This design comes from an exercise in tuning for small area on the open sky130 flow, not from production work.
Only simulation tests tie the RTL to the original design; equivalence was not proved.
Not every run is shown, and edits may drop behaviour that the tests do not exercise.
In runs 5 to 10 the design's own scripts or RTL, not TritonCTS, make the clock network.
The flow treats the clock pin as an ideal source. Dropping or thinning the clock tree relies on that and would not hold on a real chip.
No activity file was given, so power comes from the tool's default toggle rates.

Figure 1. Routing view (run 1).
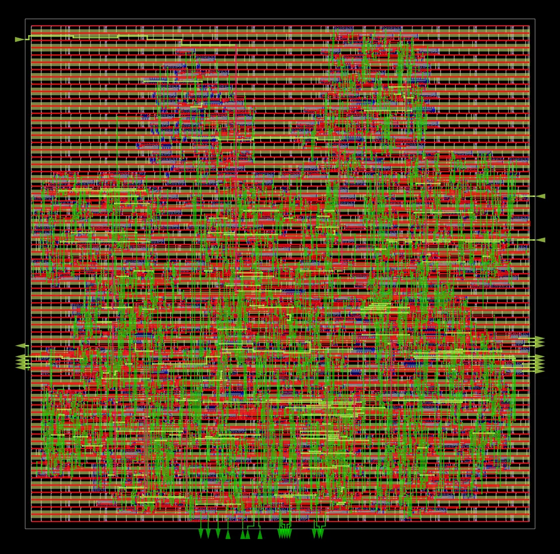
Figure 2. Ports around the boundary (run 1).
Bar = 50 um. Pins as bars across the die edge, other pins in gray.
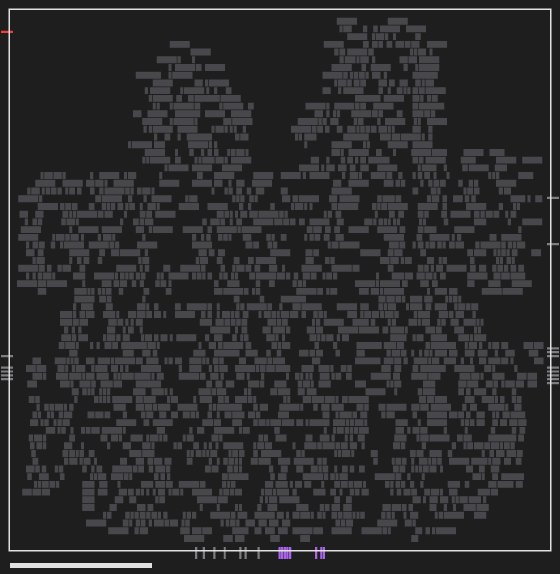
Figure 3. The metal 2 layer (run 1).
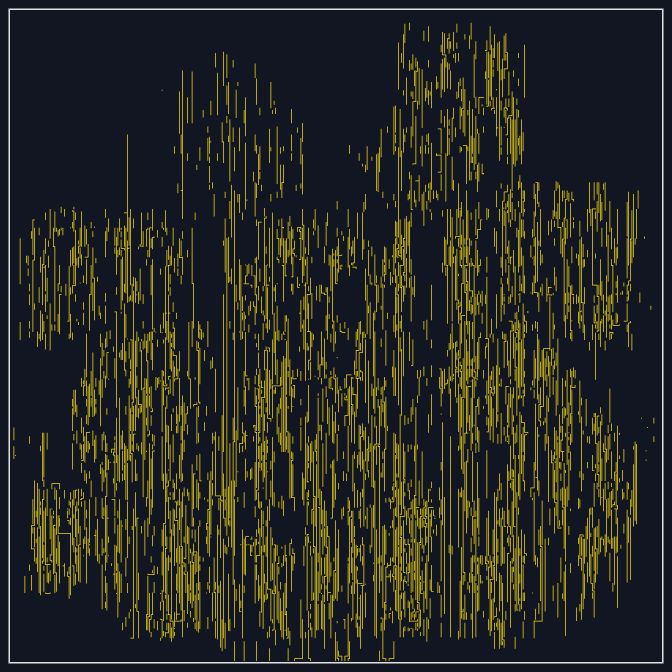
==> flow/design.v <==
module Adder(
    input  wire [3:0] i_data,
    output wire [3:0] o_data 
);
assign o_data = (i_data > 4'h4) ? (i_data + 4'h3) : i_data;
endmodule
module Bin2bcd_6bit(
    input  wire [5:0] i_data,
    output wire [7:0] o_bcd
);
wire [3:0] o1, o2, o3, o4;
Adder Adder1(
    .i_data ({1'b0, i_data[5:3]}),
    .o_data  (o1)
);
Adder Adder2(
    .i_data ({o1[2:0], i_data[2]}),
    .o_data  (o2)
);
Adder Adder3(
    .i_data ({o2[2:0], i_data[1]}),
    .o_data (o3)
);
assign o_bcd = {1'b0, o1[3], o2[3], o3, i_data[0]};
endmodule
module UniversalCounter#(
    parameter MAX_NUM       =   10,     
    parameter COUNTER_BITS  =   31      
)
(
    input  wire                     clk,           
    input  wire                     rst,          
    input  wire                     en_in,         
    input  wire                     dir_in,         
    input  wire                     loadCmd_in,     
    input  wire [COUNTER_BITS:0]    loadValue_in,
    output reg  [COUNTER_BITS:0]    counter_out,    
    output wire                     tc_out          
);
localparam COUNTER_MODULE   =   MAX_NUM - 1'b1;
always@(posedge clk) begin
    if(rst)
        counter_out <= 'h0;
    else if(loadCmd_in) begin
        if(loadValue_in <= COUNTER_MODULE)
            counter_out <= loadValue_in;
    end else if(en_in) begin
        if(dir_in) begin
            if(counter_out == COUNTER_MODULE)
                counter_out <= 'h0;
            else counter_out <= counter_out + 1'b1;   
        end
        else begin
            if(counter_out == 0)
                counter_out <= COUNTER_MODULE;
            else counter_out <= counter_out - 1'b1;   
        end
    end
end
assign tc_out = en_in & (counter_out == COUNTER_MODULE);
endmodule
module FrequencyDivisionPulse#(
    parameter FREQUENCY_IN       = 100_000_000,
    parameter FREQUENCY_OUT      = 100        
)(
    input   wire        clk,    
    input   wire        rst,    
    output  reg         clk_out 
);
localparam  DIVISION_NUM = (FREQUENCY_IN / FREQUENCY_OUT) - 1'b1;
reg [31:0]  cnt;
always@(posedge clk) begin
    if(rst) begin
        cnt     <= 32'b0;
        clk_out <= 1'b0;
    end
    else if(cnt == DIVISION_NUM) begin
        cnt     <= 32'h0;
        clk_out <= 1'b1;
    end else begin
        cnt     <= cnt + 1'b1;
        clk_out <= 1'b0;
    end
end
endmodule
module FrequencyDivisionSquare #(
    parameter FREQUENCY_IN        = 100_000_000,
    parameter FREQUENCY_OUT       = 100
)
(
    input   wire         clk,
    input   wire         rst,
    output  reg          clk_out
);
    localparam      DIVISION_NUM = FREQUENCY_IN / FREQUENCY_OUT / 2;      
    reg [31:0]      cnt;
    always @(posedge clk) begin
        if(rst) begin
            cnt        <= 32'd0;
            clk_out    <= 1'b0;
        end
        else if(cnt < DIVISION_NUM) begin
            cnt        <= cnt + 1'b1;
        end
        else begin
            cnt        <= 32'h0;
            clk_out    <=  ~clk_out;
        end
    end
endmodule
module AdjustableTimerHMS #(
    parameter FREQUENCY_IN = 1000
)
(
    input  wire       clk,
    input  wire       rst,
    input  wire       en_in,
    input  wire       adjustCmd_in,
    input  wire [7:0] bcdSecond_in,
    input  wire [7:0] bcdMinute_in,
    input  wire [7:0] bcdHour_in,
    output wire [7:0] bcdSecond_out,
    output wire [7:0] bcdMinute_out,
    output wire [7:0] bcdHour_out
);  
wire clk1HzPulse;
FrequencyDivisionPulse #(
    .FREQUENCY_IN    (FREQUENCY_IN),
    .FREQUENCY_OUT   (32'd1)
)
To_1HzPulse_ISR0
(
    .clk     (clk),
    .rst     (rst),
    .clk_out (clk1HzPulse)
);
wire        tc_hour;
wire        tc_min;
wire [31:0] hours;
wire [31:0] minutes;
wire [31:0] seconds;
wire [7:0] hours_bcd;
wire [7:0] minutes_bcd;
wire [7:0] seconds_bcd;
wire [7:0] hourTmp;
wire [7:0] minuteTmp;
wire [7:0] secondTmp;
assign hourTmp   = {1'b0, bcdHour_in[7:4],   3'b0} + {3'b0, bcdHour_in[7:4],   1'b0} + bcdHour_in[3:0];
assign minuteTmp = {1'b0, bcdMinute_in[7:4], 3'b0} + {3'b0, bcdMinute_in[7:4], 1'b0} + bcdMinute_in[3:0];
assign secondTmp = {1'b0, bcdSecond_in[7:4], 3'b0} + {3'b0, bcdSecond_in[7:4], 1'b0} + bcdSecond_in[3:0];
UniversalCounter #(
    .MAX_NUM         (60)
)Counter_ISR0
(
    .clk             (clk),
    .rst             (rst),
    .en_in           (clk1HzPulse & en_in),
    .dir_in          (1'b1),
    .loadCmd_in      (adjustCmd_in),
    .loadValue_in    ({24'h0, secondTmp}),
    .counter_out     (seconds),
    .tc_out          (tc_min)
);
UniversalCounter #(
    .MAX_NUM         (60)
)Counter_ISR1
(
    .clk             (clk),
    .rst             (rst),
    .en_in           (tc_min & en_in),
    .dir_in          (1'b1),
    .loadCmd_in      (adjustCmd_in),
    .loadValue_in    ({24'h0, minuteTmp}),
    .counter_out     (minutes),
    .tc_out          (tc_hour)
);
UniversalCounter #(
    .MAX_NUM         (24)
)Counter_ISR2
(
    .clk             (clk),
    .rst             (rst),
    .en_in           (tc_hour & en_in),
    .dir_in          (1'b1),
    .loadCmd_in      (adjustCmd_in),
    .loadValue_in    ({24'h0, hourTmp}),
    .counter_out     (hours),
    .tc_out          ()
);
Bin2bcd_6bit Bin2bcd_6bit_ISR0
(
    .i_data  (seconds[5:0]),
    .o_bcd   (seconds_bcd)
);
Bin2bcd_6bit Bin2bcd_6bit_ISR1
(
    .i_data  (minutes[5:0]),
    .o_bcd   (minutes_bcd)
);
Bin2bcd_6bit Bin2bcd_6bit_ISR2
(
    .i_data  (hours[5:0]),
    .o_bcd   (hours_bcd)
);
assign bcdHour_out   = hours_bcd;
assign bcdMinute_out = minutes_bcd;
assign bcdSecond_out = seconds_bcd;
endmodule
module ClockWithBtn #(
    parameter FREQUENCY_IN = 1000
)(
    input  wire    clk,
    input  wire    rst,
    input  wire    en_in,
    input  wire    timerSetupBtn_in,
    input  wire    timerSelectBtn_in,
    input  wire    timerUpBtn_in,
    input  wire    timerDownBtn_in,
    output reg [7:0] bcdSecond_out,
    output reg [7:0] bcdMinute_out,
    output reg [7:0] bcdHour_out
);
reg [7:0] hour_setValue;
reg [7:0] minute_setValue;
reg [7:0] second_setValue;
wire [7:0] hours_cnt_bcd;
wire [7:0] minutes_cnt_bcd;
wire [7:0] seconds_cnt_bcd;
reg       setCmd;            
reg [1:0] selectCnt;         
localparam IDLE_STATE    = 3'b001,
           SETTING_STATE = 3'b010,
           END_STATE     = 3'b100;
reg [2:0] state;
always @(posedge clk) begin
    if(rst) begin
        hour_setValue   <= 8'h00;
        minute_setValue <= 8'h00;
        second_setValue <= 8'h00;
        setCmd          <= 1'b0;
        selectCnt       <= 2'h0;
        state           <= IDLE_STATE;
    end
    else begin
        case (state)
            IDLE_STATE:begin
                if(timerSetupBtn_in) begin
                    state <= SETTING_STATE;
                    hour_setValue   <= {1'b0, hours_cnt_bcd[7:4],   3'b0} + {3'b0, hours_cnt_bcd[7:4],   1'b0} + hours_cnt_bcd[3:0];
                    minute_setValue <= {1'b0, minutes_cnt_bcd[7:4], 3'b0} + {3'b0, minutes_cnt_bcd[7:4], 1'b0} + minutes_cnt_bcd[3:0];
                    second_setValue <= {1'b0, seconds_cnt_bcd[7:4], 3'b0} + {3'b0, seconds_cnt_bcd[7:4], 1'b0} + seconds_cnt_bcd[3:0];
                end
            end 
            SETTING_STATE: begin
                if(timerSetupBtn_in) begin
                    setCmd <= 1'b1;
                    state <= END_STATE;
                end
                else if(timerSelectBtn_in) begin
                    if(selectCnt == 2'h2)
                        selectCnt <= 2'h0;
                    else
                        selectCnt <= selectCnt + 1'b1;                    
                end
                else begin
                    if(timerUpBtn_in) begin
                        case (selectCnt)
                            2'h0: begin
                                if(second_setValue == 8'd59)
                                    second_setValue <= 8'd0;
                                else
                                    second_setValue <= second_setValue + 1'b1; 
                            end
                            2'h1: begin
                                if(minute_setValue == 8'd59)
                                    minute_setValue <= 8'd0;
                                else
                                    minute_setValue <= minute_setValue + 1'b1; 
                            end
                            2'h2: begin
                                if(hour_setValue == 8'd23)
                                    hour_setValue <= 8'd0;
                                else
                                    hour_setValue <= hour_setValue + 1'b1;
                            end
                            default: selectCnt <= 2'h0;
                        endcase
                    end
                    else if(timerDownBtn_in) begin
                        case (selectCnt)
                            2'h0: begin
                                if(second_setValue == 8'd0)
                                    second_setValue <= 8'd59;
                                else
                                    second_setValue <= second_setValue - 1'b1; 
                            end
                            2'h1: begin
                                if(minute_setValue == 8'd0)
                                    minute_setValue <= 8'd59;
                                else
                                    minute_setValue <= minute_setValue - 1'b1; 
                            end
                            2'h2: begin
                                if(hour_setValue == 8'd0)
                                    hour_setValue <= 8'd23;
                                else
                                    hour_setValue <= hour_setValue - 1'b1;
                            end
                            default: selectCnt <= 2'h0;
                        endcase                        
                    end
                end
            end
            END_STATE: begin
                setCmd <= 1'b0;
                selectCnt <= 2'h0;
                state <= IDLE_STATE;
            end
            default: state <= IDLE_STATE;
        endcase
    end
end
wire [7:0] secondSet_bcd;
wire [7:0] minuteSet_bcd;
wire [7:0] hourSet_bcd;
Bin2bcd_6bit Bin2bcd_6bit_ISR0
(
    .i_data (second_setValue[5:0]),
    .o_bcd  (secondSet_bcd)
);
Bin2bcd_6bit Bin2bcd_6bit_ISR1
(
    .i_data (minute_setValue[5:0]),
    .o_bcd  (minuteSet_bcd)
);
Bin2bcd_6bit Bin2bcd_6bit_ISR2
(
    .i_data (hour_setValue[5:0]),
    .o_bcd  (hourSet_bcd)
);
wire [7:0] timerHour_bcd;
wire [7:0] timerMinute_bcd;
wire [7:0] timerSecond_bcd;
assign hours_cnt_bcd   = (setCmd) ? hourSet_bcd   : timerHour_bcd;
assign minutes_cnt_bcd = (setCmd) ? minuteSet_bcd : timerMinute_bcd;
assign seconds_cnt_bcd = (setCmd) ? secondSet_bcd : timerSecond_bcd;
AdjustableTimerHMS #(
    .FREQUENCY_IN (FREQUENCY_IN)
)
AdjustableTimerHMS_ISR0
(
    .clk          (clk),
    .rst          (rst),
    .en_in        (en_in),
    .adjustCmd_in (setCmd),
    .bcdSecond_in (secondSet_bcd),
    .bcdMinute_in (minuteSet_bcd),
    .bcdHour_in   (hourSet_bcd),
    .bcdSecond_out(timerSecond_bcd),
    .bcdMinute_out(timerMinute_bcd),
    .bcdHour_out  (timerHour_bcd)
);
reg [7:0] bcdHourTmp;
reg [7:0] bcdMinuteTmp;
reg [7:0] bcdSecondTmp;
always @(*) begin
    if(state == IDLE_STATE) begin
        bcdHourTmp <= hours_cnt_bcd;
        bcdMinuteTmp <= minutes_cnt_bcd;
        bcdSecondTmp <= seconds_cnt_bcd;
    end
    else begin
        bcdHourTmp <= hourSet_bcd;
        bcdMinuteTmp <= minuteSet_bcd;
        bcdSecondTmp <= secondSet_bcd;
    end
end
wire twinklingTime;
FrequencyDivisionSquare #(
    .FREQUENCY_IN  (FREQUENCY_IN),
    .FREQUENCY_OUT (2)
)
FrequencyDivisionSquare_ISR0
(
    .clk     (clk),
    .rst     (rst),
    .clk_out (twinklingTime)
);
always @(*) begin
    if(state == SETTING_STATE) begin
        if(selectCnt == 2'h0) begin
            bcdSecond_out <= (twinklingTime) ? bcdSecondTmp : 8'hFF;
            bcdMinute_out <= bcdMinuteTmp;
            bcdHour_out <= bcdHourTmp;
        end
        else if(selectCnt == 2'h1) begin
            bcdSecond_out <= bcdSecondTmp;
            bcdMinute_out <= (twinklingTime) ? bcdMinuteTmp : 8'hFF;
            bcdHour_out <= bcdHourTmp;
        end
        else if(selectCnt == 2'h2) begin
            bcdSecond_out <= bcdSecondTmp;
            bcdMinute_out <= bcdMinuteTmp;
            bcdHour_out <= (twinklingTime) ? bcdHourTmp : 8'hFF;
        end
        else begin
            bcdSecond_out <= bcdSecondTmp;
            bcdMinute_out <= bcdMinuteTmp;
            bcdHour_out <= bcdHourTmp;
        end
    end
    else begin
        bcdSecond_out <= bcdSecondTmp;
        bcdMinute_out <= bcdMinuteTmp;
        bcdHour_out <= bcdHourTmp;
    end
end
endmodule
==> flow/run.sh <==
#!/bin/bash
# synth_recipe.tcl (not shown) runs the flow's synth.tcl, then flattens the netlist and writes it again
# the make line also repeats each setting of config.mk as NAME=value (left out here)
make -C /OpenROAD-flow-scripts/flow DESIGN_CONFIG=/design/flow/config.mk WORK_HOME=/design/flow/orfs CLKGATE_MAP_FILE= SYNTH_SCRIPT=/design/flow/synth_recipe.tcl finish
==> flow/config.mk <==
export PLATFORM = sky130hd
export DESIGN_NAME = ClockWithBtn
export DESIGN_NICKNAME = ClockWithBtn
export VERILOG_FILES = /design/flow/design.v
export SDC_FILE = /design/flow/constraint.sdc
export NUM_CORES = 4
export LEC_CHECK = 0
export CAP_MARGIN = 20
export CORE_MARGIN = 2
export CORE_UTILIZATION = 40
export PLACE_DENSITY = 0.6
export SLEW_MARGIN = 20
==> flow/constraint.sdc <==
create_clock -name core_clock -period 10.0 [get_ports {clk}]
set_input_delay 2.0000 -clock core_clock [delete_from_list [all_inputs] [get_ports {clk}]]
set_output_delay 2.0000 -clock core_clock [all_outputs]
set_load 0.01 [all_outputs]
==> reports/summary.txt, run 1 <==
======================================================================================
Multi-input gate count                                                            1441
Drc violations                                                                       0
Main flop type after synthesis                                            sky130_fd_sc_hd__dfxtp_1
Top contributor to total power                                            sequential cells
Combinational fraction of design power                                           12.9%
Period Utilization, post-route                                                  66.68%
Final critical-path setup slack                                               3.332 ns
Setup Viol. Count Final                                                              0
Total negative slack for setup checks                                             0 ns
Wire length on met1                                                           17120 um
Required @ worst endpoint                                                      8.00 ns
Count of buffers not belonging to the clock network in the layout                   47
First DRT Iteration DRCs                                                           916
Number of nets in the layout                                                      1890
Worst path cell trace                                                     inv_1 -> ha_1 -> inv_1 -> ha_1 -> xnor2_1 -> ha_1 -> inv_1 -> a31oi_1 -> xnor2_1 -> ha_1 -> inv_1 -> a21boi_0 -> mux2i_1 -> mux2_2 -> nand2_1 -> o211ai_1 -> clkdlybuf4s50_1
Critical Path AT                                                               4.67 ns
CTS H-Tree Depth                                                                     4
First-pass GRT wire length                                                    60750 um
Synthesized-area fraction occupied by ao, oa, aoi and oai cells                 23.73%
Synthesized-area fraction occupied by and/or/nand/nor cells                     25.24%
Met2 track demand over resource                                                 33.38%
CP Capture Type                                                           primary output
CP Launch Point                                                           minute_setValue[3]$_SDFFE_PP0P_
Largest delay share family, worst path                                     adder cells
Hold worst-path end                                                       FrequencyDivisionSquare_ISR0.cnt[0]$_SDFF_PP0_
Number of global-route vias before repair                                        12360
Post-detailed-placement cell area                                           14600 um^2
Endpoint of the most critical setup path                                  bcdMinute_out[2]
Final critical-path required period                                           6.668 ns
Worst-skew pair later-pin latency                                              0.45 ns
Dominant combinational cell family by area after synthesis                simple AND/OR/NAND/NOR gates
Post-synth EDFFs                                                                     0
Seq power                                                                     0.794 mW
Clock Sink Count                                                                   192
Largest area class, layout                                                multi-input combinational cells
Worst reg-to-reg setup slack                                                   3.90 ns
Min-delay worst type                                                      flip-flop to flip-flop
Area growth from synthesis to layout                                            9.413%
Transition time of the tightest slew-check pin                                1.131 ns
Internal Dissipation                                                          1.193 mW
Synth Area per Inst                                                         7.761 um^2
Master cell of the clock root buffer                                      sky130_fd_sc_hd__clkbuf_16
Library cell contributing the largest single delay on the critical path   sky130_fd_sc_hd__clkdlybuf4s50_1
Final std cells w/o fill                                                          2255
Via/cell ratio                                                                   5.765
Register area                                                                3844 um^2
Post-route cell area                                                        15180 um^2
Clock tree from TritonCTS                                                         done
Pre-CTS setup slack                                                           3.906 ns
Number of stages on the worst setup path                                            17
Worst hold slack                                                             0.4533 ns
Area enclosed by the die boundary                                           36200 um^2
Hold wc startpoint                                                        FrequencyDivisionSquare_ISR0.cnt[0]$_SDFF_PP0_
Count of buffers added by post-CTS timing repair for setup                           0
Clock distribution area overhead in the final layout                            3.873%
Synth warnings                                                                       5
Clock slew at reported path FFs                                                0.08 ns
Ranking of synthesized cells by area                                      sky130_fd_sc_hd__dfxtp_1 (28%), sky130_fd_sc_hd__ha_1 (7.8%), sky130_fd_sc_hd__nor2_1 (5.4%), sky130_fd_sc_hd__nand2_1 (4.8%), sky130_fd_sc_hd__xor2_1 (3.4%)
Post-Synth XOR/XNOR Area                                                        6.618%
Sequential fraction of design power                                              46.5%
Largest area contributor in the synthesized netlist                       sky130_fd_sc_hd__dfxtp_1
Number of cells on the worst reg-to-reg path                                        20
N_taps                                                                             455
Number of distinct library cells after synthesis                                    95
MaxCap Viol Count                                                                    0
Count of inverters not on the clock network in the layout                           88
N_diodes                                                                             0
Fraction of final layout cells sized beyond drive strength 1                    6.333%
Kind of critical path                                                     flip-flop to primary output
Flip-flop and latch count after synthesis                                          192
Outcome                                                       timing/DRC/antenna clean
Netlist area before placement                                               13880 um^2
Met3 global-route usage                                                         3.276%
Leakage component of the power                                                5.745 nW
FF+latch count                                                                     192
Final routed wire length divided by cell count                                16.02 um
Power Dens Cells                                                          112.4 nW/um^2
Number of resized instances in the post-cts repair step                              0
Total wire length                                                             36130 um
Hold-critical path depth                                                             1
Critical Path Start Type                                                     flip-flop
Register area share after synthesis                                             27.70%
Normalized max-slew margin                                                      24.59%
Clk pwr                                                                       0.693 mW
CLK BUF                                                                             17
GRT overflow                                                                         0
Number of antenna violations at the first check in global routing                    1
======================================================================================
## Picture notes: Figure 1
met2 routed WL: 16810 um
highest metal layer with signal wires: met4

## Picture notes: Figure 2
clk: in red, pins 1, direction input, edge left. bcdMinute_out: in purple, pins 8, direction output, edge bottom.
All pins by edge: 15 bottom, 10 right, 6 left.
Die Y: 190.3 um
number of port buffers: 30
die span in x: 190.3 um

## Picture notes: Figure 3
1505 nets have wire on it. The wires run mostly vertical.

Figure 4. Placement density heat map (run 1).
19 x 19 tiles, from dark purple (low) to yellow (high), 0 to 100% covered.
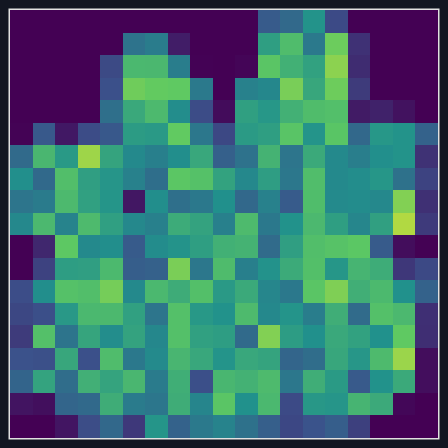

## Run 2: what changed since run 1
==> flow/design.v (replaced) <==
module ClockWithBtn #(
    parameter FREQUENCY_IN = 1000
)(
    input  wire       clk,
    input  wire       rst,
    input  wire       en_in,
    input  wire       timerSetupBtn_in,
    input  wire       timerSelectBtn_in,
    input  wire       timerUpBtn_in,
    input  wire       timerDownBtn_in,
    output wire [7:0] bcdSecond_out,
    output wire [7:0] bcdMinute_out,
    output wire [7:0] bcdHour_out
);
reg  [9:0] dv;
reg        p;
wire       dv_term = (dv == 10'b0000111111);
wire       dv_clr  = rst | dv_term;
always @(posedge clk) begin
    dv <= dv_clr ? 10'd0 : {~dv[8:0], ~(dv[2] ^ dv[9])};
    p  <= ~rst & dv_term;
end
reg  [8:0] bk;
reg        w;
wire       bk_term = bk[1] & bk[3] & ~bk[4] & bk[5] & bk[7] & ~bk[8];
wire       bk_clr  = rst | bk_term;
always @(posedge clk) begin
    bk <= bk_clr ? 9'd0 : {~bk[7:0], ~(bk[3] ^ bk[8])};
    w  <= ~rst & (w ^ bk_term);
end
reg  act, s1, s0;
wire idle   = ~act & ~s0;
wire setact = act & ~timerSetupBtn_in & ~timerSelectBtn_in;
wire up     = setact & timerUpBtn_in;
wire dn     = setact & ~timerUpBtn_in & timerDownBtn_in;
wire selS   = ~s1 & ~s0;
wire selM   = s0;
wire selH   = s1;
always @(posedge clk) begin
    if (rst) begin
        act <= 1'b0; s1 <= 1'b0; s0 <= 1'b0;
    end else if (act) begin
        if (timerSetupBtn_in) begin
            act <= 1'b0; s1 <= 1'b1; s0 <= 1'b1;
        end else if (timerSelectBtn_in) begin
            s1 <= s0; s0 <= ~s1 & ~s0;
        end
    end else begin
        act <= idle & timerSetupBtn_in;
        s1  <= 1'b0;
        s0  <= 1'b0;
    end
end
reg  [3:0] su_n, mu_n, hu_n;
reg  [2:0] st_n, mt_n;
reg  [1:0] ht_n;
wire [3:0] su = ~su_n, mu = ~mu_n, hu = ~hu_n;
wire [2:0] st = ~st_n, mt = ~mt_n;
wire [1:0] ht = ~ht_n;
wire tick  = p & en_in & idle & ~timerSetupBtn_in;
wire sec59 = (su == 4'd9) & (st == 3'd5);
wire min59 = (mu == 4'd9) & (mt == 3'd5);
wire incS  = tick | (up & selS);
wire decS  = dn & selS;
wire incM  = (tick & sec59) | (up & selM);
wire decM  = dn & selM;
wire incH  = (tick & sec59 & min59) | (up & selH);
wire decH  = dn & selH;
reg [3:0] su_x, mu_x, hu_x;
reg [2:0] st_x, mt_x;
reg [1:0] ht_x;
always @(*) begin
    su_x = su; st_x = st;
    if (incS) begin
        su_x = (su == 4'd9) ? 4'd0 : su + 4'd1;
        if (su == 4'd9) st_x = (st == 3'd5) ? 3'd0 : st + 3'd1;
    end else if (decS) begin
        su_x = (su == 4'd0) ? 4'd9 : su - 4'd1;
        if (su == 4'd0) st_x = (st == 3'd0) ? 3'd5 : st - 3'd1;
    end
    mu_x = mu; mt_x = mt;
    if (incM) begin
        mu_x = (mu == 4'd9) ? 4'd0 : mu + 4'd1;
        if (mu == 4'd9) mt_x = (mt == 3'd5) ? 3'd0 : mt + 3'd1;
    end else if (decM) begin
        mu_x = (mu == 4'd0) ? 4'd9 : mu - 4'd1;
        if (mu == 4'd0) mt_x = (mt == 3'd0) ? 3'd5 : mt - 3'd1;
    end
    hu_x = hu; ht_x = ht;
    if (incH) begin
        if (ht == 2'd2 && hu == 4'd3) begin
            hu_x = 4'd0; ht_x = 2'd0;
        end else if (hu == 4'd9) begin
            hu_x = 4'd0; ht_x = ht + 2'd1;
        end else
            hu_x = hu + 4'd1;
    end else if (decH) begin
        if (ht == 2'd0 && hu == 4'd0) begin
            hu_x = 4'd3; ht_x = 2'd2;
        end else if (hu == 4'd0) begin
            hu_x = 4'd9; ht_x = ht - 2'd1;
        end else
            hu_x = hu - 4'd1;
    end
end
always @(posedge clk) begin
    su_n <= rst ? 4'hF : ~su_x;
    st_n <= rst ? 3'h7 : ~st_x;
    mu_n <= rst ? 4'hF : ~mu_x;
    mt_n <= rst ? 3'h7 : ~mt_x;
    hu_n <= rst ? 4'hF : ~hu_x;
    ht_n <= rst ? 2'h3 : ~ht_x;
end
wire bS = act & selS & ~w;
wire bM = act & selM & ~w;
wire bH = act & selH & ~w;
assign bcdSecond_out = {bS, ~(st_n & {3{~bS}}), ~(su_n & {4{~bS}})};
assign bcdMinute_out = {bM, ~(mt_n & {3{~bM}}), ~(mu_n & {4{~bM}})};
assign bcdHour_out   = {bH, bH, ~(ht_n & {2{~bH}}), ~(hu_n & {4{~bH}})};
endmodule
Figure 5. Placement density heat map (run 2).
8 x 8 tiles, from dark purple (low) to yellow (high), 0 to 100% covered.
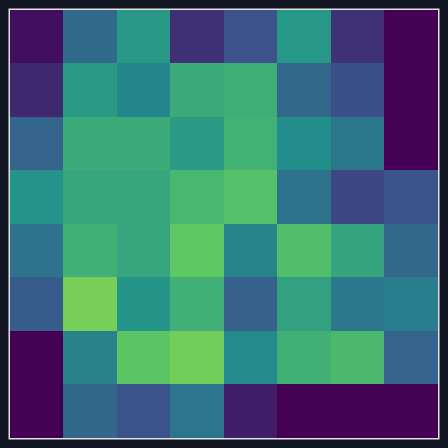
The fullest tile reaches 79%. 13% of the tiles are nearly empty. The mean over all tiles is 41%.

Figure 6. Clock network drawn from the DEF (run 2).
Bar = 20 um.
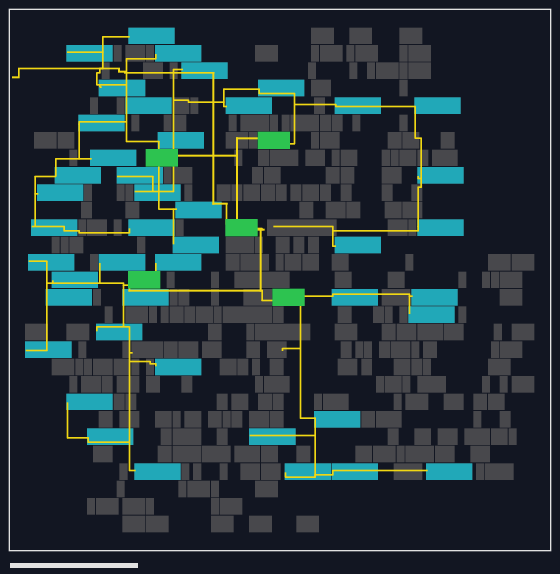
flip-flops: in cyan, count 44. clock-net drivers: in green, count 5. clock wires: in yellow, length 580 um.
Position of the flops: widely spread. There are 6 routed clock nets.
clock network power share: 38.6%
clk pwr: 0.145 mW
worst-skew pair later-pin latency: 0.30 ns
Post-Route Skew: 0.009582 ns

Figure 7. Routing view (run 2).
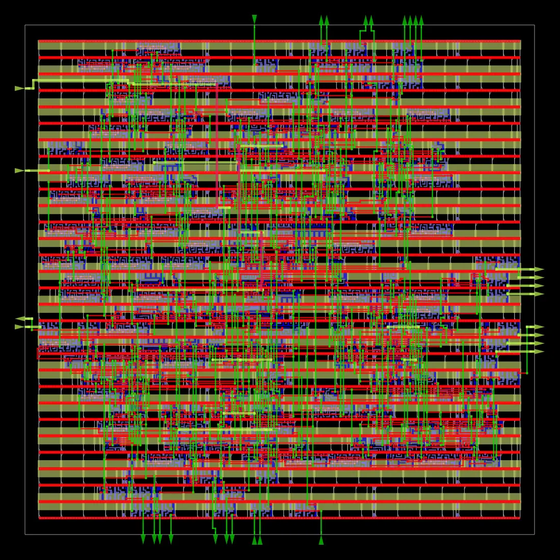
routed vias: 2145
met2 routed WL: 2499 um

==> reports/summary.txt, run 2 <==
================================================================================
Required @ worst endpoint                                                8.00 ns   about the same
Hold-critical path depth                                                       1   unchanged
Number of global-route vias before repair                                   1997   -84%
Min-delay worst type                                                flip-flop to flip-flop
Largest area class, layout                                          multi-input combinational cells
Critical Path AT                                                         2.47 ns   -2.20 ns
Synthesized-area fraction occupied by ao, oa, aoi and oai cells           17.18%   -6.5 points
Drc violations                                                                 0   unchanged
CP Launch Point                                                     act$_SDFF_PP0_
Seq power                                                               0.191 mW   -76%
Area enclosed by the die boundary                                      7101 um^2   -80%
Number of nets in the layout                                                 349   -82%
Master cell of the clock root buffer                                sky130_fd_sc_hd__clkbuf_8
CLK BUF                                                                        6   -11
Ranking of synthesized cells by area                                sky130_fd_sc_hd__dfxtp_1 (34%), sky130_fd_sc_hd__nor2_1 (6.6%), sky130_fd_sc_hd__nand2_1 (5.7%), sky130_fd_sc_hd__ha_1 (5.3%), sky130_fd_sc_hd__nand3_1 (2.7%)
Post-synth EDFFs                                                               0   unchanged
Met2 track demand over resource                                           25.54%   -7.8 points
Number of port buffers                                                        30   unchanged
Fraction of final layout cells sized beyond drive strength 1              8.434%   +2.1 points
Area growth from synthesis to layout                                      15.44%
CTS H-Tree Depth                                                               2   -2
Die span in x                                                           84.27 um   -56%
Register area                                                         880.8 um^2   -77%
Final critical-path required period                                     4.468 ns   -2.200 ns
Internal Dissipation                                                   0.2847 mW   -76%
Register area share after synthesis                                       34.17%   +6.5 points
Final routed wire length divided by cell count                          13.14 um   -18%
Count of buffers not belonging to the clock network in the layout             31   -34%
Leakage component of the power                                          1.328 nW   -77%
Flip-flop and latch count after synthesis                                     44   -77%
Critical Path Start Type                                               flip-flop
Combinational fraction of design power                                     10.5%   -2.4 points
FF+latch count                                                                44   -77%
Dominant combinational cell family by area after synthesis          simple AND/OR/NAND/NOR gates
Main flop type after synthesis                                      sky130_fd_sc_hd__dfxtp_1
Clock tree from TritonCTS                                                   done
Number of resized instances in the post-cts repair step                        0   unchanged
Count of inverters not on the clock network in the layout                     14   -84%
Via/cell ratio                                                             5.244   -9.0%
Outcome                                                 timing/DRC/antenna clean
Number of stages on the worst setup path                                       4   -13
Multi-input gate count                                                       235   -84%
MaxCap Viol Count                                                              0   unchanged
Top contributor to total power                                      sequential cells
N_taps                                                                        77   -83%
Wire length on met1                                                      2663 um   -84%
Worst hold slack                                                       0.3863 ns   -0.06698 ns
Kind of critical path                                               flip-flop to primary output
================================================================================
Figure 8. Ports around the boundary (run 2).
Bar = 20 um. Pins as bars across the die edge, other pins in gray.
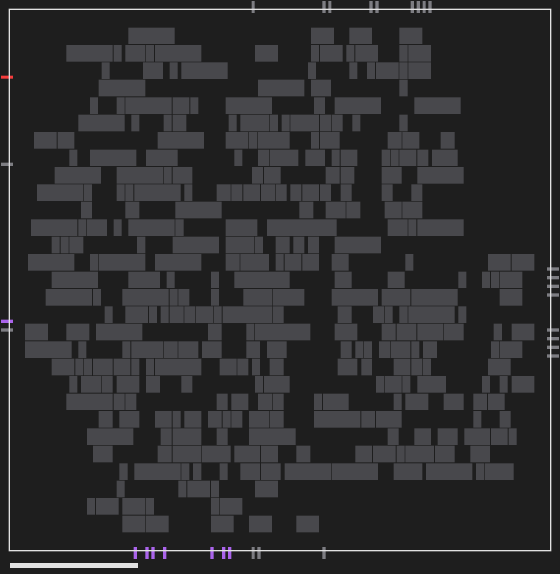

## Run 3: what changed since run 2
--- a/flow/design.v
+++ b/flow/design.v
@@ -66,50 +66,49 @@
 wire decM  = dn & selM;
 wire incH  = (tick & sec59 & min59) | (up & selH);
 wire decH  = dn & selH;
-reg [3:0] su_x, mu_x, hu_x;
-reg [2:0] st_x, mt_x;
-reg [1:0] ht_x;
-always @(*) begin
-    su_x = su; st_x = st;
-    if (incS) begin
-        su_x = (su == 4'd9) ? 4'd0 : su + 4'd1;
-        if (su == 4'd9) st_x = (st == 3'd5) ? 3'd0 : st + 3'd1;
-    end else if (decS) begin
-        su_x = (su == 4'd0) ? 4'd9 : su - 4'd1;
-        if (su == 4'd0) st_x = (st == 3'd0) ? 3'd5 : st - 3'd1;
-    end
-    mu_x = mu; mt_x = mt;
-    if (incM) begin
-        mu_x = (mu == 4'd9) ? 4'd0 : mu + 4'd1;
-        if (mu == 4'd9) mt_x = (mt == 3'd5) ? 3'd0 : mt + 3'd1;
-    end else if (decM) begin
-        mu_x = (mu == 4'd0) ? 4'd9 : mu - 4'd1;
-        if (mu == 4'd0) mt_x = (mt == 3'd0) ? 3'd5 : mt - 3'd1;
-    end
-    hu_x = hu; ht_x = ht;
-    if (incH) begin
-        if (ht == 2'd2 && hu == 4'd3) begin
-            hu_x = 4'd0; ht_x = 2'd0;
-        end else if (hu == 4'd9) begin
-            hu_x = 4'd0; ht_x = ht + 2'd1;
-        end else
-            hu_x = hu + 4'd1;
-    end else if (decH) begin
-        if (ht == 2'd0 && hu == 4'd0) begin
-            hu_x = 4'd3; ht_x = 2'd2;
-        end else if (hu == 4'd0) begin
-            hu_x = 4'd9; ht_x = ht - 2'd1;
-        end else
-            hu_x = hu - 4'd1;
-    end
-end
+wire su9 = su[0] & su[3];
+wire su0 = ~su[0] & ~su[1] & ~su[2] & ~su[3];
+wire mu9 = mu[0] & mu[3];
+wire mu0 = ~mu[0] & ~mu[1] & ~mu[2] & ~mu[3];
+wire hu9 = hu[0] & hu[3];
+wire hu0 = ~hu[0] & ~hu[1] & ~hu[2] & ~hu[3];
+wire h23 = ht[1] & hu[0] & hu[1];
+wire h00 = hu0 & ~ht[0] & ~ht[1];
+wire [3:0] su_t = {
+    incS & su[0] & ((su[1] & su[2]) | su[3]) | decS & ~su[0] & ~su[1] & ~su[2],
+    incS & su[0] & su[1] | decS & ~su[0] & ~su[1] & (su[2] | su[3]),
+    incS & su[0] & ~su[3] | decS & ~su[0] & (su[1] | su[2] | su[3]),
+    incS | decS};
+wire cS = incS & su9, bS_ = decS & su0;
+wire [2:0] st_t = {
+    cS & st[0] & (st[1] | st[2]) | bS_ & ~st[0] & ~st[1],
+    cS & st[0] & ~st[2] | bS_ & ~st[0] & (st[1] | st[2]),
+    cS | bS_};
+wire [3:0] mu_t = {
+    incM & mu[0] & ((mu[1] & mu[2]) | mu[3]) | decM & ~mu[0] & ~mu[1] & ~mu[2],
+    incM & mu[0] & mu[1] | decM & ~mu[0] & ~mu[1] & (mu[2] | mu[3]),
+    incM & mu[0] & ~mu[3] | decM & ~mu[0] & (mu[1] | mu[2] | mu[3]),
+    incM | decM};
+wire cM = incM & mu9, bM_ = decM & mu0;
+wire [2:0] mt_t = {
+    cM & mt[0] & (mt[1] | mt[2]) | bM_ & ~mt[0] & ~mt[1],
+    cM & mt[0] & ~mt[2] | bM_ & ~mt[0] & (mt[1] | mt[2]),
+    cM | bM_};
+wire [3:0] hu_t = {
+    incH & hu[0] & ((hu[1] & hu[2]) | hu[3]) | decH & ~hu[0] & ~hu[1] & ~hu[2] & (hu[3] | ht[0] | ht[1]),
+    incH & hu[0] & hu[1] & ~ht[1] | decH & ~hu[0] & ~hu[1] & (hu[2] | hu[3]),
+    incH & hu[0] & ~hu[3] | decH & ~hu[0] & (hu[1] | hu[2] | hu[3] | (~ht[0] & ~ht[1])),
+    incH | decH};
+wire [1:0] ht_t = {
+    incH & (hu9 & ht[0] | h23) | decH & hu0 & ~ht[0],
+    incH & hu9 | decH & hu0 & (ht[0] | ht[1])};
 always @(posedge clk) begin
-    su_n <= rst ? 4'hF : ~su_x;
-    st_n <= rst ? 3'h7 : ~st_x;
-    mu_n <= rst ? 4'hF : ~mu_x;
-    mt_n <= rst ? 3'h7 : ~mt_x;
-    hu_n <= rst ? 4'hF : ~hu_x;
-    ht_n <= rst ? 2'h3 : ~ht_x;
+    su_n <= rst ? 4'hF : su_n ^ su_t;
+    st_n <= rst ? 3'h7 : st_n ^ st_t;
+    mu_n <= rst ? 4'hF : mu_n ^ mu_t;
+    mt_n <= rst ? 3'h7 : mt_n ^ mt_t;
+    hu_n <= rst ? 4'hF : hu_n ^ hu_t;
+    ht_n <= rst ? 2'h3 : ht_n ^ ht_t;
 end
 wire bS = act & selS & ~w;
 wire bM = act & selM & ~w;
Figure 9. Ports around the boundary (run 3).
Bar = 20 um. Pins as bars across the die edge, other pins in gray.
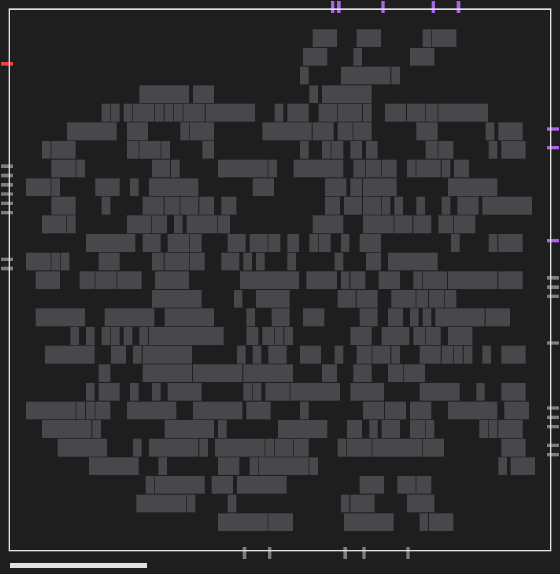
bcdMinute_out: in purple, pins 8, direction output, edge 5 top, 3 right. clk: in red, pins 1, direction input, edge left.
Die Y: 78.93 um
die span in x: 78.93 um

Figure 10. The metal 2 layer (run 3).
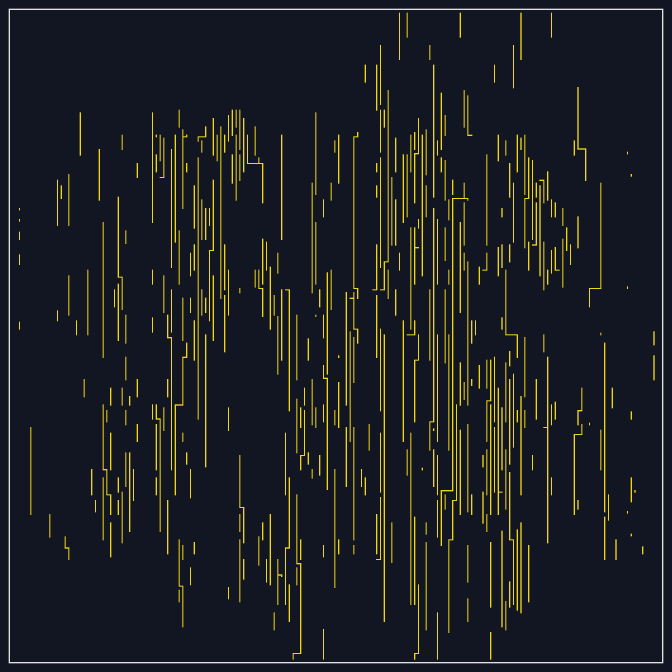
The longest straight run is 35.4 um. The layer holds 45% of the routed length. 233 nets have wire on it. The layer carries 2160 um of wire.
routed vias: 1934
total wire length: 4784 um
met2 track demand over resource: 26.58%

Figure 11. Routing view (run 3).
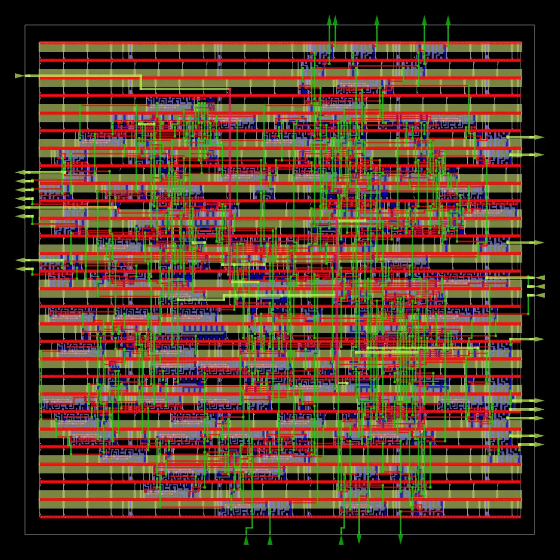
wire length on met1: 2379 um
met2 routed WL: 2163 um
global router's overall resource usage: 16.64%
metal3 WL: 173 um
final routed wire length divided by cell count: 13.04 um

==> reports/summary.txt, run 3 <==
=========================================================================================
Flip-flop and latch count after synthesis                                              44   unchanged
Synth Area per Inst                                                            8.108 um^2
Number of global-route vias before repair                                            1803   -9.7%
Main flop type after synthesis                                               sky130_fd_sc_hd__dfxtp_1
MaxCap Viol Count                                                                       0   unchanged
Number of nets in the layout                                                          301   -14%
Via/cell ratio                                                                      5.270   +0.48%
Critical R2R Launch                                                          s0$_SDFFE_PP0P_
Post-synth top area share                                                          39.22%
Library cell contributing the largest single delay on the critical path      sky130_fd_sc_hd__clkdlybuf4s50_1
Instance count after placement with tap cells included                                359
Dominant combinational cell family by area after synthesis                   simple AND/OR/NAND/NOR gates
Clock Sink Count                                                                       44
Drt first pass iters                                                                    4
Combinational Power                                                             0.0451 mW
Count of inverters not on the clock network in the layout                              13   -1
Master cell of the clock root buffer                                         sky130_fd_sc_hd__clkbuf_8
Non-clock buffer share                                                             11.57%
Multi-input gate count                                                                199   -15%
Synth warnings                                                                          1
Total negative slack for setup checks                                                0 ns
Gr busiest metal                                                                     met2
Count of buffers not belonging to the clock network in the layout                      31   unchanged
Routing usage on met1                                                              22.22%
Area enclosed by the die boundary                                               6230 um^2   -12%
Kind of critical path                                                        flip-flop to primary output
Synthesized-area fraction occupied by ao, oa, aoi and oai cells                    17.33%   +0.14 points
CP Launch Point                                                              act$_SDFF_PP0_
Most common cell after layout, fill and taps aside                           sky130_fd_sc_hd__dfxtp_1
Post-detailed-placement cell area                                               2545 um^2
Pins over their slew limit                                                              0
Worst hold slack                                                                0.3860 ns   -0.0003950 ns
Internal Dissipation                                                            0.2840 mW   -0.23%
Critical Path AT                                                                  2.00 ns   -0.47 ns
Combinational fraction of design power                                              11.8%   +1.3 points
Clock slew at reported path FFs                                                   0.09 ns
Largest delay share family, worst path                                       simple AND/OR/NAND/NOR gates
Count of buffers added by post-CTS timing repair for setup                              0
Endpoint of the most critical setup path                                     bcdMinute_out[4]
Cts-stage hold buffer count                                                             0
Buffer and inverter count on the worst path                                             1
Number of resized instances in the post-cts repair step                                 0   unchanged
Register area                                                                  880.8 um^2   unchanged
Starting utilization of the core area                                              41.04%
Clock network power share                                                           37.2%   -1.4 points
Layout fillers                                                                        565
Final critical-path required period                                              4.005 ns   -0.4627 ns
Outcome                                                          timing/DRC/antenna clean
N_taps                                                                                 72   -6.5%
Hold-critical path depth                                                                1   unchanged
Sequential share of cell area                                                      33.11%
Normalized max-slew margin                                                         57.99%
Setup Viol. Count Final                                                                 0
Transition time of the tightest slew-check pin                                  0.6263 ns
Ranking of synthesized cells by area                                         sky130_fd_sc_hd__dfxtp_1 (39%), sky130_fd_sc_hd__nand2_1 (7.2%), sky130_fd_sc_hd__nor2_1 (6.4%), sky130_fd_sc_hd__xnor2_1 (2.7%), sky130_fd_sc_hd__inv_1 (2.0%)
Number of endpoints with negative hold slack in the final report                        0
Seq power                                                                        0.194 mW   about the same
Top cells by instance count after synthesis                                  sky130_fd_sc_hd__dfxtp_1 (44), sky130_fd_sc_hd__nand2_1 (43), sky130_fd_sc_hd__nor2_1 (38), sky130_fd_sc_hd__inv_1 (12), sky130_fd_sc_hd__clkbuf_1 (11)
CTS H-Tree Depth                                                                        2   unchanged
Leakage component of the power                                                   1.137 nW   -14%
Top contributor to total power                                               sequential cells
Clock tree from TritonCTS                                                            done
Multiplexer share of the synthesized area                                          1.783%
Largest area class, layout                                                   multi-input combinational cells
Number of flip-flops under the largest register name                                   10
Hold wc startpoint                                                           bk[0]$_SDFF_PP0_
Worst-skew pair later-pin latency                                                 0.30 ns   about the same
Critical Path Start Type                                                        flip-flop
Post-synth EDFFs                                                                        0   unchanged
Detailed-placement wirelength estimate                                            3295 um
Drc violations                                                                          0   unchanged
Number of port buffers                                                                 30   unchanged
Area growth from synthesis to layout                                               18.44%
Register area share after synthesis                                                39.22%   +5.0 points
Min-delay worst type                                                         flip-flop to flip-flop
Clk pwr                                                                          0.142 mW   about the same
CLK BUF                                                                                 5   -1
Required @ worst endpoint                                                         8.00 ns   about the same
TritonCTS Buffers                                                                       5
Post-Route Skew                                                               0.005931 ns   -0.003651 ns
Number of stages on the worst setup path                                                4   unchanged
Proportion of register bits with asynchronous set or reset after synthesis             0%
Fraction of final layout cells sized beyond drive strength 1                       6.780%   -1.7 points
First DRT Iteration DRCs                                                               94
FF+latch count                                                                         44   unchanged
=========================================================================================
Figure 12. Clock network drawn from the DEF (run 3).
Bar = 20 um.
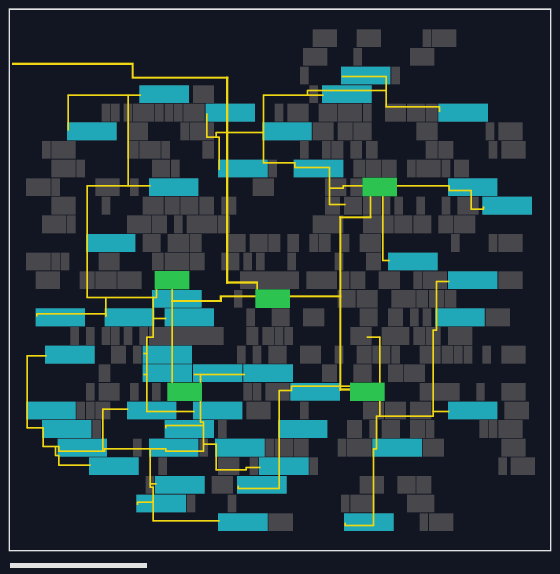

## Run 4: what changed since run 3
==> flow/flow/run.sh (new file) <==
#!/bin/bash
# Own layout flow: the standard flow, with two changes:
#  - synthesis maps the logic with an area-oriented ABC script (flow/area.abc);
#    everything else in synthesis is the standard flow's own script (synth_recipe.tcl)
#  - the port buffers are buf_1 cells
# Each tool's output goes to the logs under orfs/logs and to flow_make.log here.
set -euo pipefail
W=$(pwd)
export MY_WORK="$W"
export MY_ABC_SCRIPT="$W/flow/area.abc"
export BUFFER_PORTS_ARGS="-buffer_cell sky130_fd_sc_hd__buf_1"
sed -e "s#SYNTH_SCRIPT=[^ ]*#SYNTH_SCRIPT=$W/flow/my_synth.tcl#" standard.sh > my_standard.sh
grep -q "SYNTH_SCRIPT=$W/flow/my_synth.tcl" my_standard.sh
bash my_standard.sh finish > flow_make.log 2>&1
==> flow/flow/area.abc (new file) <==
strash
 &get -n
 &deepsyn -T 20
 &put
 dch -f
 map -a
 topo
==> flow/flow/my_synth.tcl (new file) <==
# The standard flow's synthesis script (synth_recipe.tcl), with ABC's technology mapping
# run with an area-oriented script and no delay target.
proc abc {args} {
  set i [lsearch -exact $args -script]
  if { $i >= 0 } { set args [lreplace $args $i [expr {$i + 1}] -script $::env(MY_ABC_SCRIPT)] }
  set j [lsearch -exact $args -D]
  if { $j >= 0 } { set args [lreplace $args $j [expr {$j + 1}]] }
  yosys abc {*}$args
}
source $::env(MY_WORK)/synth_recipe.tcl
==> flow/standard.sh (new file) <==
#!/bin/bash
# synth_recipe.tcl (not shown) runs the flow's synth.tcl, then flattens the netlist and writes it again
# the make line also repeats each setting of config.mk as NAME=value (left out here)
make -C /OpenROAD-flow-scripts/flow DESIGN_CONFIG=/design/flow/config.mk WORK_HOME=/design/flow/orfs CLKGATE_MAP_FILE= SYNTH_SCRIPT=/design/flow/synth_recipe.tcl "${@:-finish}"
removed: flow/run.sh
Figure 13. Clock network drawn from the DEF (run 4).
Bar = 20 um.
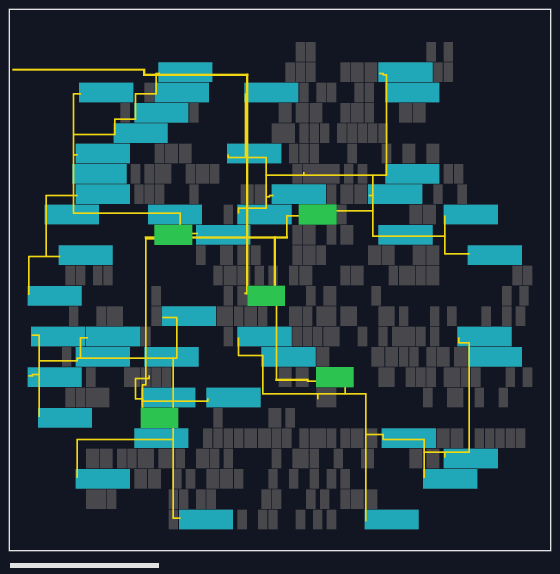
clock wires: in yellow, length 484 um. clock-net drivers: in green, count 5. flip-flops: in cyan, count 44.
There are 6 routed clock nets.
clock network power share: 34.9%
Post-Route Skew: 0.006079 ns

Figure 14. Placement density heat map (run 4).
7 x 7 tiles, from dark purple (low) to yellow (high), 0 to 100% covered.
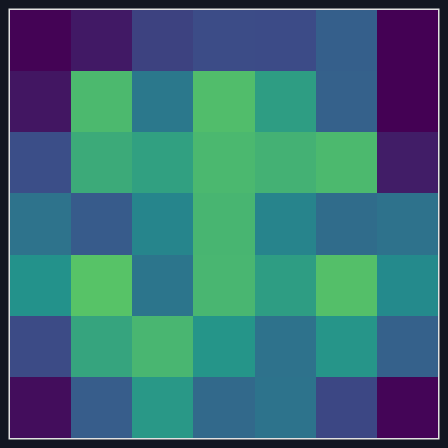
The densest ninth of the die: middle. 8.2% of the tiles are nearly empty. The mean over all tiles is 39%. The emptiest ninth of the die: top right. The fullest tile reaches 72%.
starting utilization of the core area: 42.21%
core region area: 4414 um^2
final core occ: 47.85%

==> reports/summary.txt, run 4 <==
======================================================================================
Most common cell after layout, fill and taps aside                        sky130_fd_sc_hd__nor2_1
Top cells by instance count after synthesis                               sky130_fd_sc_hd__nor2_1 (49), sky130_fd_sc_hd__nand2_1 (48), sky130_fd_sc_hd__dfxtp_1 (44), sky130_fd_sc_hd__clkinv_1 (40), sky130_fd_sc_hd__a21oi_1 (28)
Ranking of synthesized cells by area                                      sky130_fd_sc_hd__dfxtp_1 (47%), sky130_fd_sc_hd__nor2_1 (9.9%), sky130_fd_sc_hd__nand2_1 (9.7%), sky130_fd_sc_hd__clkinv_1 (8.1%), sky130_fd_sc_hd__a21oi_1 (7.5%)
Area growth from synthesis to layout                                            13.36%
MaxCap Viol Count                                                                    0   unchanged
Worst-skew pair later-pin latency                                              0.29 ns   about the same
Layout fillers                                                                     468   -17%
Seq power                                                                     0.187 mW   -4%
CP Launch Point                                                           s1$_SDFFE_PP0P_
Drc violations                                                                       0   unchanged
Number of global-route vias before repair                                         1411   -22%
Internal Dissipation                                                         0.2453 mW   -14%
Number of nets in the layout                                                       307   +2.0%
CTS H-Tree Depth                                                                     2   unchanged
Largest area class, layout                                                sequential cells
Hold-critical path depth                                                             1   unchanged
Fraction of final layout cells sized beyond drive strength 1                    2.658%   -4.1 points
Register area                                                               880.8 um^2   unchanged
N_taps                                                                              52   -28%
Post-synth top area share                                                       47.28%   +8.1 points
Dominant combinational cell family by area after synthesis                simple AND/OR/NAND/NOR gates
Setup Viol. Count Final                                                              0   unchanged
Clock tree from TritonCTS                                                         done
Number of port buffers                                                              30   unchanged
Cts-stage hold buffer count                                                          0   unchanged
Met2 routed WL                                                                 1645 um   -24%
Instance count after placement with tap cells included                             345   -3.9%
Critical R2R Launch                                                       act$_SDFF_PP0_
Metal3 WL                                                                       163 um   -5.8%
Gr busiest metal                                                                  met2
Critical Path AT                                                               1.79 ns   -0.21 ns
Register area share after synthesis                                             47.28%   +8.1 points
Area enclosed by the die boundary                                            5219 um^2   -16%
Multi-input gate count                                                             178   -11%
Count of buffers added by post-CTS timing repair for setup                           0   unchanged
Transition time of the tightest slew-check pin                               0.5776 ns   -0.04877 ns
Library cell contributing the largest single delay on the critical path   sky130_fd_sc_hd__dfxtp_1
Largest delay share family, worst path                                    buffers and inverters
Detailed-placement wirelength estimate                                         2714 um   -18%
Main flop type after synthesis                                            sky130_fd_sc_hd__dfxtp_1
Normalized max-slew margin                                                      61.09%   +3.1 points
Post-synth EDFFs                                                                     0   unchanged
Number of flip-flops under the largest register name                                10   unchanged
Clk pwr                                                                       0.111 mW   -22%
Multiplexer share of the synthesized area                                           0%   -1.8 points
Critical Path Start Type                                                     flip-flop
Min-delay worst type                                                      flip-flop to flip-flop
Combinational Power                                                          0.0207 mW   -54%
Outcome                                                       timing/DRC/antenna clean
Pins over their slew limit                                                           0   unchanged
Kind of critical path                                                     flip-flop to primary output
Clock slew at reported path FFs                                                0.08 ns   about the same
Synth warnings                                                                       1   unchanged
Count of inverters not on the clock network in the layout                           40   +27
Leakage component of the power                                               0.8925 nW   -21%
Buffer and inverter count on the worst path                                          3   +2
Post-detailed-placement cell area                                            2018 um^2   -21%
Die span in x                                                                 72.25 um   -8.5%
======================================================================================
Figure 15. Routing view (run 4).
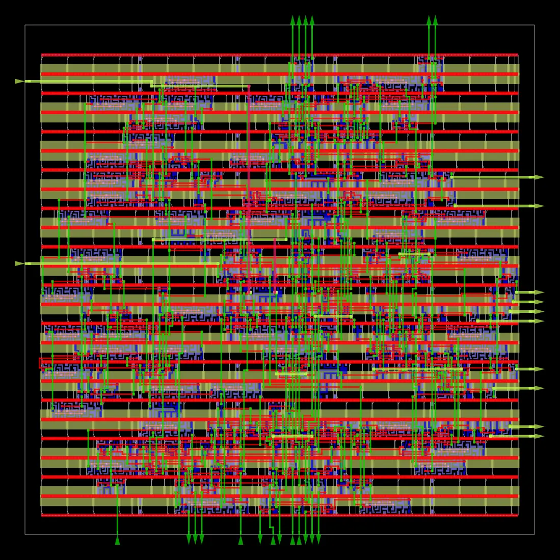
total wire length: 3607 um
global router's overall resource usage: 14.87%
final routed wire length divided by cell count: 10.22 um
wire length on met1: 1760 um
routed vias: 1688

Figure 16. Ports around the boundary (run 4).
Bar = 20 um. Pins as bars across the die edge, other pins in gray.
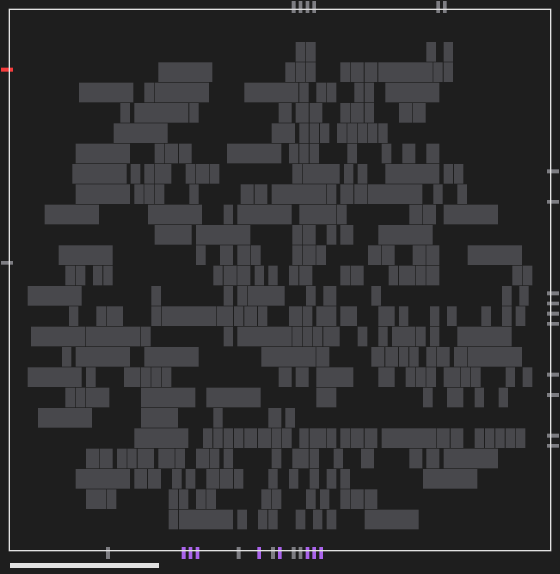

## Run 5: what changed since run 4
==> flow/flow/run.sh (replaced) <==
#!/bin/bash
# Own layout flow: the standard flow, with these changes:
#  - synthesis maps the logic with several area-oriented ABC scripts
#    (flow/abc/*.abc) and keeps the smallest result; everything else in
#    synthesis is the standard flow's own script (synth_recipe.tcl)
#  - the port buffers are buf_1 cells
#  - the clock tree is four buffers driven by the clock port, each feeding a
#    cluster of about a quarter of the flip-flops (flow/cts_hook.tcl); each
#    is a clkbuf_4, upsized while the estimated slew at its clock pins is high
# Each tool's output goes to the logs under orfs/logs and to flow_make.log here.
set -euo pipefail
W=$(pwd)
export MY_WORK="$W"
export MY_ABC_DIR="$W/flow/abc"
export MY_ABC_TMP="$W"
export BUFFER_PORTS_ARGS="-buffer_cell sky130_fd_sc_hd__buf_1"
export PRE_CTS_TCL="$W/flow/cts_hook.tcl"
export MY_CTS_GROUPS=4
export MY_CTS_BUF=sky130_fd_sc_hd__clkbuf_4
export MY_CTS_SIZES="sky130_fd_sc_hd__clkbuf_8 sky130_fd_sc_hd__clkbuf_16"
export MY_CTS_SLEW=0.095
sed -e "s#SYNTH_SCRIPT=[^ ]*#SYNTH_SCRIPT=$W/flow/my_synth.tcl#" standard.sh > my_standard.sh
grep -q "SYNTH_SCRIPT=$W/flow/my_synth.tcl" my_standard.sh
bash my_standard.sh finish > flow_make.log 2>&1
==> flow/flow/abc/a_ds.abc (new file) <==
strash
 &get -n
 &deepsyn -T 20
 &put
 dch -f
 map -a
 topo
==> flow/flow/abc/b_m3.abc (new file) <==
strash
 &get -n
 &deepsyn -T 20
 &put
 dch -f
 map -a
 topo
 &get -n
 &nf -R 1000
 &put
==> flow/flow/abc/c_F.abc (new file) <==
strash
 &get -n
 &dc2
 &dch -f
 &nf -R 1000
 &put
==> flow/flow/abc/f_ds30nf.abc (new file) <==
strash
 &get -n
 &deepsyn -T 30 -S 7
 &put
 dch -f
 map -a
 topo
 &get -n
 &nf -R 1000
 &put
==> flow/flow/abc/i_ds20s9.abc (new file) <==
strash
 &get -n
 &deepsyn -T 20 -S 9
 &put
 &dch -f
 &nf -R 1000
 &put
==> flow/flow/cts_hook.tcl (new file) <==
# Clock tree: the clock port drives MY_CTS_GROUPS buffers (MY_CTS_BUF)
# directly, each feeding one cluster of flip-flops (k-means on position).
proc clock_tree_synthesis {args} {
  set ng $::env(MY_CTS_GROUPS)
  set bc $::env(MY_CTS_BUF)
  set bufs {}
  set block [ord::get_db_block]
  set net [$block findNet clk]
  set sinks {}
  foreach it [$net getITerms] {
    if {[$it isInputSignal]} {
      set inst [$it getInst]
      set b [$inst getBBox]
      set x [expr {([$b xMin] + [$b xMax]) / 2.0}]
      set y [expr {([$b yMin] + [$b yMax]) / 2.0}]
      lappend sinks [list $x $y "[$inst getName]/[[$it getMTerm] getName]"]
    }
  }
  set sinks [lsort -real -index 0 $sinks]
  set n [llength $sinks]
  # initial centres: slabs in x
  set cen {}
  for {set g 0} {$g < $ng} {incr g} {
    set s [lindex $sinks [expr {(2 * $g + 1) * $n / (2 * $ng)}]]
    lappend cen [list [lindex $s 0] [lindex $s 1]]
  }
  # balanced k-means: each cluster takes at most ceil(n/ng) sinks
  set cap [expr {($n + $ng - 1) / $ng}]
  for {set it 0} {$it < 30} {incr it} {
    set pairs {}
    set i 0
    foreach s $sinks {
      set g 0
      foreach c $cen {
        set d [expr {abs([lindex $s 0] - [lindex $c 0]) + abs([lindex $s 1] - [lindex $c 1])}]
        lappend pairs [list $d $i $g]
        incr g
      }
      incr i
    }
    set pairs [lsort -real -index 0 $pairs]
    set asg [lrepeat $n -1]
    set cnt [lrepeat $ng 0]
    foreach p $pairs {
      lassign $p d i g
      if {[lindex $asg $i] >= 0 || [lindex $cnt $g] >= $cap} continue
      lset asg $i $g
      lset cnt $g [expr {[lindex $cnt $g] + 1}]
    }
    set newcen {}
    for {set g 0} {$g < $ng} {incr g} {
      set sx 0; set sy 0; set k 0
      for {set i 0} {$i < $n} {incr i} {
        if {[lindex $asg $i] == $g} {
          set s [lindex $sinks $i]
          set sx [expr {$sx + [lindex $s 0]}]; set sy [expr {$sy + [lindex $s 1]}]; incr k
        }
      }
      lappend newcen [list [expr {$sx / $k}] [expr {$sy / $k}]]
    }
    set cen $newcen
  }
  for {set g 0} {$g < $ng} {incr g} {
    set pins {}
    for {set i 0} {$i < $n} {incr i} {
      if {[lindex $asg $i] == $g} { lappend pins [get_pins [lindex [lindex $sinks $i] 2]] }
    }
    set c [lindex $cen $g]
    set buf [insert_buffer -buffer_cell $bc -net clk -load_pins $pins \
      -location [list [expr {[lindex $c 0] / 1000.0}] [expr {[lindex $c 1] / 1000.0}]] \
      -buffer_name clkbuf_$g -net_name clknet_$g]
    lappend bufs $buf
  }
  # upsize a buffer while the estimated slew at its flip-flops' clock pins
  # is above MY_CTS_SLEW (ns)
  set sizes $::env(MY_CTS_SIZES)
  set_propagated_clock [all_clocks]
  estimate_parasitics -placement
  foreach buf $bufs {
    set name [get_full_name $buf]
    foreach size $sizes {
      set worst 0
      foreach pin [get_pins -of_objects [get_nets -of_objects [get_pins $name/X]]] {
        if {[get_full_name $pin] eq "$name/X"} continue
        set worst [expr {max($worst, [get_property $pin slew_max])}]
      }
      puts "clock buffer $name [get_property $buf ref_name] slew $worst"
      if {$worst <= $::env(MY_CTS_SLEW)} break
      replace_cell $buf $size
      estimate_parasitics -placement
    }
  }
}
==> flow/flow/my_synth.tcl (replaced) <==
# The standard flow's synthesis script (synth_recipe.tcl), with ABC's technology mapping
# run with several area-oriented scripts (flow/abc/*.abc) and no delay
# target; the smallest result is kept.
proc abc {args} {
  set j [lsearch -exact $args -D]
  if { $j >= 0 } { set args [lreplace $args $j [expr {$j + 1}]] }
  set i [lsearch -exact $args -script]
  if { $i >= 0 } { set args [lreplace $args $i [expr {$i + 1}]] }
  set lib [lindex $args [expr {[lsearch -exact $args -liberty] + 1}]]
  yosys design -save pre_abc
  set best ""
  set best_area 1e18
  foreach s [lsort [glob $::env(MY_ABC_DIR)/*.abc]] {
    yosys design -load pre_abc
    yosys abc {*}$args -script $s
    yosys tee -q -o $::env(MY_ABC_TMP)/abc_stat.txt stat -liberty $lib
    set f [open $::env(MY_ABC_TMP)/abc_stat.txt r]
    set txt [read $f]
    close $f
    regexp {Chip area for module[^:]*: ([0-9.eE+-]+)} $txt -> area
    puts "abc script [file tail $s]: area $area"
    if { $area < $best_area } { set best_area $area; set best $s }
  }
  yosys design -load pre_abc
  puts "abc script chosen: [file tail $best] (area $best_area)"
  yosys abc {*}$args -script $best
}
source $::env(MY_WORK)/synth_recipe.tcl
--- a/flow/config.mk
+++ b/flow/config.mk
@@ -6,7 +6,7 @@
 export NUM_CORES = 4
 export LEC_CHECK = 0
 export CAP_MARGIN = 20
-export CORE_MARGIN = 2
-export CORE_UTILIZATION = 40
-export PLACE_DENSITY = 0.6
+export CORE_AREA = 2.3 2.72 64.86 64.6
+export DIE_AREA = 0 0 67.16 67.16
+export PLACE_DENSITY = 0.85
 export SLEW_MARGIN = 20
removed: flow/flow/area.abc
Figure 17. Ports around the boundary (run 5).
Bar = 20 um. Pins as bars across the die edge, other pins in gray.
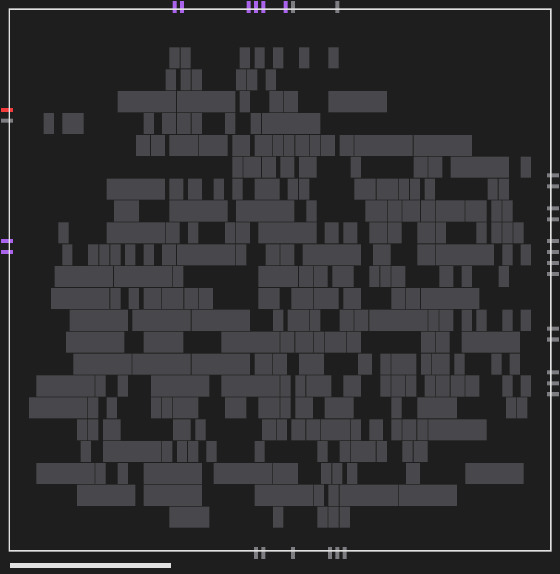
bcdMinute_out: in purple, pins 8, direction output, edge 6 top, 2 left. clk: in red, pins 1, direction input, edge left.
All pins by edge: 13 right, 8 top, 6 bottom, 4 left.

Figure 18. The metal 2 layer (run 5).
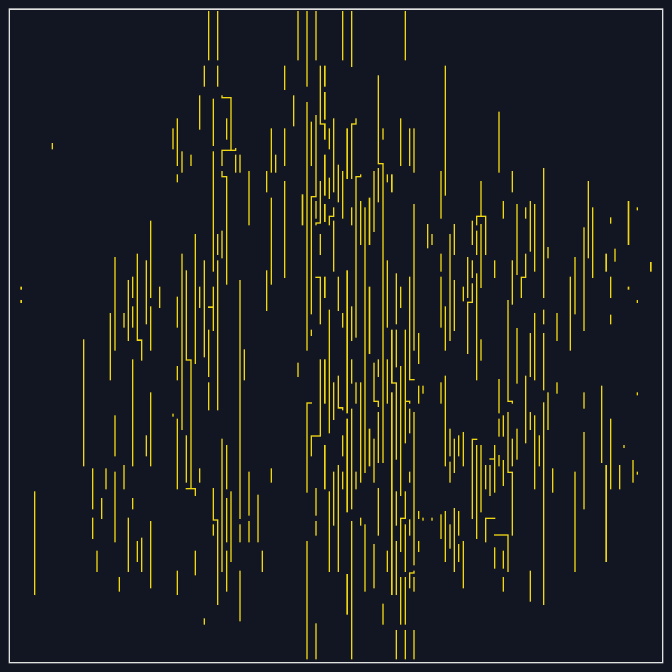
The longest straight run is 30.8 um. The wires run mostly vertical. The layer holds 46% of the routed length. The layer carries 1640 um of wire. 217 nets have wire on it.
total wire length: 3593 um
met2 track demand over resource: 29.33%
routed vias: 1633

==> reports/summary.txt, run 5 <==
=====================================================================================================
Outcome                                                                      timing/DRC/antenna clean
Final routed wire length divided by cell count                                               11.48 um   +12%
Main flop type after synthesis                                                           sky130_fd_sc_hd__dfxtp_1
Cts-stage hold buffer count                                                                         0   unchanged
Post-Route Skew                                                                            0.01458 ns   +0.008504 ns
Leakage component of the power                                                              0.8622 nW   -3.4%
Setup Viol. Count Final                                                                             0   unchanged
Instance count after placement with tap cells included                                            309   -10%
Final antenna-violating net count                                                                   0
Drc violations                                                                                      0   unchanged
Post-synth EDFFs                                                                                    0   unchanged
N_diodes                                                                                            0
Post-detailed-placement cell area                                                           1992 um^2   -1.3%
Sequential fraction of design power                                                             64.8%
Register area share after synthesis                                                            47.83%   +0.55 points
Number of global-route vias before repair                                                        1400   -0.78%
Normalized max-slew margin                                                                     41.50%   -20 points
First-pass GRT wire length                                                                    6092 um
Die span in x                                                                                67.16 um   -7.0%
Number of nets in the layout                                                                      274   -11%
Setup repair after global routing missed its margin                                             false
Multi-input logic portion of the cell area                                                     43.09%
Top cells by instance count after synthesis                                              sky130_fd_sc_hd__dfxtp_1 (44), sky130_fd_sc_hd__nor2_1 (41), sky130_fd_sc_hd__nand2_1 (35), sky130_fd_sc_hd__a21oi_1 (24), sky130_fd_sc_hd__o21ai_0 (20)
Dominant combinational cell family by area after synthesis                               simple AND/OR/NAND/NOR gates
Pins over their slew limit                                                                          0   unchanged
Number of stages on the worst setup path                                                           10
Count of buffers added by post-CTS timing repair for setup                                          0   unchanged
Most common cell after layout, fill and taps aside                                       sky130_fd_sc_hd__dfxtp_1
Area enclosed by the die boundary                                                           4510 um^2   -14%
Worst-skew pair later-pin latency                                                             0.14 ns   -0.15 ns
Metal3 WL                                                                                      123 um   -25%
Final critical-path setup slack                                                              5.786 ns
N_taps                                                                                             48   -7.7%
Clock slew at reported path FFs                                                               0.08 ns   about the same
Min-delay worst type                                                                     flip-flop to flip-flop
Buffer and inverter count on the worst path                                                         1   -2
Global router's overall resource usage                                                         16.57%   +1.7 points
Routing usage on met1                                                                          22.57%
Post-synthesis share of cell area spent on full adders, half adders and majority gates             0%
Critical R2R Launch                                                                      act$_SDFF_PP0_
Post-Synth XOR/XNOR Area                                                                      0.4755%
Area growth from synthesis to layout                                                           11.14%
Detailed-placement wirelength estimate                                                        2562 um   -5.6%
Post-synth top area share                                                                      47.83%   +0.55 points
Clk pwr                                                                                     0.0812 mW   -27%
Kind of critical path                                                                    input pin to flip-flop
Met2 routed WL                                                                                1641 um   -0.24%
Largest area class, layout                                                               multi-input combinational cells
Most common cell in the netlist                                                          sky130_fd_sc_hd__dfxtp_1
Hold-critical path depth                                                                            1   unchanged
Internal Dissipation                                                                        0.2262 mW   -7.8%
Wire length on met1                                                                           1766 um   +0.34%
Multi-input gate count                                                                            173   -2.8%
MaxCap Viol Count                                                                                   0   unchanged
Largest delay share family, worst path                                                   simple AND/OR/NAND/NOR gates
Count of inverters not on the clock network in the layout                                          13   -68%
Layout fillers                                                                                    379   -19%
CP Launch Point                                                                          timerSetupBtn_in
Gr busiest metal                                                                                 met2
Biggest register                                                                                   dv
Clock network power share                                                                       28.1%   -6.8 points
Max Freq                                                                                    237.3 MHz
Register area                                                                              880.8 um^2   unchanged
Ranking of synthesized cells by area                                                     sky130_fd_sc_hd__dfxtp_1 (48%), sky130_fd_sc_hd__nor2_1 (8.4%), sky130_fd_sc_hd__nand2_1 (7.1%), sky130_fd_sc_hd__a21oi_1 (6.5%), sky130_fd_sc_hd__o21ai_0 (5.4%)
Multi-input combinational cell area                                                        882.1 um^2
Critical Path Start Type                                                                    input pin
Critical Path AT                                                                              4.25 ns   +2.46 ns
Fraction of final layout cells sized beyond drive strength 1                                   1.887%   -0.77 points
Combinational Power                                                                         0.0203 mW   -2%
Multiplexer share of the synthesized area                                                     0.5435%   +0.54 points
Transition time of the tightest slew-check pin                                              0.8654 ns   +0.2878 ns
Number of flip-flops under the largest register name                                               10   unchanged
Synth warnings                                                                                      1   unchanged
Delay of the slowest critical-path stage                                                      0.77 ns
Library cell contributing the largest single delay on the critical path                  sky130_fd_sc_hd__nor4b_1
Top-level I/O count                                                                                31
Seq power                                                                                    0.187 mW   about the same
Number of port buffers                                                                             30   unchanged
=====================================================================================================
Figure 19. Placement density heat map (run 5).
7 x 7 tiles, from dark purple (low) to yellow (high), 0 to 100% covered.
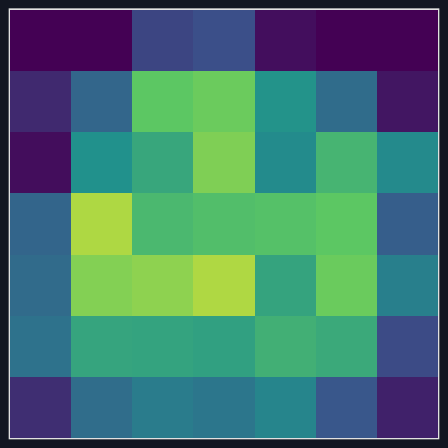
The fullest tile reaches 88%. The mean over all tiles is 44%. 8.2% of the tiles are nearly empty. The densest ninth of the die: middle. 14% of the tiles are over 75% full.
final core occ: 54.68%
core region area: 3744 um^2
starting utilization of the core area: 49.20%

Figure 20. Clock network drawn from the DEF (run 5).
Bar = 20 um.
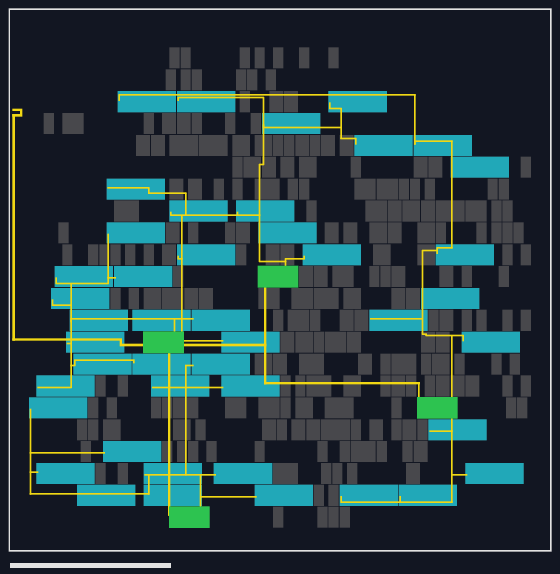

## Run 6: what changed since run 5
==> flow/flow/run.sh (replaced) <==
#!/bin/bash
# Own layout flow: the standard flow, with these changes:
#  - synthesis maps the logic with several area-oriented ABC scripts
#    (flow/abc/*.abc) and keeps the smallest result; everything else in
#    synthesis is the standard flow's own script (synth_recipe.tcl)
#  - the port buffers are buf_1 cells
#  - the clock tree is three buffers driven by the clock port, each feeding a
#    cluster of about a third of the flip-flops (flow/cts_hook.tcl); each
#    is a clkbuf_8, upsized while the estimated slew at its clock pins is high
# Each tool's output goes to the logs under orfs/logs and to flow_make.log here.
set -euo pipefail
W=$(pwd)
export MY_WORK="$W"
export MY_ABC_DIR="$W/flow/abc"
export MY_ABC_TMP="$W"
export BUFFER_PORTS_ARGS="-buffer_cell sky130_fd_sc_hd__buf_1"
export PRE_CTS_TCL="$W/flow/cts_hook.tcl"
export MY_CTS_GROUPS=3
export MY_CTS_BUF=sky130_fd_sc_hd__clkbuf_8
export MY_CTS_SIZES="sky130_fd_sc_hd__clkbuf_16"
export MY_CTS_SLEW=0.10
sed -e "s#SYNTH_SCRIPT=[^ ]*#SYNTH_SCRIPT=$W/flow/my_synth.tcl#" standard.sh > my_standard.sh
grep -q "SYNTH_SCRIPT=$W/flow/my_synth.tcl" my_standard.sh
bash my_standard.sh finish > flow_make.log 2>&1
Figure 21. Clock network drawn from the DEF (run 6).
Bar = 20 um.
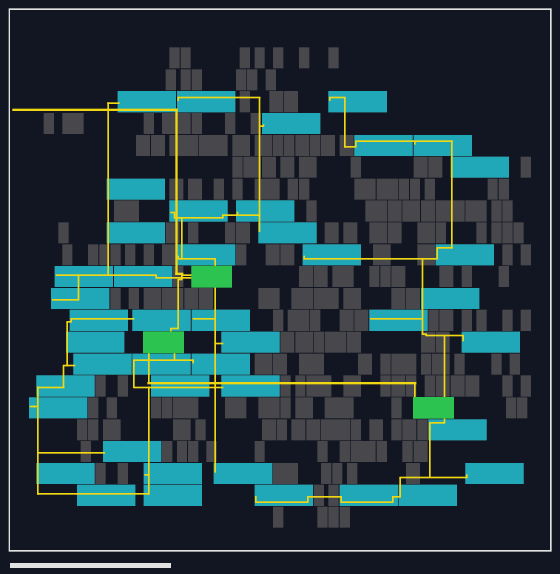
clock wires: in yellow, length 451 um. flip-flops: in cyan, count 44. clock-net drivers: in green, count 3.
Position of the flops: widely spread. There are 4 routed clock nets.
clock network power share: 25.3%
Post-Route Skew: 0.009263 ns
clk pwr: 0.0701 mW

Figure 22. Ports around the boundary (run 6).
Bar = 20 um. Pins as bars across the die edge, other pins in gray.
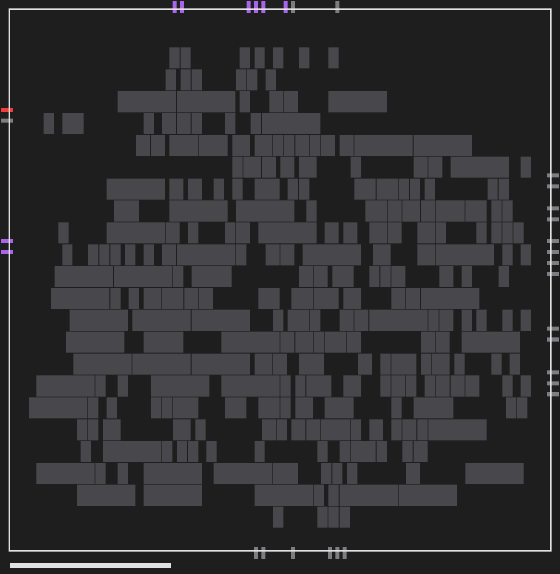
clk: in red, pins 1, direction input, edge left. bcdMinute_out: in purple, pins 8, direction output, edge 6 top, 2 left.
Die Y: 67.16 um
die span in x: 67.16 um

Figure 23. Routing view (run 6).
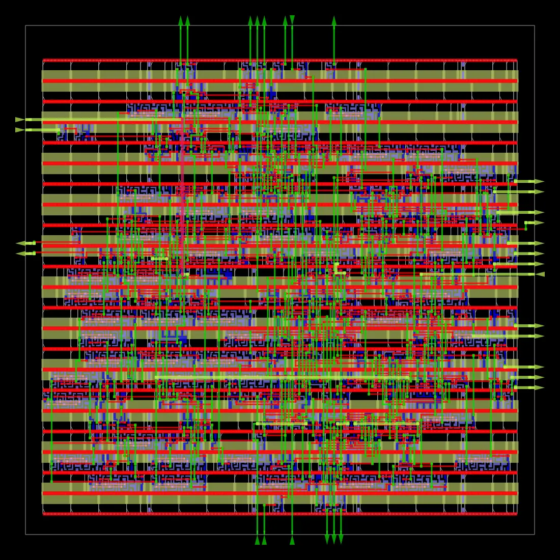
global router's overall resource usage: 16.25%
total wire length: 3540 um
wire length on met1: 1705 um
metal3 WL: 133 um

==> reports/summary.txt, run 6 <==
=====================================================================================================
Top-level I/O count                                                                                31   unchanged
Max Freq                                                                                    237.4 MHz   about the same
Multi-input logic portion of the cell area                                                     43.38%   +0.29 points
Pins over their slew limit                                                                          0   unchanged
Library cell contributing the largest single delay on the critical path                  sky130_fd_sc_hd__nor4b_1
N_taps                                                                                             48   unchanged
Cts-stage hold buffer count                                                                         0   unchanged
Critical Path AT                                                                              4.26 ns   about the same
Number of global-route vias before repair                                                        1388   -0.86%
Area enclosed by the die boundary                                                           4510 um^2   unchanged
Final core occ                                                                                 54.31%   -0.37 points
Critical R2R Launch                                                                      act$_SDFF_PP0_
Multi-input gate count                                                                            173   unchanged
First-pass GRT wire length                                                                    5996 um   -1.6%
Fraction of final layout cells sized beyond drive strength 1                                   1.515%   -0.37 points
Post-Synth XOR/XNOR Area                                                                      0.4755%   unchanged
CP Launch Point                                                                          timerSetupBtn_in
Leakage component of the power                                                              0.8550 nW   -0.83%
Post-detailed-placement cell area                                                           1992 um^2   unchanged
Delay of the slowest critical-path stage                                                      0.77 ns   about the same
Final antenna-violating net count                                                                   0   unchanged
Hold-critical path depth                                                                            1   unchanged
Multi-input combinational cell area                                                        882.1 um^2   unchanged
Most common cell in the netlist                                                          sky130_fd_sc_hd__dfxtp_1
Layout fillers                                                                                    381   +0.53%
Routing usage on met1                                                                          21.84%   -0.73 points
Count of buffers added by post-CTS timing repair for setup                                          0   unchanged
Largest area class, layout                                                               multi-input combinational cells
Number of stages on the worst setup path                                                           10   unchanged
Met2 routed WL                                                                                1680 um   +2.4%
Post-synth top area share                                                                      47.83%   unchanged
Register area                                                                              880.8 um^2   unchanged
Seq power                                                                                    0.187 mW   about the same
Number of nets in the layout                                                                      273   -0.36%
Buffer and inverter count on the worst path                                                         1   unchanged
Outcome                                                                      timing/DRC/antenna clean
Number of port buffers                                                                             30   unchanged
Top cells by instance count after synthesis                                              sky130_fd_sc_hd__dfxtp_1 (44), sky130_fd_sc_hd__nor2_1 (41), sky130_fd_sc_hd__nand2_1 (35), sky130_fd_sc_hd__a21oi_1 (24), sky130_fd_sc_hd__o21ai_0 (20)
Largest delay share family, worst path                                                   simple AND/OR/NAND/NOR gates
Sequential fraction of design power                                                             67.4%   +2.6 points
Min-delay worst type                                                                     flip-flop to flip-flop
Final routed wire length divided by cell count                                               11.35 um   -1.2%
Transition time of the tightest slew-check pin                                              0.8644 ns   -0.0009868 ns
MaxCap Viol Count                                                                                   0   unchanged
Final critical-path setup slack                                                              5.788 ns   +0.001480 ns
Ranking of synthesized cells by area                                                     sky130_fd_sc_hd__dfxtp_1 (48%), sky130_fd_sc_hd__nor2_1 (8.4%), sky130_fd_sc_hd__nand2_1 (7.1%), sky130_fd_sc_hd__a21oi_1 (6.5%), sky130_fd_sc_hd__o21ai_0 (5.4%)
Multiplexer share of the synthesized area                                                     0.5435%   unchanged
Kind of critical path                                                                    input pin to flip-flop
Setup Viol. Count Final                                                                             0   unchanged
Combinational Power                                                                         0.0204 mW   about the same
Post-synthesis share of cell area spent on full adders, half adders and majority gates             0%   unchanged
Post-synth EDFFs                                                                                    0   unchanged
Worst-skew pair later-pin latency                                                             0.15 ns   about the same
Number of flip-flops under the largest register name                                               10   unchanged
Main flop type after synthesis                                                           sky130_fd_sc_hd__dfxtp_1
Area growth from synthesis to layout                                                           10.39%
N_diodes                                                                                            0   unchanged
=====================================================================================================
Figure 24. The metal 2 layer (run 6).
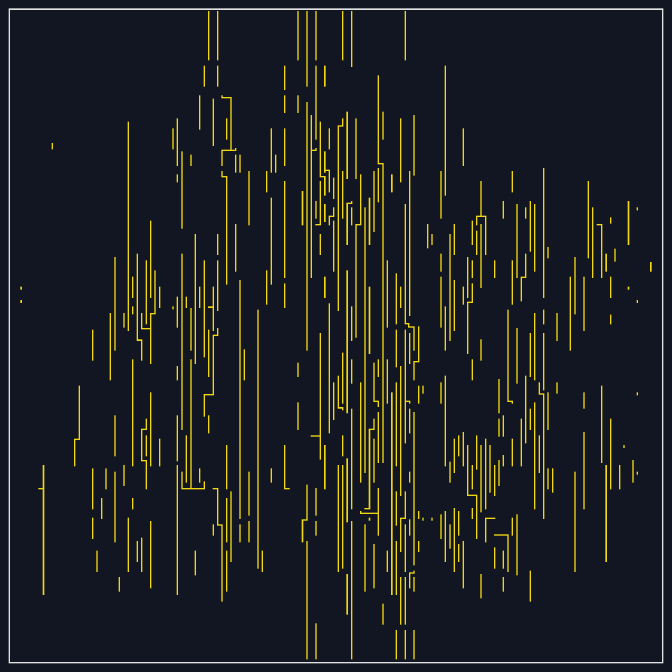

## Run 7: what changed since run 6
==> flow/flow/abc/j_ds_nf2.abc (new file) <==
strash
 &get -n
 &deepsyn -T 20
 &put
 dch -f
 map -a
 topo
 &get -n
 &nf -R 1000
 &put
 &get -n
 &dch -f
 &nf -R 1000
 &put
==> flow/flow/abc/k_ds_nf4.abc (new file) <==
strash
 &get -n
 &deepsyn -T 20
 &put
 dch -f
 map -a
 topo
 &get -n
 &nf -R 1000
 &put
 &get -n
 &dch -f
 &nf -R 1000
 &put
 &get -n
 &dch -f
 &nf -R 1000
 &put
 &get -n
 &dch -f
 &nf -R 1000
 &put
==> flow/flow/abc/l_ds_dc2nf.abc (new file) <==
strash
 &get -n
 &deepsyn -T 20
 &put
 dch -f
 map -a
 topo
 &get -n
 &nf -R 1000
 &put
 &get -n
 &dc2
 &dch -f
 &nf -R 1000
 &put
Figure 25. The metal 2 layer (run 7).
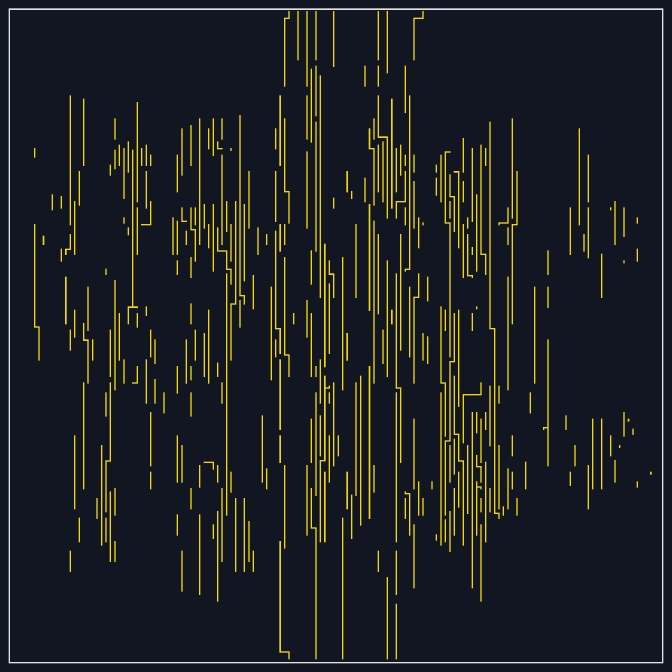
The longest straight run is 24.8 um. The layer holds 49% of the routed length. The wires run mostly vertical. The layer carries 1730 um of wire. 214 nets have wire on it.

Figure 26. Clock network drawn from the DEF (run 7).
Bar = 20 um.
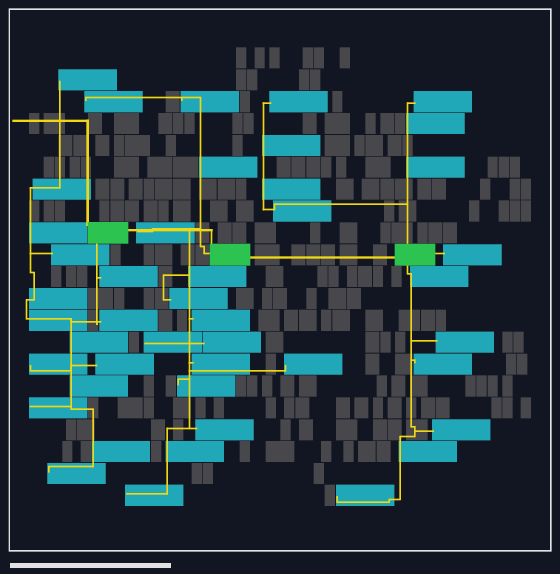
flip-flops: in cyan, count 44. clock wires: in yellow, length 394 um. clock-net drivers: in green, count 3.
Position of the flops: widely spread. There are 4 routed clock nets.
clock network power share: 25.0%
clk pwr: 0.0699 mW

Figure 27. Placement density heat map (run 7).
7 x 7 tiles, from dark purple (low) to yellow (high), 0 to 100% covered.
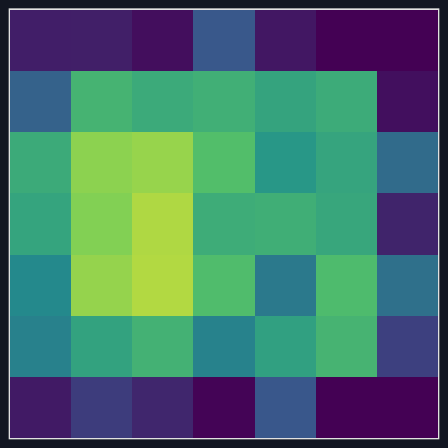
The fullest tile reaches 88%. 12% of the tiles are over 75% full. The emptiest ninth of the die: top right.

==> reports/summary.txt, run 7 <==
=====================================================================================================
Area growth from synthesis to layout                                                           10.54%
Multi-input combinational cell area                                                        872.1 um^2   -1.1%
Transition time of the tightest slew-check pin                                              0.4224 ns   -0.4420 ns
Largest area class, layout                                                               sequential cells
Top library cells by usage in the layout, fill and taps aside                            sky130_fd_sc_hd__dfxtp_1 (44), sky130_fd_sc_hd__nand2_1 (38), sky130_fd_sc_hd__nor2_1 (34)
Fraction of final layout cells sized beyond drive strength 1                                   1.538%   +0.023 points
Worst reg-to-reg setup slack                                                                  7.87 ns
Biggest register                                                                                   dv
Starting utilization of the core area                                                          48.53%
Min-delay worst type                                                                     flip-flop to flip-flop
Leakage component of the power                                                              0.8307 nW   -2.8%
N_diodes                                                                                            0   unchanged
Outcome                                                                      timing/DRC/antenna clean
Global router's overall resource usage                                                         16.17%   -0.083 points
CP Launch Point                                                                          timerSetupBtn_in
Clock slew at reported path FFs                                                               0.09 ns
Setup Viol. Count Final                                                                             0   unchanged
MaxCap Viol Count                                                                                   0   unchanged
Metal3 WL                                                                                      161 um   +21%
Number of nets in the layout                                                                      269   -1.5%
Number of stages on the worst setup path                                                            9   -1
Number of global-route vias before repair                                                        1436   +3.5%
Internal Dissipation                                                                        0.2178 mW
N_taps                                                                                             48   unchanged
Area enclosed by the die boundary                                                           4510 um^2   unchanged
Required @ worst endpoint                                                                    10.04 ns
Post-Synth XOR/XNOR Area                                                                      0.4821%   +0.0066 points
FF+latch count                                                                                     44
Layout fillers                                                                                    393   +3.1%
Multi-input gate count                                                                            173   unchanged
Most common cell in the netlist                                                          sky130_fd_sc_hd__dfxtp_1
Final antenna-violating net count                                                                   0   unchanged
Buffer and inverter count on the worst path                                                         2   +1
Top cells by instance count after synthesis                                              sky130_fd_sc_hd__dfxtp_1 (44), sky130_fd_sc_hd__nand2_1 (38), sky130_fd_sc_hd__nor2_1 (34), sky130_fd_sc_hd__a21oi_1 (28), sky130_fd_sc_hd__o21ai_0 (17)
Worst r2r dst                                                                            ht_n[0]$_SDFF_PP1_
Ranking of synthesized cells by area                                                     sky130_fd_sc_hd__dfxtp_1 (48%), sky130_fd_sc_hd__nand2_1 (7.9%), sky130_fd_sc_hd__a21oi_1 (7.7%), sky130_fd_sc_hd__nor2_1 (7.0%), sky130_fd_sc_hd__o21ai_0 (4.7%)
Worst-skew pair later-pin latency                                                             0.15 ns   about the same
Post-synthesis share of cell area spent on full adders, half adders and majority gates             0%   unchanged
Register area share after synthesis                                                            48.48%
Number of port buffers                                                                             30   unchanged
Final core occ                                                                                 53.64%   -0.67 points
Post-Route Skew                                                                           0.005127 ns   -0.004136 ns
Critical R2R Launch                                                                      su_n[1]$_SDFF_PP1_
Register area                                                                              880.8 um^2   unchanged
Pin count of the biggest net entering global routing                                               32
Number of resized instances in the post-cts repair step                                             0
First DRT Iteration DRCs                                                                          120
Critical Path AT                                                                              3.65 ns   -0.61 ns
Count of buffers added by post-CTS timing repair for setup                                          0   unchanged
Multi-input logic portion of the cell area                                                     43.43%   about the same
Wire length on met1                                                                           1616 um   -5.2%
Multiplexer share of the synthesized area                                                     0.5510%   +0.0075 points
Kind of critical path                                                                    input pin to flip-flop
First-pass GRT wire length                                                                    5961 um   -0.58%
Final critical-path required period                                                          3.613 ns
Routed vias                                                                                      1646
Most common cell after layout, fill and taps aside                                       sky130_fd_sc_hd__dfxtp_1
Post-synth top area share                                                                      48.48%   +0.66 points
Die span in x                                                                                67.16 um   unchanged
Total chip power                                                                            0.2794 mW
Delay of the slowest critical-path stage                                                      0.30 ns   -0.47 ns
Pins over their slew limit                                                                          0   unchanged
Synthesized-area fraction occupied by ao, oa, aoi and oai cells                                18.39%
Die Y                                                                                        67.16 um   unchanged
Drc violations                                                                                      0
Met3 global-route usage                                                                        1.500%
Sequential fraction of design power                                                             67.1%   -0.3 points
Core region area                                                                            3744 um^2
Met2 routed WL                                                                                1725 um   +2.7%
Seq power                                                                                    0.187 mW   about the same
Routing usage on met1                                                                          20.25%   -1.6 points
Net switching power of the design                                                          0.06164 mW
Main flop type after synthesis                                                           sky130_fd_sc_hd__dfxtp_1
Total negative slack for setup checks                                                            0 ns
Largest delay share family, worst path                                                   simple AND/OR/NAND/NOR gates
Total wire length                                                                             3523 um   -0.48%
Hold-critical path depth                                                                            1   unchanged
Library cell contributing the largest single delay on the critical path                  sky130_fd_sc_hd__and3b_1
Final critical-path setup slack                                                              6.387 ns   +0.5988 ns
Cts-stage hold buffer count                                                                         0   unchanged
Number of flip-flops under the largest register name                                               10   unchanged
Combinational Power                                                                         0.0221 mW   +8%
Post-Synthesis Cells                                                                              230
Final routed wire length divided by cell count                                               11.44 um   +0.81%
Max Freq                                                                                    276.8 MHz   +17%
Via/cell ratio                                                                                  5.344
Post-synth EDFFs                                                                                    0   unchanged
Power Dens Cells                                                                         139.2 nW/um^2
Number of distinct library cells after synthesis                                                   30
CP Capture Type                                                                             flip-flop
Top-level I/O count                                                                                31   unchanged
Post-detailed-placement cell area                                                           1967 um^2   -1.3%
=====================================================================================================
Figure 28. Ports around the boundary (run 7).
Bar = 20 um. Pins as bars across the die edge, other pins in gray.
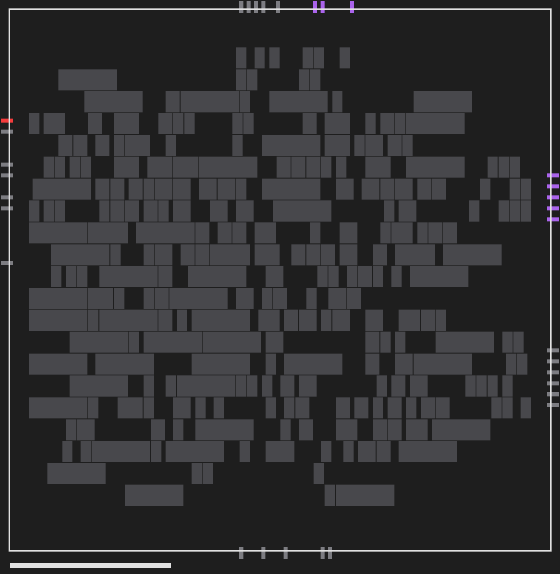

## Run 8: what changed since run 7
==> flow/flow/abc/m_ds40_nf2.abc (new file) <==
strash
 &get -n
 &deepsyn -T 40 -S 2
 &put
 dch -f
 map -a
 topo
 &get -n
 &nf -R 1000
 &put
 &get -n
 &dch -f
 &nf -R 1000
 &put
--- a/flow/config.mk
+++ b/flow/config.mk
@@ -5,8 +5,8 @@
 export SDC_FILE = /design/flow/constraint.sdc
 export NUM_CORES = 4
 export LEC_CHECK = 0
-export CAP_MARGIN = 20
+export CAP_MARGIN = 0
 export CORE_AREA = 2.3 2.72 64.86 64.6
 export DIE_AREA = 0 0 67.16 67.16
 export PLACE_DENSITY = 0.85
-export SLEW_MARGIN = 20
+export SLEW_MARGIN = 0
Figure 29. Ports around the boundary (run 8).
Bar = 20 um. Pins as bars across the die edge, other pins in gray.
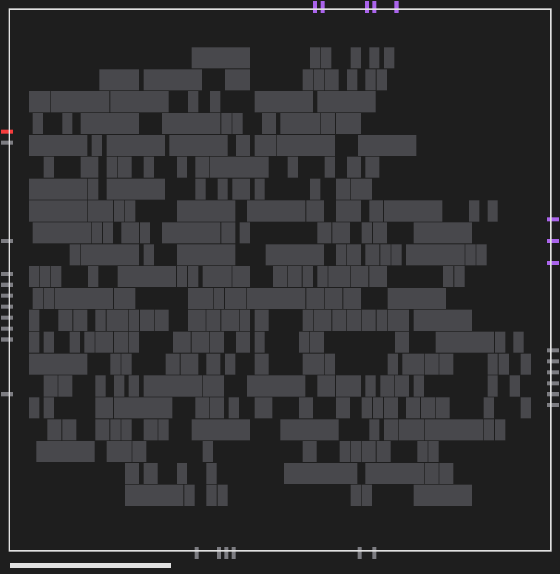
clk: in red, pins 1, direction input, edge left. bcdMinute_out: in purple, pins 8, direction output, edge 5 top, 3 right.
All pins by edge: 11 left, 9 right, 6 bottom, 5 top.

Figure 30. The metal 2 layer (run 8).
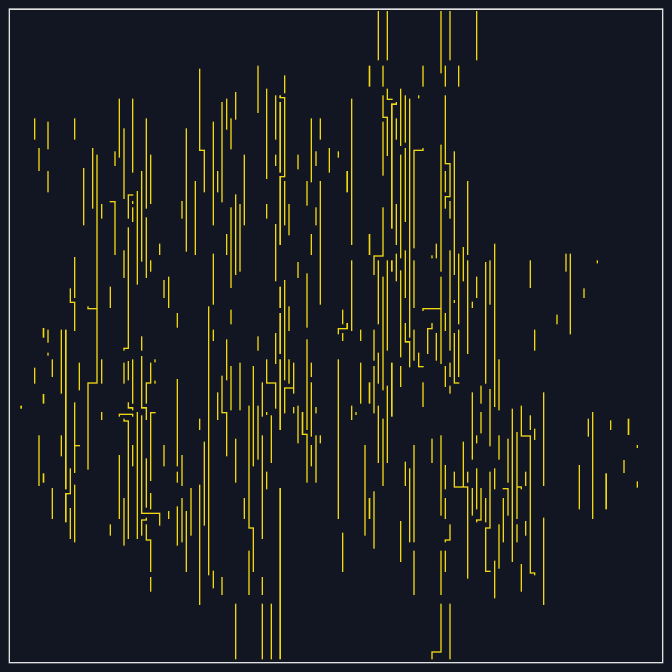
The longest straight run is 27.5 um. The wires run mostly vertical. The layer carries 1570 um of wire. 214 nets have wire on it. The layer holds 45% of the routed length.
met2 track demand over resource: 26.61%
routed vias: 1638
total wire length: 3489 um

==> reports/summary.txt, run 8 <==
======================================================================================
Outcome                                                       timing/DRC/antenna clean
Synthesized-area fraction occupied by ao, oa, aoi and oai cells                 19.63%   +1.2 points
Net switching power of the design                                           0.06099 mW   -1.1%
Library cell contributing the largest single delay on the critical path   sky130_fd_sc_hd__and3b_1
Number of resized instances in the post-cts repair step                              0   unchanged
First-pass GRT wire length                                                     5747 um   -3.6%
Sequential fraction of design power                                              65.2%   -1.9 points
Via/cell ratio                                                                   5.301   -0.81%
Register area                                                               880.8 um^2   unchanged
Number of global-route vias before repair                                         1336   -7.0%
Main flop type after synthesis                                            sky130_fd_sc_hd__dfxtp_1
Routing usage on met1                                                           21.76%   +1.5 points
Core region area                                                             3744 um^2   unchanged
Number of distinct library cells after synthesis                                    30   unchanged
Power Dens Cells                                                          142.8 nW/um^2   +2.6%
Transition time of the tightest slew-check pin                               0.3343 ns   -0.08808 ns
Multi-input logic portion of the cell area                                      43.01%   -0.42 points
First DRT Iteration DRCs                                                            93   -23%
Met2 routed WL                                                                 1565 um   -9.3%
Hold-critical path depth                                                             1   unchanged
Number of port buffers                                                              30   unchanged
N_taps                                                                              48   unchanged
Multi-input gate count                                                             174   +0.58%
Die span in x                                                                 67.16 um   unchanged
FF+latch count                                                                      44   unchanged
Multi-input combinational cell area                                         865.8 um^2   -0.72%
Top cells by instance count after synthesis                               sky130_fd_sc_hd__dfxtp_1 (44), sky130_fd_sc_hd__nor2_1 (37), sky130_fd_sc_hd__nand2_1 (36), sky130_fd_sc_hd__a21oi_1 (30), sky130_fd_sc_hd__o21ai_0 (18)
Post-detailed-placement cell area                                            1961 um^2   -0.32%
Count of buffers added by post-CTS timing repair for setup                           0   unchanged
Post-synth top area share                                                       48.65%   +0.17 points
Clock slew at reported path FFs                                                0.08 ns   about the same
Total negative slack for setup checks                                             0 ns   unchanged
MaxCap Viol Count                                                                    0   unchanged
Number of stages on the worst setup path                                            10   +1
Area enclosed by the die boundary                                            4510 um^2   unchanged
Final critical-path required period                                           3.714 ns   +0.1004 ns
Final antenna-violating net count                                                    0   unchanged
Number of flip-flops under the largest register name                                10   unchanged
Multiplexer share of the synthesized area                                      0.5529%   +0.0019 points
Area growth from synthesis to layout                                            11.20%
Largest area class, layout                                                sequential cells
Post-synth EDFFs                                                                     0   unchanged
Post-Synth XOR/XNOR Area                                                       0.4838%   +0.0017 points
Pins over their slew limit                                                           0   unchanged
Fraction of final layout cells sized beyond drive strength 1                    1.533%   -0.0059 points
Leakage component of the power                                               0.8554 nW   +3.0%
Worst-skew pair later-pin latency                                              0.14 ns   about the same
Top-level I/O count                                                                 31   unchanged
CP Launch Point                                                           timerSetupBtn_in
Layout fillers                                                                     382   -2.8%
Post-Synthesis Cells                                                               231   +0.43%
Combinational Power                                                          0.0218 mW   about the same
======================================================================================
Figure 31. Clock network drawn from the DEF (run 8).
Bar = 20 um.
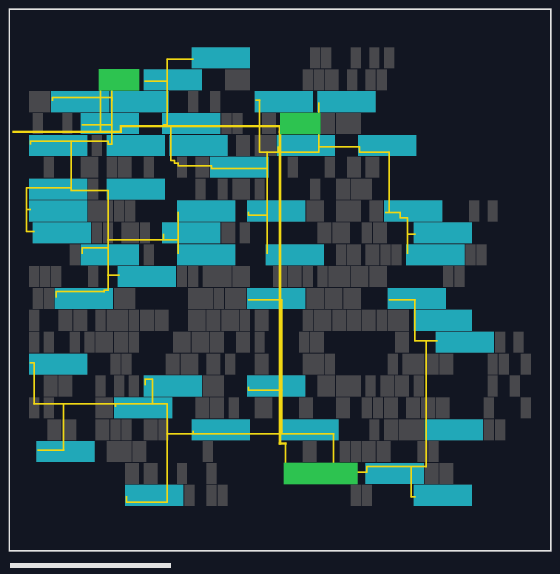
flip-flops: in cyan, count 44. clock wires: in yellow, length 420 um. clock-net drivers: in green, count 3.
There are 4 routed clock nets.
clk pwr: 0.0784 mW
Post-Route Skew: 0.01126 ns

Figure 32. Routing view (run 8).
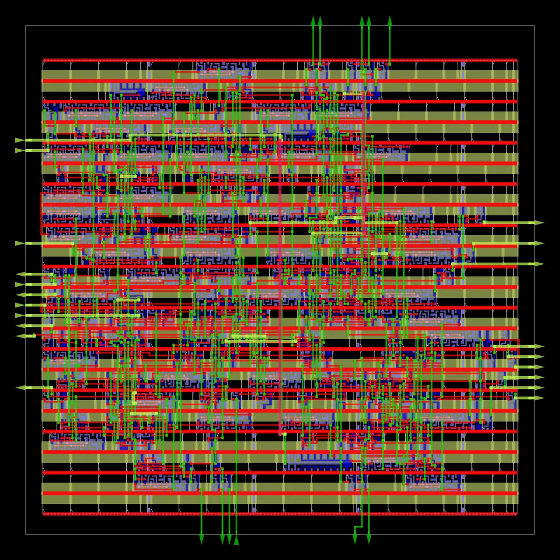

## Run 9: what changed since run 8
--- a/flow/flow/run.sh
+++ b/flow/flow/run.sh
@@ -18,7 +18,7 @@
 export MY_CTS_GROUPS=3
 export MY_CTS_BUF=sky130_fd_sc_hd__clkbuf_8
 export MY_CTS_SIZES="sky130_fd_sc_hd__clkbuf_16"
-export MY_CTS_SLEW=0.10
+export MY_CTS_SLEW=0.11
 sed -e "s#SYNTH_SCRIPT=[^ ]*#SYNTH_SCRIPT=$W/flow/my_synth.tcl#" standard.sh > my_standard.sh
 grep -q "SYNTH_SCRIPT=$W/flow/my_synth.tcl" my_standard.sh
 bash my_standard.sh finish > flow_make.log 2>&1
--- a/flow/config.mk
+++ b/flow/config.mk
@@ -5,8 +5,9 @@
 export SDC_FILE = /design/flow/constraint.sdc
 export NUM_CORES = 4
 export LEC_CHECK = 0
-export CAP_MARGIN = 0
+export CAP_MARGIN = 20
 export CORE_AREA = 2.3 2.72 64.86 64.6
 export DIE_AREA = 0 0 67.16 67.16
+export GPL_TIMING_DRIVEN = 0
 export PLACE_DENSITY = 0.85
-export SLEW_MARGIN = 0
+export SLEW_MARGIN = 20
Figure 33. Routing view (run 9).
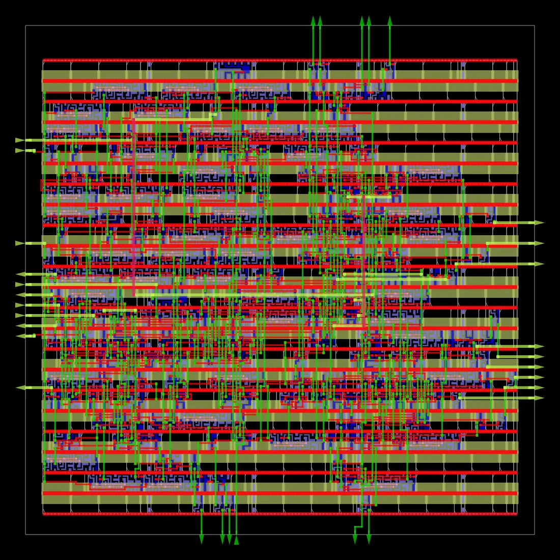
global router's overall resource usage: 15.25%
final routed wire length divided by cell count: 11.07 um
metal3 WL: 196 um
total wire length: 3454 um

Figure 34. Ports around the boundary (run 9).
Bar = 20 um. Pins as bars across the die edge, other pins in gray.
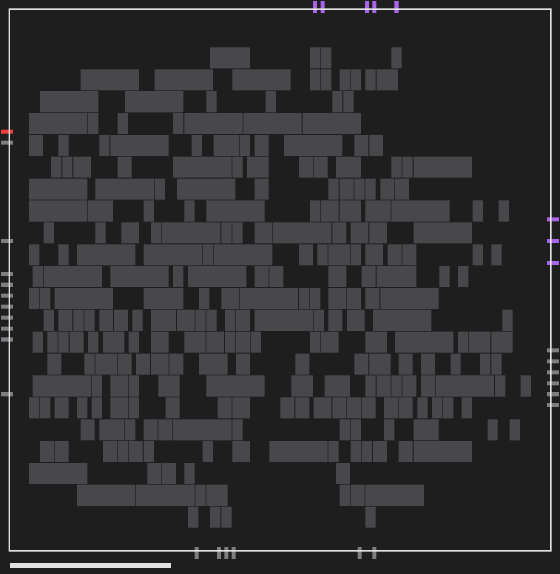
clk: in red, pins 1, direction input, edge left. bcdMinute_out: in purple, pins 8, direction output, edge 5 top, 3 right.

Figure 35. The metal 2 layer (run 9).
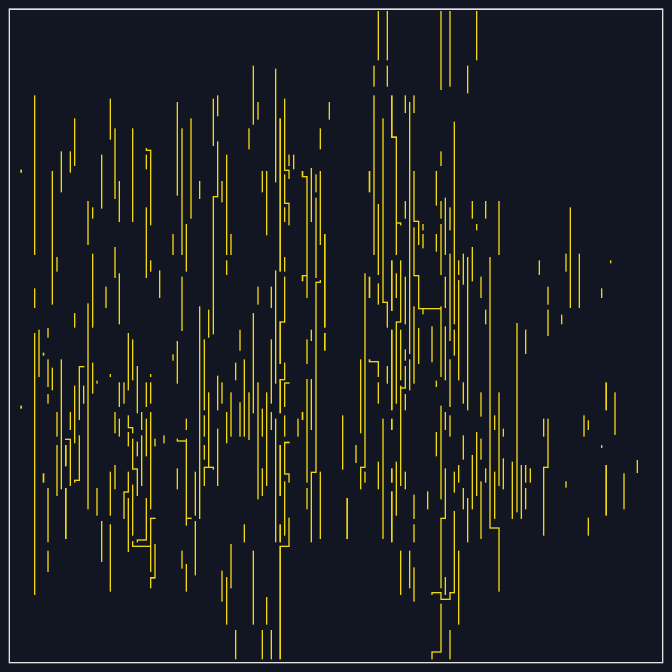
The longest straight run is 27.8 um. The layer carries 1600 um of wire. 220 nets have wire on it.

==> reports/summary.txt, run 9 <==
=====================================================================================================
Ranking of synthesized cells by area                                                     sky130_fd_sc_hd__dfxtp_1 (49%), sky130_fd_sc_hd__a21oi_1 (8.3%), sky130_fd_sc_hd__nor2_1 (7.7%), sky130_fd_sc_hd__nand2_1 (7.5%), sky130_fd_sc_hd__o21ai_0 (5.0%)
Post-detailed-placement cell area                                                           1984 um^2   +1.2%
Main flop type after synthesis                                                           sky130_fd_sc_hd__dfxtp_1
Combinational Power                                                                         0.0225 mW   +3%
Outcome                                                                      timing/DRC/antenna clean
Met2 track demand over resource                                                                26.61%   unchanged
Row cnt                                                                                            22
MaxCap Viol Count                                                                                   0   unchanged
Final antenna-violating net count                                                                   0   unchanged
Setup repair after global routing missed its margin                                             false
Critical Path AT                                                                              3.77 ns
Register area share after synthesis                                                            48.65%
Cts-stage hold buffer count                                                                         0
Library cell contributing the largest single delay on the critical path                  sky130_fd_sc_hd__and3b_1
FF+latch count                                                                                     44   unchanged
Met2 routed WL                                                                                1597 um   +2.0%
Final critical-path setup slack                                                              6.267 ns
Die span in x                                                                                67.16 um   unchanged
Number of resized instances in the post-cts repair step                                             0   unchanged
Power Dens Cells                                                                         138.5 nW/um^2   -3.0%
Post-synth top area share                                                                      48.65%   unchanged
Pin count of the biggest net entering global routing                                               34
Post-route cell area                                                                        2026 um^2
Number of cells on the worst reg-to-reg path                                                        9
Biggest regs                                                                             dv: 10 flops, bk: 9 flops
Area growth from synthesis to layout                                                           11.89%
Final critical-path required period                                                          3.733 ns   +0.01893 ns
Gr busiest metal                                                                                 met2
First-pass GRT wire length                                                                    5589 um   -2.7%
Drc violations                                                                                      0
Synthesized-area fraction occupied by ao, oa, aoi and oai cells                                19.63%   unchanged
Layout fillers                                                                                    378   -1.0%
Setup Viol. Count Final                                                                             0
GRT overflow                                                                                        0
Post-Synth XOR/XNOR Area                                                                      0.4838%   unchanged
Internal Dissipation                                                                        0.2183 mW
Combinational fraction of design power                                                           8.0%
Core region area                                                                            3744 um^2   unchanged
Multi-input logic portion of the cell area                                                     42.74%   -0.27 points
Synth warnings                                                                                      1
Required @ worst endpoint                                                                    10.04 ns
Hold-critical path depth                                                                            1   unchanged
Synth Area per Inst                                                                        7.838 um^2
Clk pwr                                                                                     0.0708 mW   -9.7%
Sequential fraction of design power                                                             66.8%   +1.6 points
Largest area contributor in the synthesized netlist                                      sky130_fd_sc_hd__dfxtp_1
Top contributor to total power                                                           sequential cells
Worst r2r dst                                                                            hu_n[2]$_SDFF_PP1_
Area enclosed by the die boundary                                                           4510 um^2   unchanged
Routed vias                                                                                      1636   -0.12%
Kind of critical path                                                                    input pin to flip-flop
Worst-skew pair later-pin latency                                                             0.15 ns   about the same
Number of global-route vias before repair                                                        1306   -2.2%
Critical Path Start Type                                                                    input pin
Largest area class, layout                                                               sequential cells
Top cells by instance count after synthesis                                              sky130_fd_sc_hd__dfxtp_1 (44), sky130_fd_sc_hd__nor2_1 (37), sky130_fd_sc_hd__nand2_1 (36), sky130_fd_sc_hd__a21oi_1 (30), sky130_fd_sc_hd__o21ai_0 (18)
First DRT Iteration DRCs                                                                           65   -30%
Net switching power of the design                                                          0.06223 mW   +2.0%
Register area                                                                              880.8 um^2   unchanged
Number of flip-flops under the largest register name                                               10   unchanged
Multiplexer share of the synthesized area                                                     0.5529%   unchanged
CP Capture Type                                                                             flip-flop
Normalized max-slew margin                                                                     60.10%
Clock slew at reported path FFs                                                               0.09 ns   about the same
Maximum vdd ir drop                                                                         0.1346 mV
Detailed-placement wirelength estimate                                                        2506 um
Leakage component of the power                                                              0.8697 nW   +1.7%
Critical path peak fanout                                                                           7
Number of port buffers                                                                             30   unchanged
Post-synth EDFFs                                                                                    0   unchanged
Period Utilization, post-route                                                                 37.33%
Count of inverters not on the clock network in the layout                                           9
Hold wc startpoint                                                                       bk[6]$_SDFF_PP0_
Multi-input gate count                                                                            174   unchanged
Most common cell after layout, fill and taps aside                                       sky130_fd_sc_hd__dfxtp_1
Count of buffers added by post-CTS timing repair for setup                                          0   unchanged
CP Launch Point                                                                          timerSetupBtn_in
Routing usage on met1                                                                          21.01%   -0.75 points
Largest delay share family, worst path                                                   simple AND/OR/NAND/NOR gates
Flip-flop and latch count after synthesis                                                          44
Clock network power share                                                                       25.2%
Post-synthesis share of cell area spent on full adders, half adders and majority gates             0%
Seq power                                                                                    0.187 mW
Worst reg-to-reg setup slack                                                                  7.83 ns
Top-level I/O count                                                                                31   unchanged
Transition time of the tightest slew-check pin                                              0.5986 ns   +0.2643 ns
Dominant combinational cell family by area after synthesis                               simple AND/OR/NAND/NOR gates
Total negative slack for setup checks                                                            0 ns   unchanged
Fraction of final layout cells sized beyond drive strength 1                                   3.030%   +1.5 points
Wire length on met1                                                                           1620 um
Post-Synthesis Cells                                                                              231   unchanged
Post-Route Skew                                                                           0.003589 ns   -0.007674 ns
Pins over their slew limit                                                                          0   unchanged
Number of nets in the layout                                                                      273
N_taps                                                                                             48   unchanged
Via/cell ratio                                                                                  5.244   -1.1%
Number of stages on the worst setup path                                                           10   unchanged
Number of distinct library cells after synthesis                                                   30   unchanged
Met3 global-route usage                                                                        1.667%
Max Freq                                                                                    267.9 MHz
Multi-input combinational cell area                                                        865.8 um^2   unchanged
Most common cell in the netlist                                                          sky130_fd_sc_hd__dfxtp_1
Min-delay worst type                                                                     flip-flop to flip-flop
=====================================================================================================
Figure 36. Clock network drawn from the DEF (run 9).
Bar = 20 um.
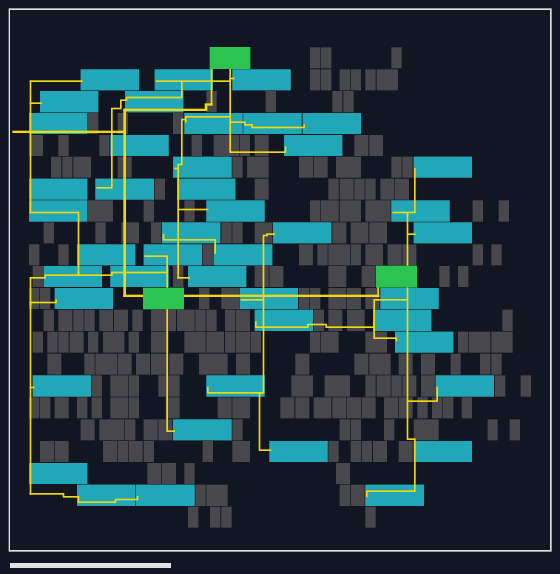

## Run 10: what changed since run 9
--- a/flow/config.mk
+++ b/flow/config.mk
@@ -8,6 +8,5 @@
 export CAP_MARGIN = 20
 export CORE_AREA = 2.3 2.72 64.86 64.6
 export DIE_AREA = 0 0 67.16 67.16
-export GPL_TIMING_DRIVEN = 0
 export PLACE_DENSITY = 0.85
 export SLEW_MARGIN = 20
Figure 37. Clock network drawn from the DEF (run 10).
Bar = 20 um.
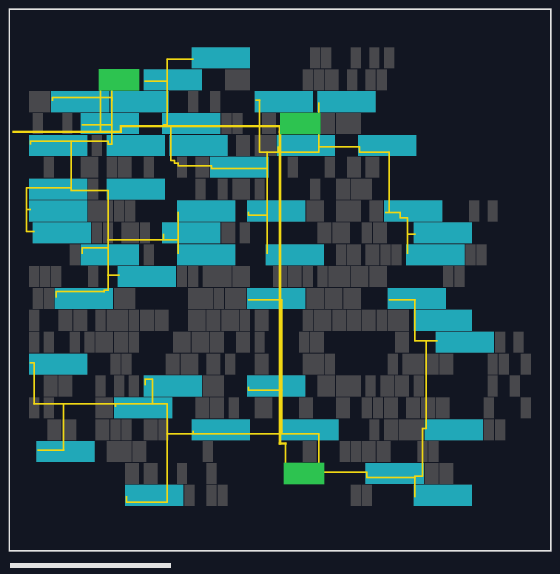
clock wires: in yellow, length 422 um. flip-flops: in cyan, count 44. clock-net drivers: in green, count 3.
Position of the flops: widely spread. There are 4 routed clock nets.
clk pwr: 0.0696 mW
Post-Route Skew: 0.01228 ns
worst-skew pair later-pin latency: 0.15 ns

Figure 38. The metal 2 layer (run 10).
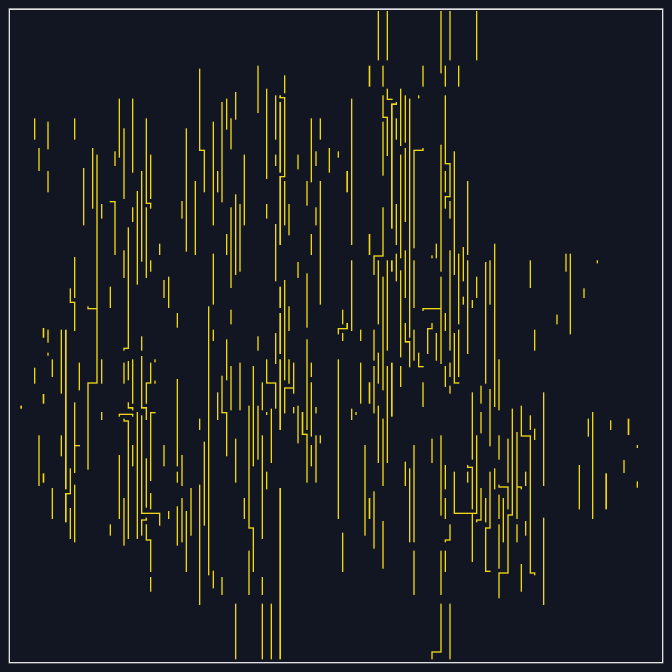
The layer carries 1570 um of wire. 215 nets have wire on it.

Figure 39. Routing view (run 10).
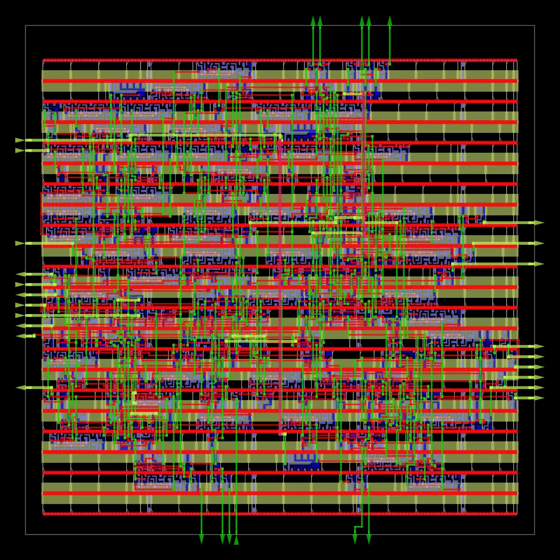
final routed wire length divided by cell count: 11.30 um
total wire length: 3491 um

==> reports/summary.txt, run 10 <==
=====================================================================================================
Worst reg-to-reg setup slack                                                                  7.87 ns   +0.04 ns
Sequential fraction of design power                                                             67.2%   +0.4 points
Largest delay share family, worst path                                                   simple AND/OR/NAND/NOR gates
Delay of the slowest critical-path stage                                                      0.32 ns
Largest area contributor in the synthesized netlist                                      sky130_fd_sc_hd__dfxtp_1
Synth warnings                                                                                      1   unchanged
Hold wc startpoint                                                                       bk[6]$_SDFF_PP0_
FF+latch count                                                                                     44   unchanged
Power Dens Cells                                                                         139.2 nW/um^2   +0.53%
Total negative slack for setup checks                                                            0 ns   unchanged
Combinational fraction of design power                                                           7.8%   -0.2 points
Register area                                                                              880.8 um^2   unchanged
CP Launch Point                                                                          timerSetupBtn_in
Biggest regs                                                                             dv: 10 flops, bk: 9 flops
Number of stages on the worst setup path                                                           10   unchanged
Worst r2r dst                                                                            hu_n[2]$_SDFF_PP1_
Number of global-route vias before repair                                                        1336   +2.3%
Wire length on met1                                                                           1691 um   +4.4%
Number of distinct library cells after synthesis                                                   30   unchanged
Normalized max-slew margin                                                                     77.52%   +17 points
N_taps                                                                                             48   unchanged
Post-synth EDFFs                                                                                    0   unchanged
Post-route cell area                                                                        2002 um^2   -1.2%
Multi-input logic portion of the cell area                                                     43.25%   +0.51 points
Top contributor to total power                                                           sequential cells
Final weighted congestion in routability-driven placement                                      0.8109
Most common cell in the netlist                                                          sky130_fd_sc_hd__dfxtp_1
Pin count of the biggest net entering global routing                                               34   unchanged
Number of nets in the layout                                                                      270   -1.1%
First DRT Iteration DRCs                                                                           93   +43%
Detailed-placement wirelength estimate                                                        2516 um   +0.39%
CP Capture Type                                                                             flip-flop
Multi-input gate count                                                                            174   unchanged
Netlist area before placement                                                               1810 um^2
Post-Synthesis Cells                                                                              231   unchanged
Drc violations                                                                                      0   unchanged
Number of cells on the worst reg-to-reg path                                                        9   unchanged
Worst hold slack                                                                            0.3860 ns
Hold-critical path depth                                                                            1   unchanged
Critical path peak fanout                                                                           7   unchanged
Top-level I/O count                                                                                31   unchanged
Setup Viol. Count Final                                                                             0   unchanged
Max Freq                                                                                    269.0 MHz   +0.42%
Met2 track demand over resource                                                                26.61%   unchanged
Final critical-path required period                                                          3.717 ns   -0.01564 ns
MaxCap Viol Count                                                                                   0   unchanged
Number of resized instances in the post-cts repair step                                             0   unchanged
Met3 global-route usage                                                                        1.667%   unchanged
Largest area class, layout                                                               sequential cells
Row cnt                                                                                            22   unchanged
Post-detailed-placement cell area                                                           1961 um^2   -1.2%
GRT overflow                                                                                        0   unchanged
Count of buffers added by post-CTS timing repair for setup                                          0   unchanged
Clock slew at reported path FFs                                                               0.08 ns   about the same
Met2 routed WL                                                                                1569 um   -1.8%
Final critical-path setup slack                                                              6.283 ns   +0.01564 ns
Post-Synth XOR/XNOR Area                                                                      0.4838%   unchanged
Setup repair after global routing missed its margin                                             false
Die span in x                                                                                67.16 um   unchanged
Fraction of final layout cells sized beyond drive strength 1                                   1.533%   -1.5 points
Period Utilization, post-route                                                                 37.17%   -0.16 points
Area growth from synthesis to layout                                                           10.57%
Multiplexer share of the synthesized area                                                     0.5529%   unchanged
Final antenna-violating net count                                                                   0   unchanged
Metal3 WL                                                                                      172 um   -12%
Most common cell after layout, fill and taps aside                                       sky130_fd_sc_hd__dfxtp_1
Clock network power share                                                                       25.0%   -0.2 points
Routed vias                                                                                      1628   -0.49%
Synthesized-area fraction occupied by ao, oa, aoi and oai cells                                19.63%   unchanged
Pins over their slew limit                                                                          0   unchanged
Min-delay worst type                                                                     flip-flop to flip-flop
Via/cell ratio                                                                                  5.269   +0.48%
Maximum vdd ir drop                                                                        0.08653 mV   -36%
Critical Path AT                                                                              3.75 ns   -0.02 ns
Gr busiest metal                                                                                 met2
Cts-stage hold buffer count                                                                         0   unchanged
Kind of critical path                                                                    input pin to flip-flop
Net switching power of the design                                                          0.06094 mW   -2.1%
Global router's overall resource usage                                                         15.66%   +0.40 points
Internal Dissipation                                                                        0.2178 mW   -0.25%
Post-synth top area share                                                                      48.65%   unchanged
Routing usage on met1                                                                          21.76%   +0.75 points
Multi-input combinational cell area                                                        865.8 um^2   unchanged
Register area share after synthesis                                                            48.65%   unchanged
Layout fillers                                                                                    383   +1.3%
Area enclosed by the die boundary                                                           4510 um^2   unchanged
Ranking of synthesized cells by area                                                     sky130_fd_sc_hd__dfxtp_1 (49%), sky130_fd_sc_hd__a21oi_1 (8.3%), sky130_fd_sc_hd__nor2_1 (7.7%), sky130_fd_sc_hd__nand2_1 (7.5%), sky130_fd_sc_hd__o21ai_0 (5.0%)
First-pass GRT wire length                                                                    5747 um   +2.8%
Outcome                                                                      timing/DRC/antenna clean
Number of flip-flops under the largest register name                                               10   unchanged
Synth Area per Inst                                                                        7.838 um^2   unchanged
Leakage component of the power                                                              0.8503 nW   -2.2%
Main flop type after synthesis                                                           sky130_fd_sc_hd__dfxtp_1
Critical Path Start Type                                                                    input pin
Number of port buffers                                                                             30   unchanged
Core region area                                                                            3744 um^2   unchanged
Library cell contributing the largest single delay on the critical path                  sky130_fd_sc_hd__and3b_1
Flip-flop and latch count after synthesis                                                          44   unchanged
Die Y                                                                                        67.16 um
Transition time of the tightest slew-check pin                                              0.3341 ns   -0.2644 ns
Dominant combinational cell family by area after synthesis                               simple AND/OR/NAND/NOR gates
Seq power                                                                                    0.187 mW   about the same
Combinational Power                                                                         0.0218 mW   -3%
Post-synthesis share of cell area spent on full adders, half adders and majority gates             0%   unchanged
Required @ worst endpoint                                                                    10.03 ns   about the same
=====================================================================================================

==> notes/layouts.md <==
Pictures saved along the way, in no particular order.

Placement density heat map.
(a)
7 x 7 tiles, from dark purple (low) to yellow (high), 0 to 100% covered.
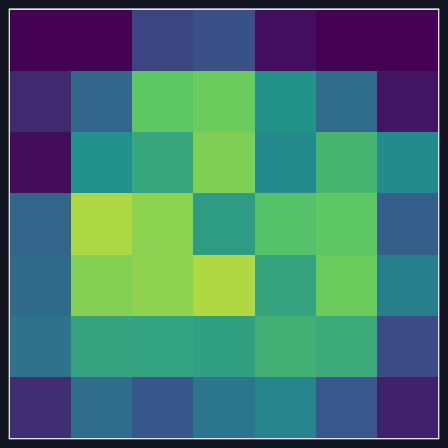
(b)
7 x 7 tiles, from dark purple (low) to yellow (high), 0 to 100% covered.
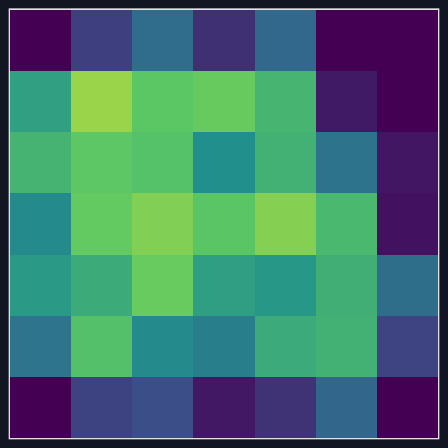
(c)
8 x 8 tiles, from dark purple (low) to yellow (high), 0 to 100% covered.
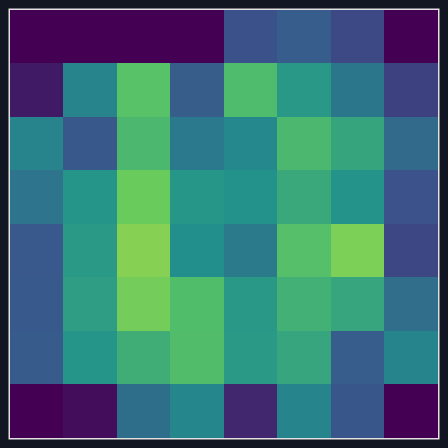
(d)
7 x 7 tiles, from dark purple (low) to yellow (high), 0 to 100% covered.
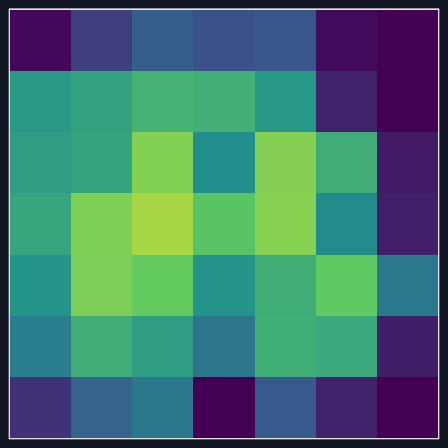
(c): run 3
(a): run 6
(d): run 9
(b): run 10

port drivers added, routing unchanged:
How much do the figures lean on ideal ports? The routed layouts below were timed once more, with nothing changed but the port constraints. Step 1, drivers: a clkbuf_16 drives clk and a buf_2 each remaining input, both assumed. Step 2, shift: input delay + t, output delay - t, t = (earliest + latest rising clock arrival at the registers) / 2. This alone moves slack from input paths to output paths. Slacks: ideal / step 1 / step 2; pairs: ideal / step 1.
| run | shift t [ns] | setup WS [ns] | worst setup path at the end |
|---|---|---|---|
| run 1 | 0.494 | 3.332 / 3.281 / 3.775 | register to output |
| run 2 | 0.322 | 5.532 / 5.506 / 5.498 | input to register |
| run 3 | 0.325 | 5.995 / 5.967 / 5.788 | input to register |
| run 4 | 0.308 | 6.213 / 6.187 / 6.111 | input to register |
| run 5 | 0.188 | 5.786 / 5.815 / 5.627 | input to register |
| run 6 | 0.190 | 5.788 / 5.809 / 5.619 | input to register |
| run 7 | 0.185 | 6.387 / 6.397 / 6.212 | input to register |
| run 8 | 0.185 | 6.286 / 6.304 / 6.119 | input to register |
| run 9 | 0.192 | 6.267 / 6.288 / 6.096 | input to register |
| run 10 | 0.188 | 6.283 / 6.296 / 6.108 | input to register |
After both steps every run listed still meets setup and hold. For run 3, which loses most, drivers alone change the setup slack by -0.028 ns; drivers and shift together by -0.207 ns.
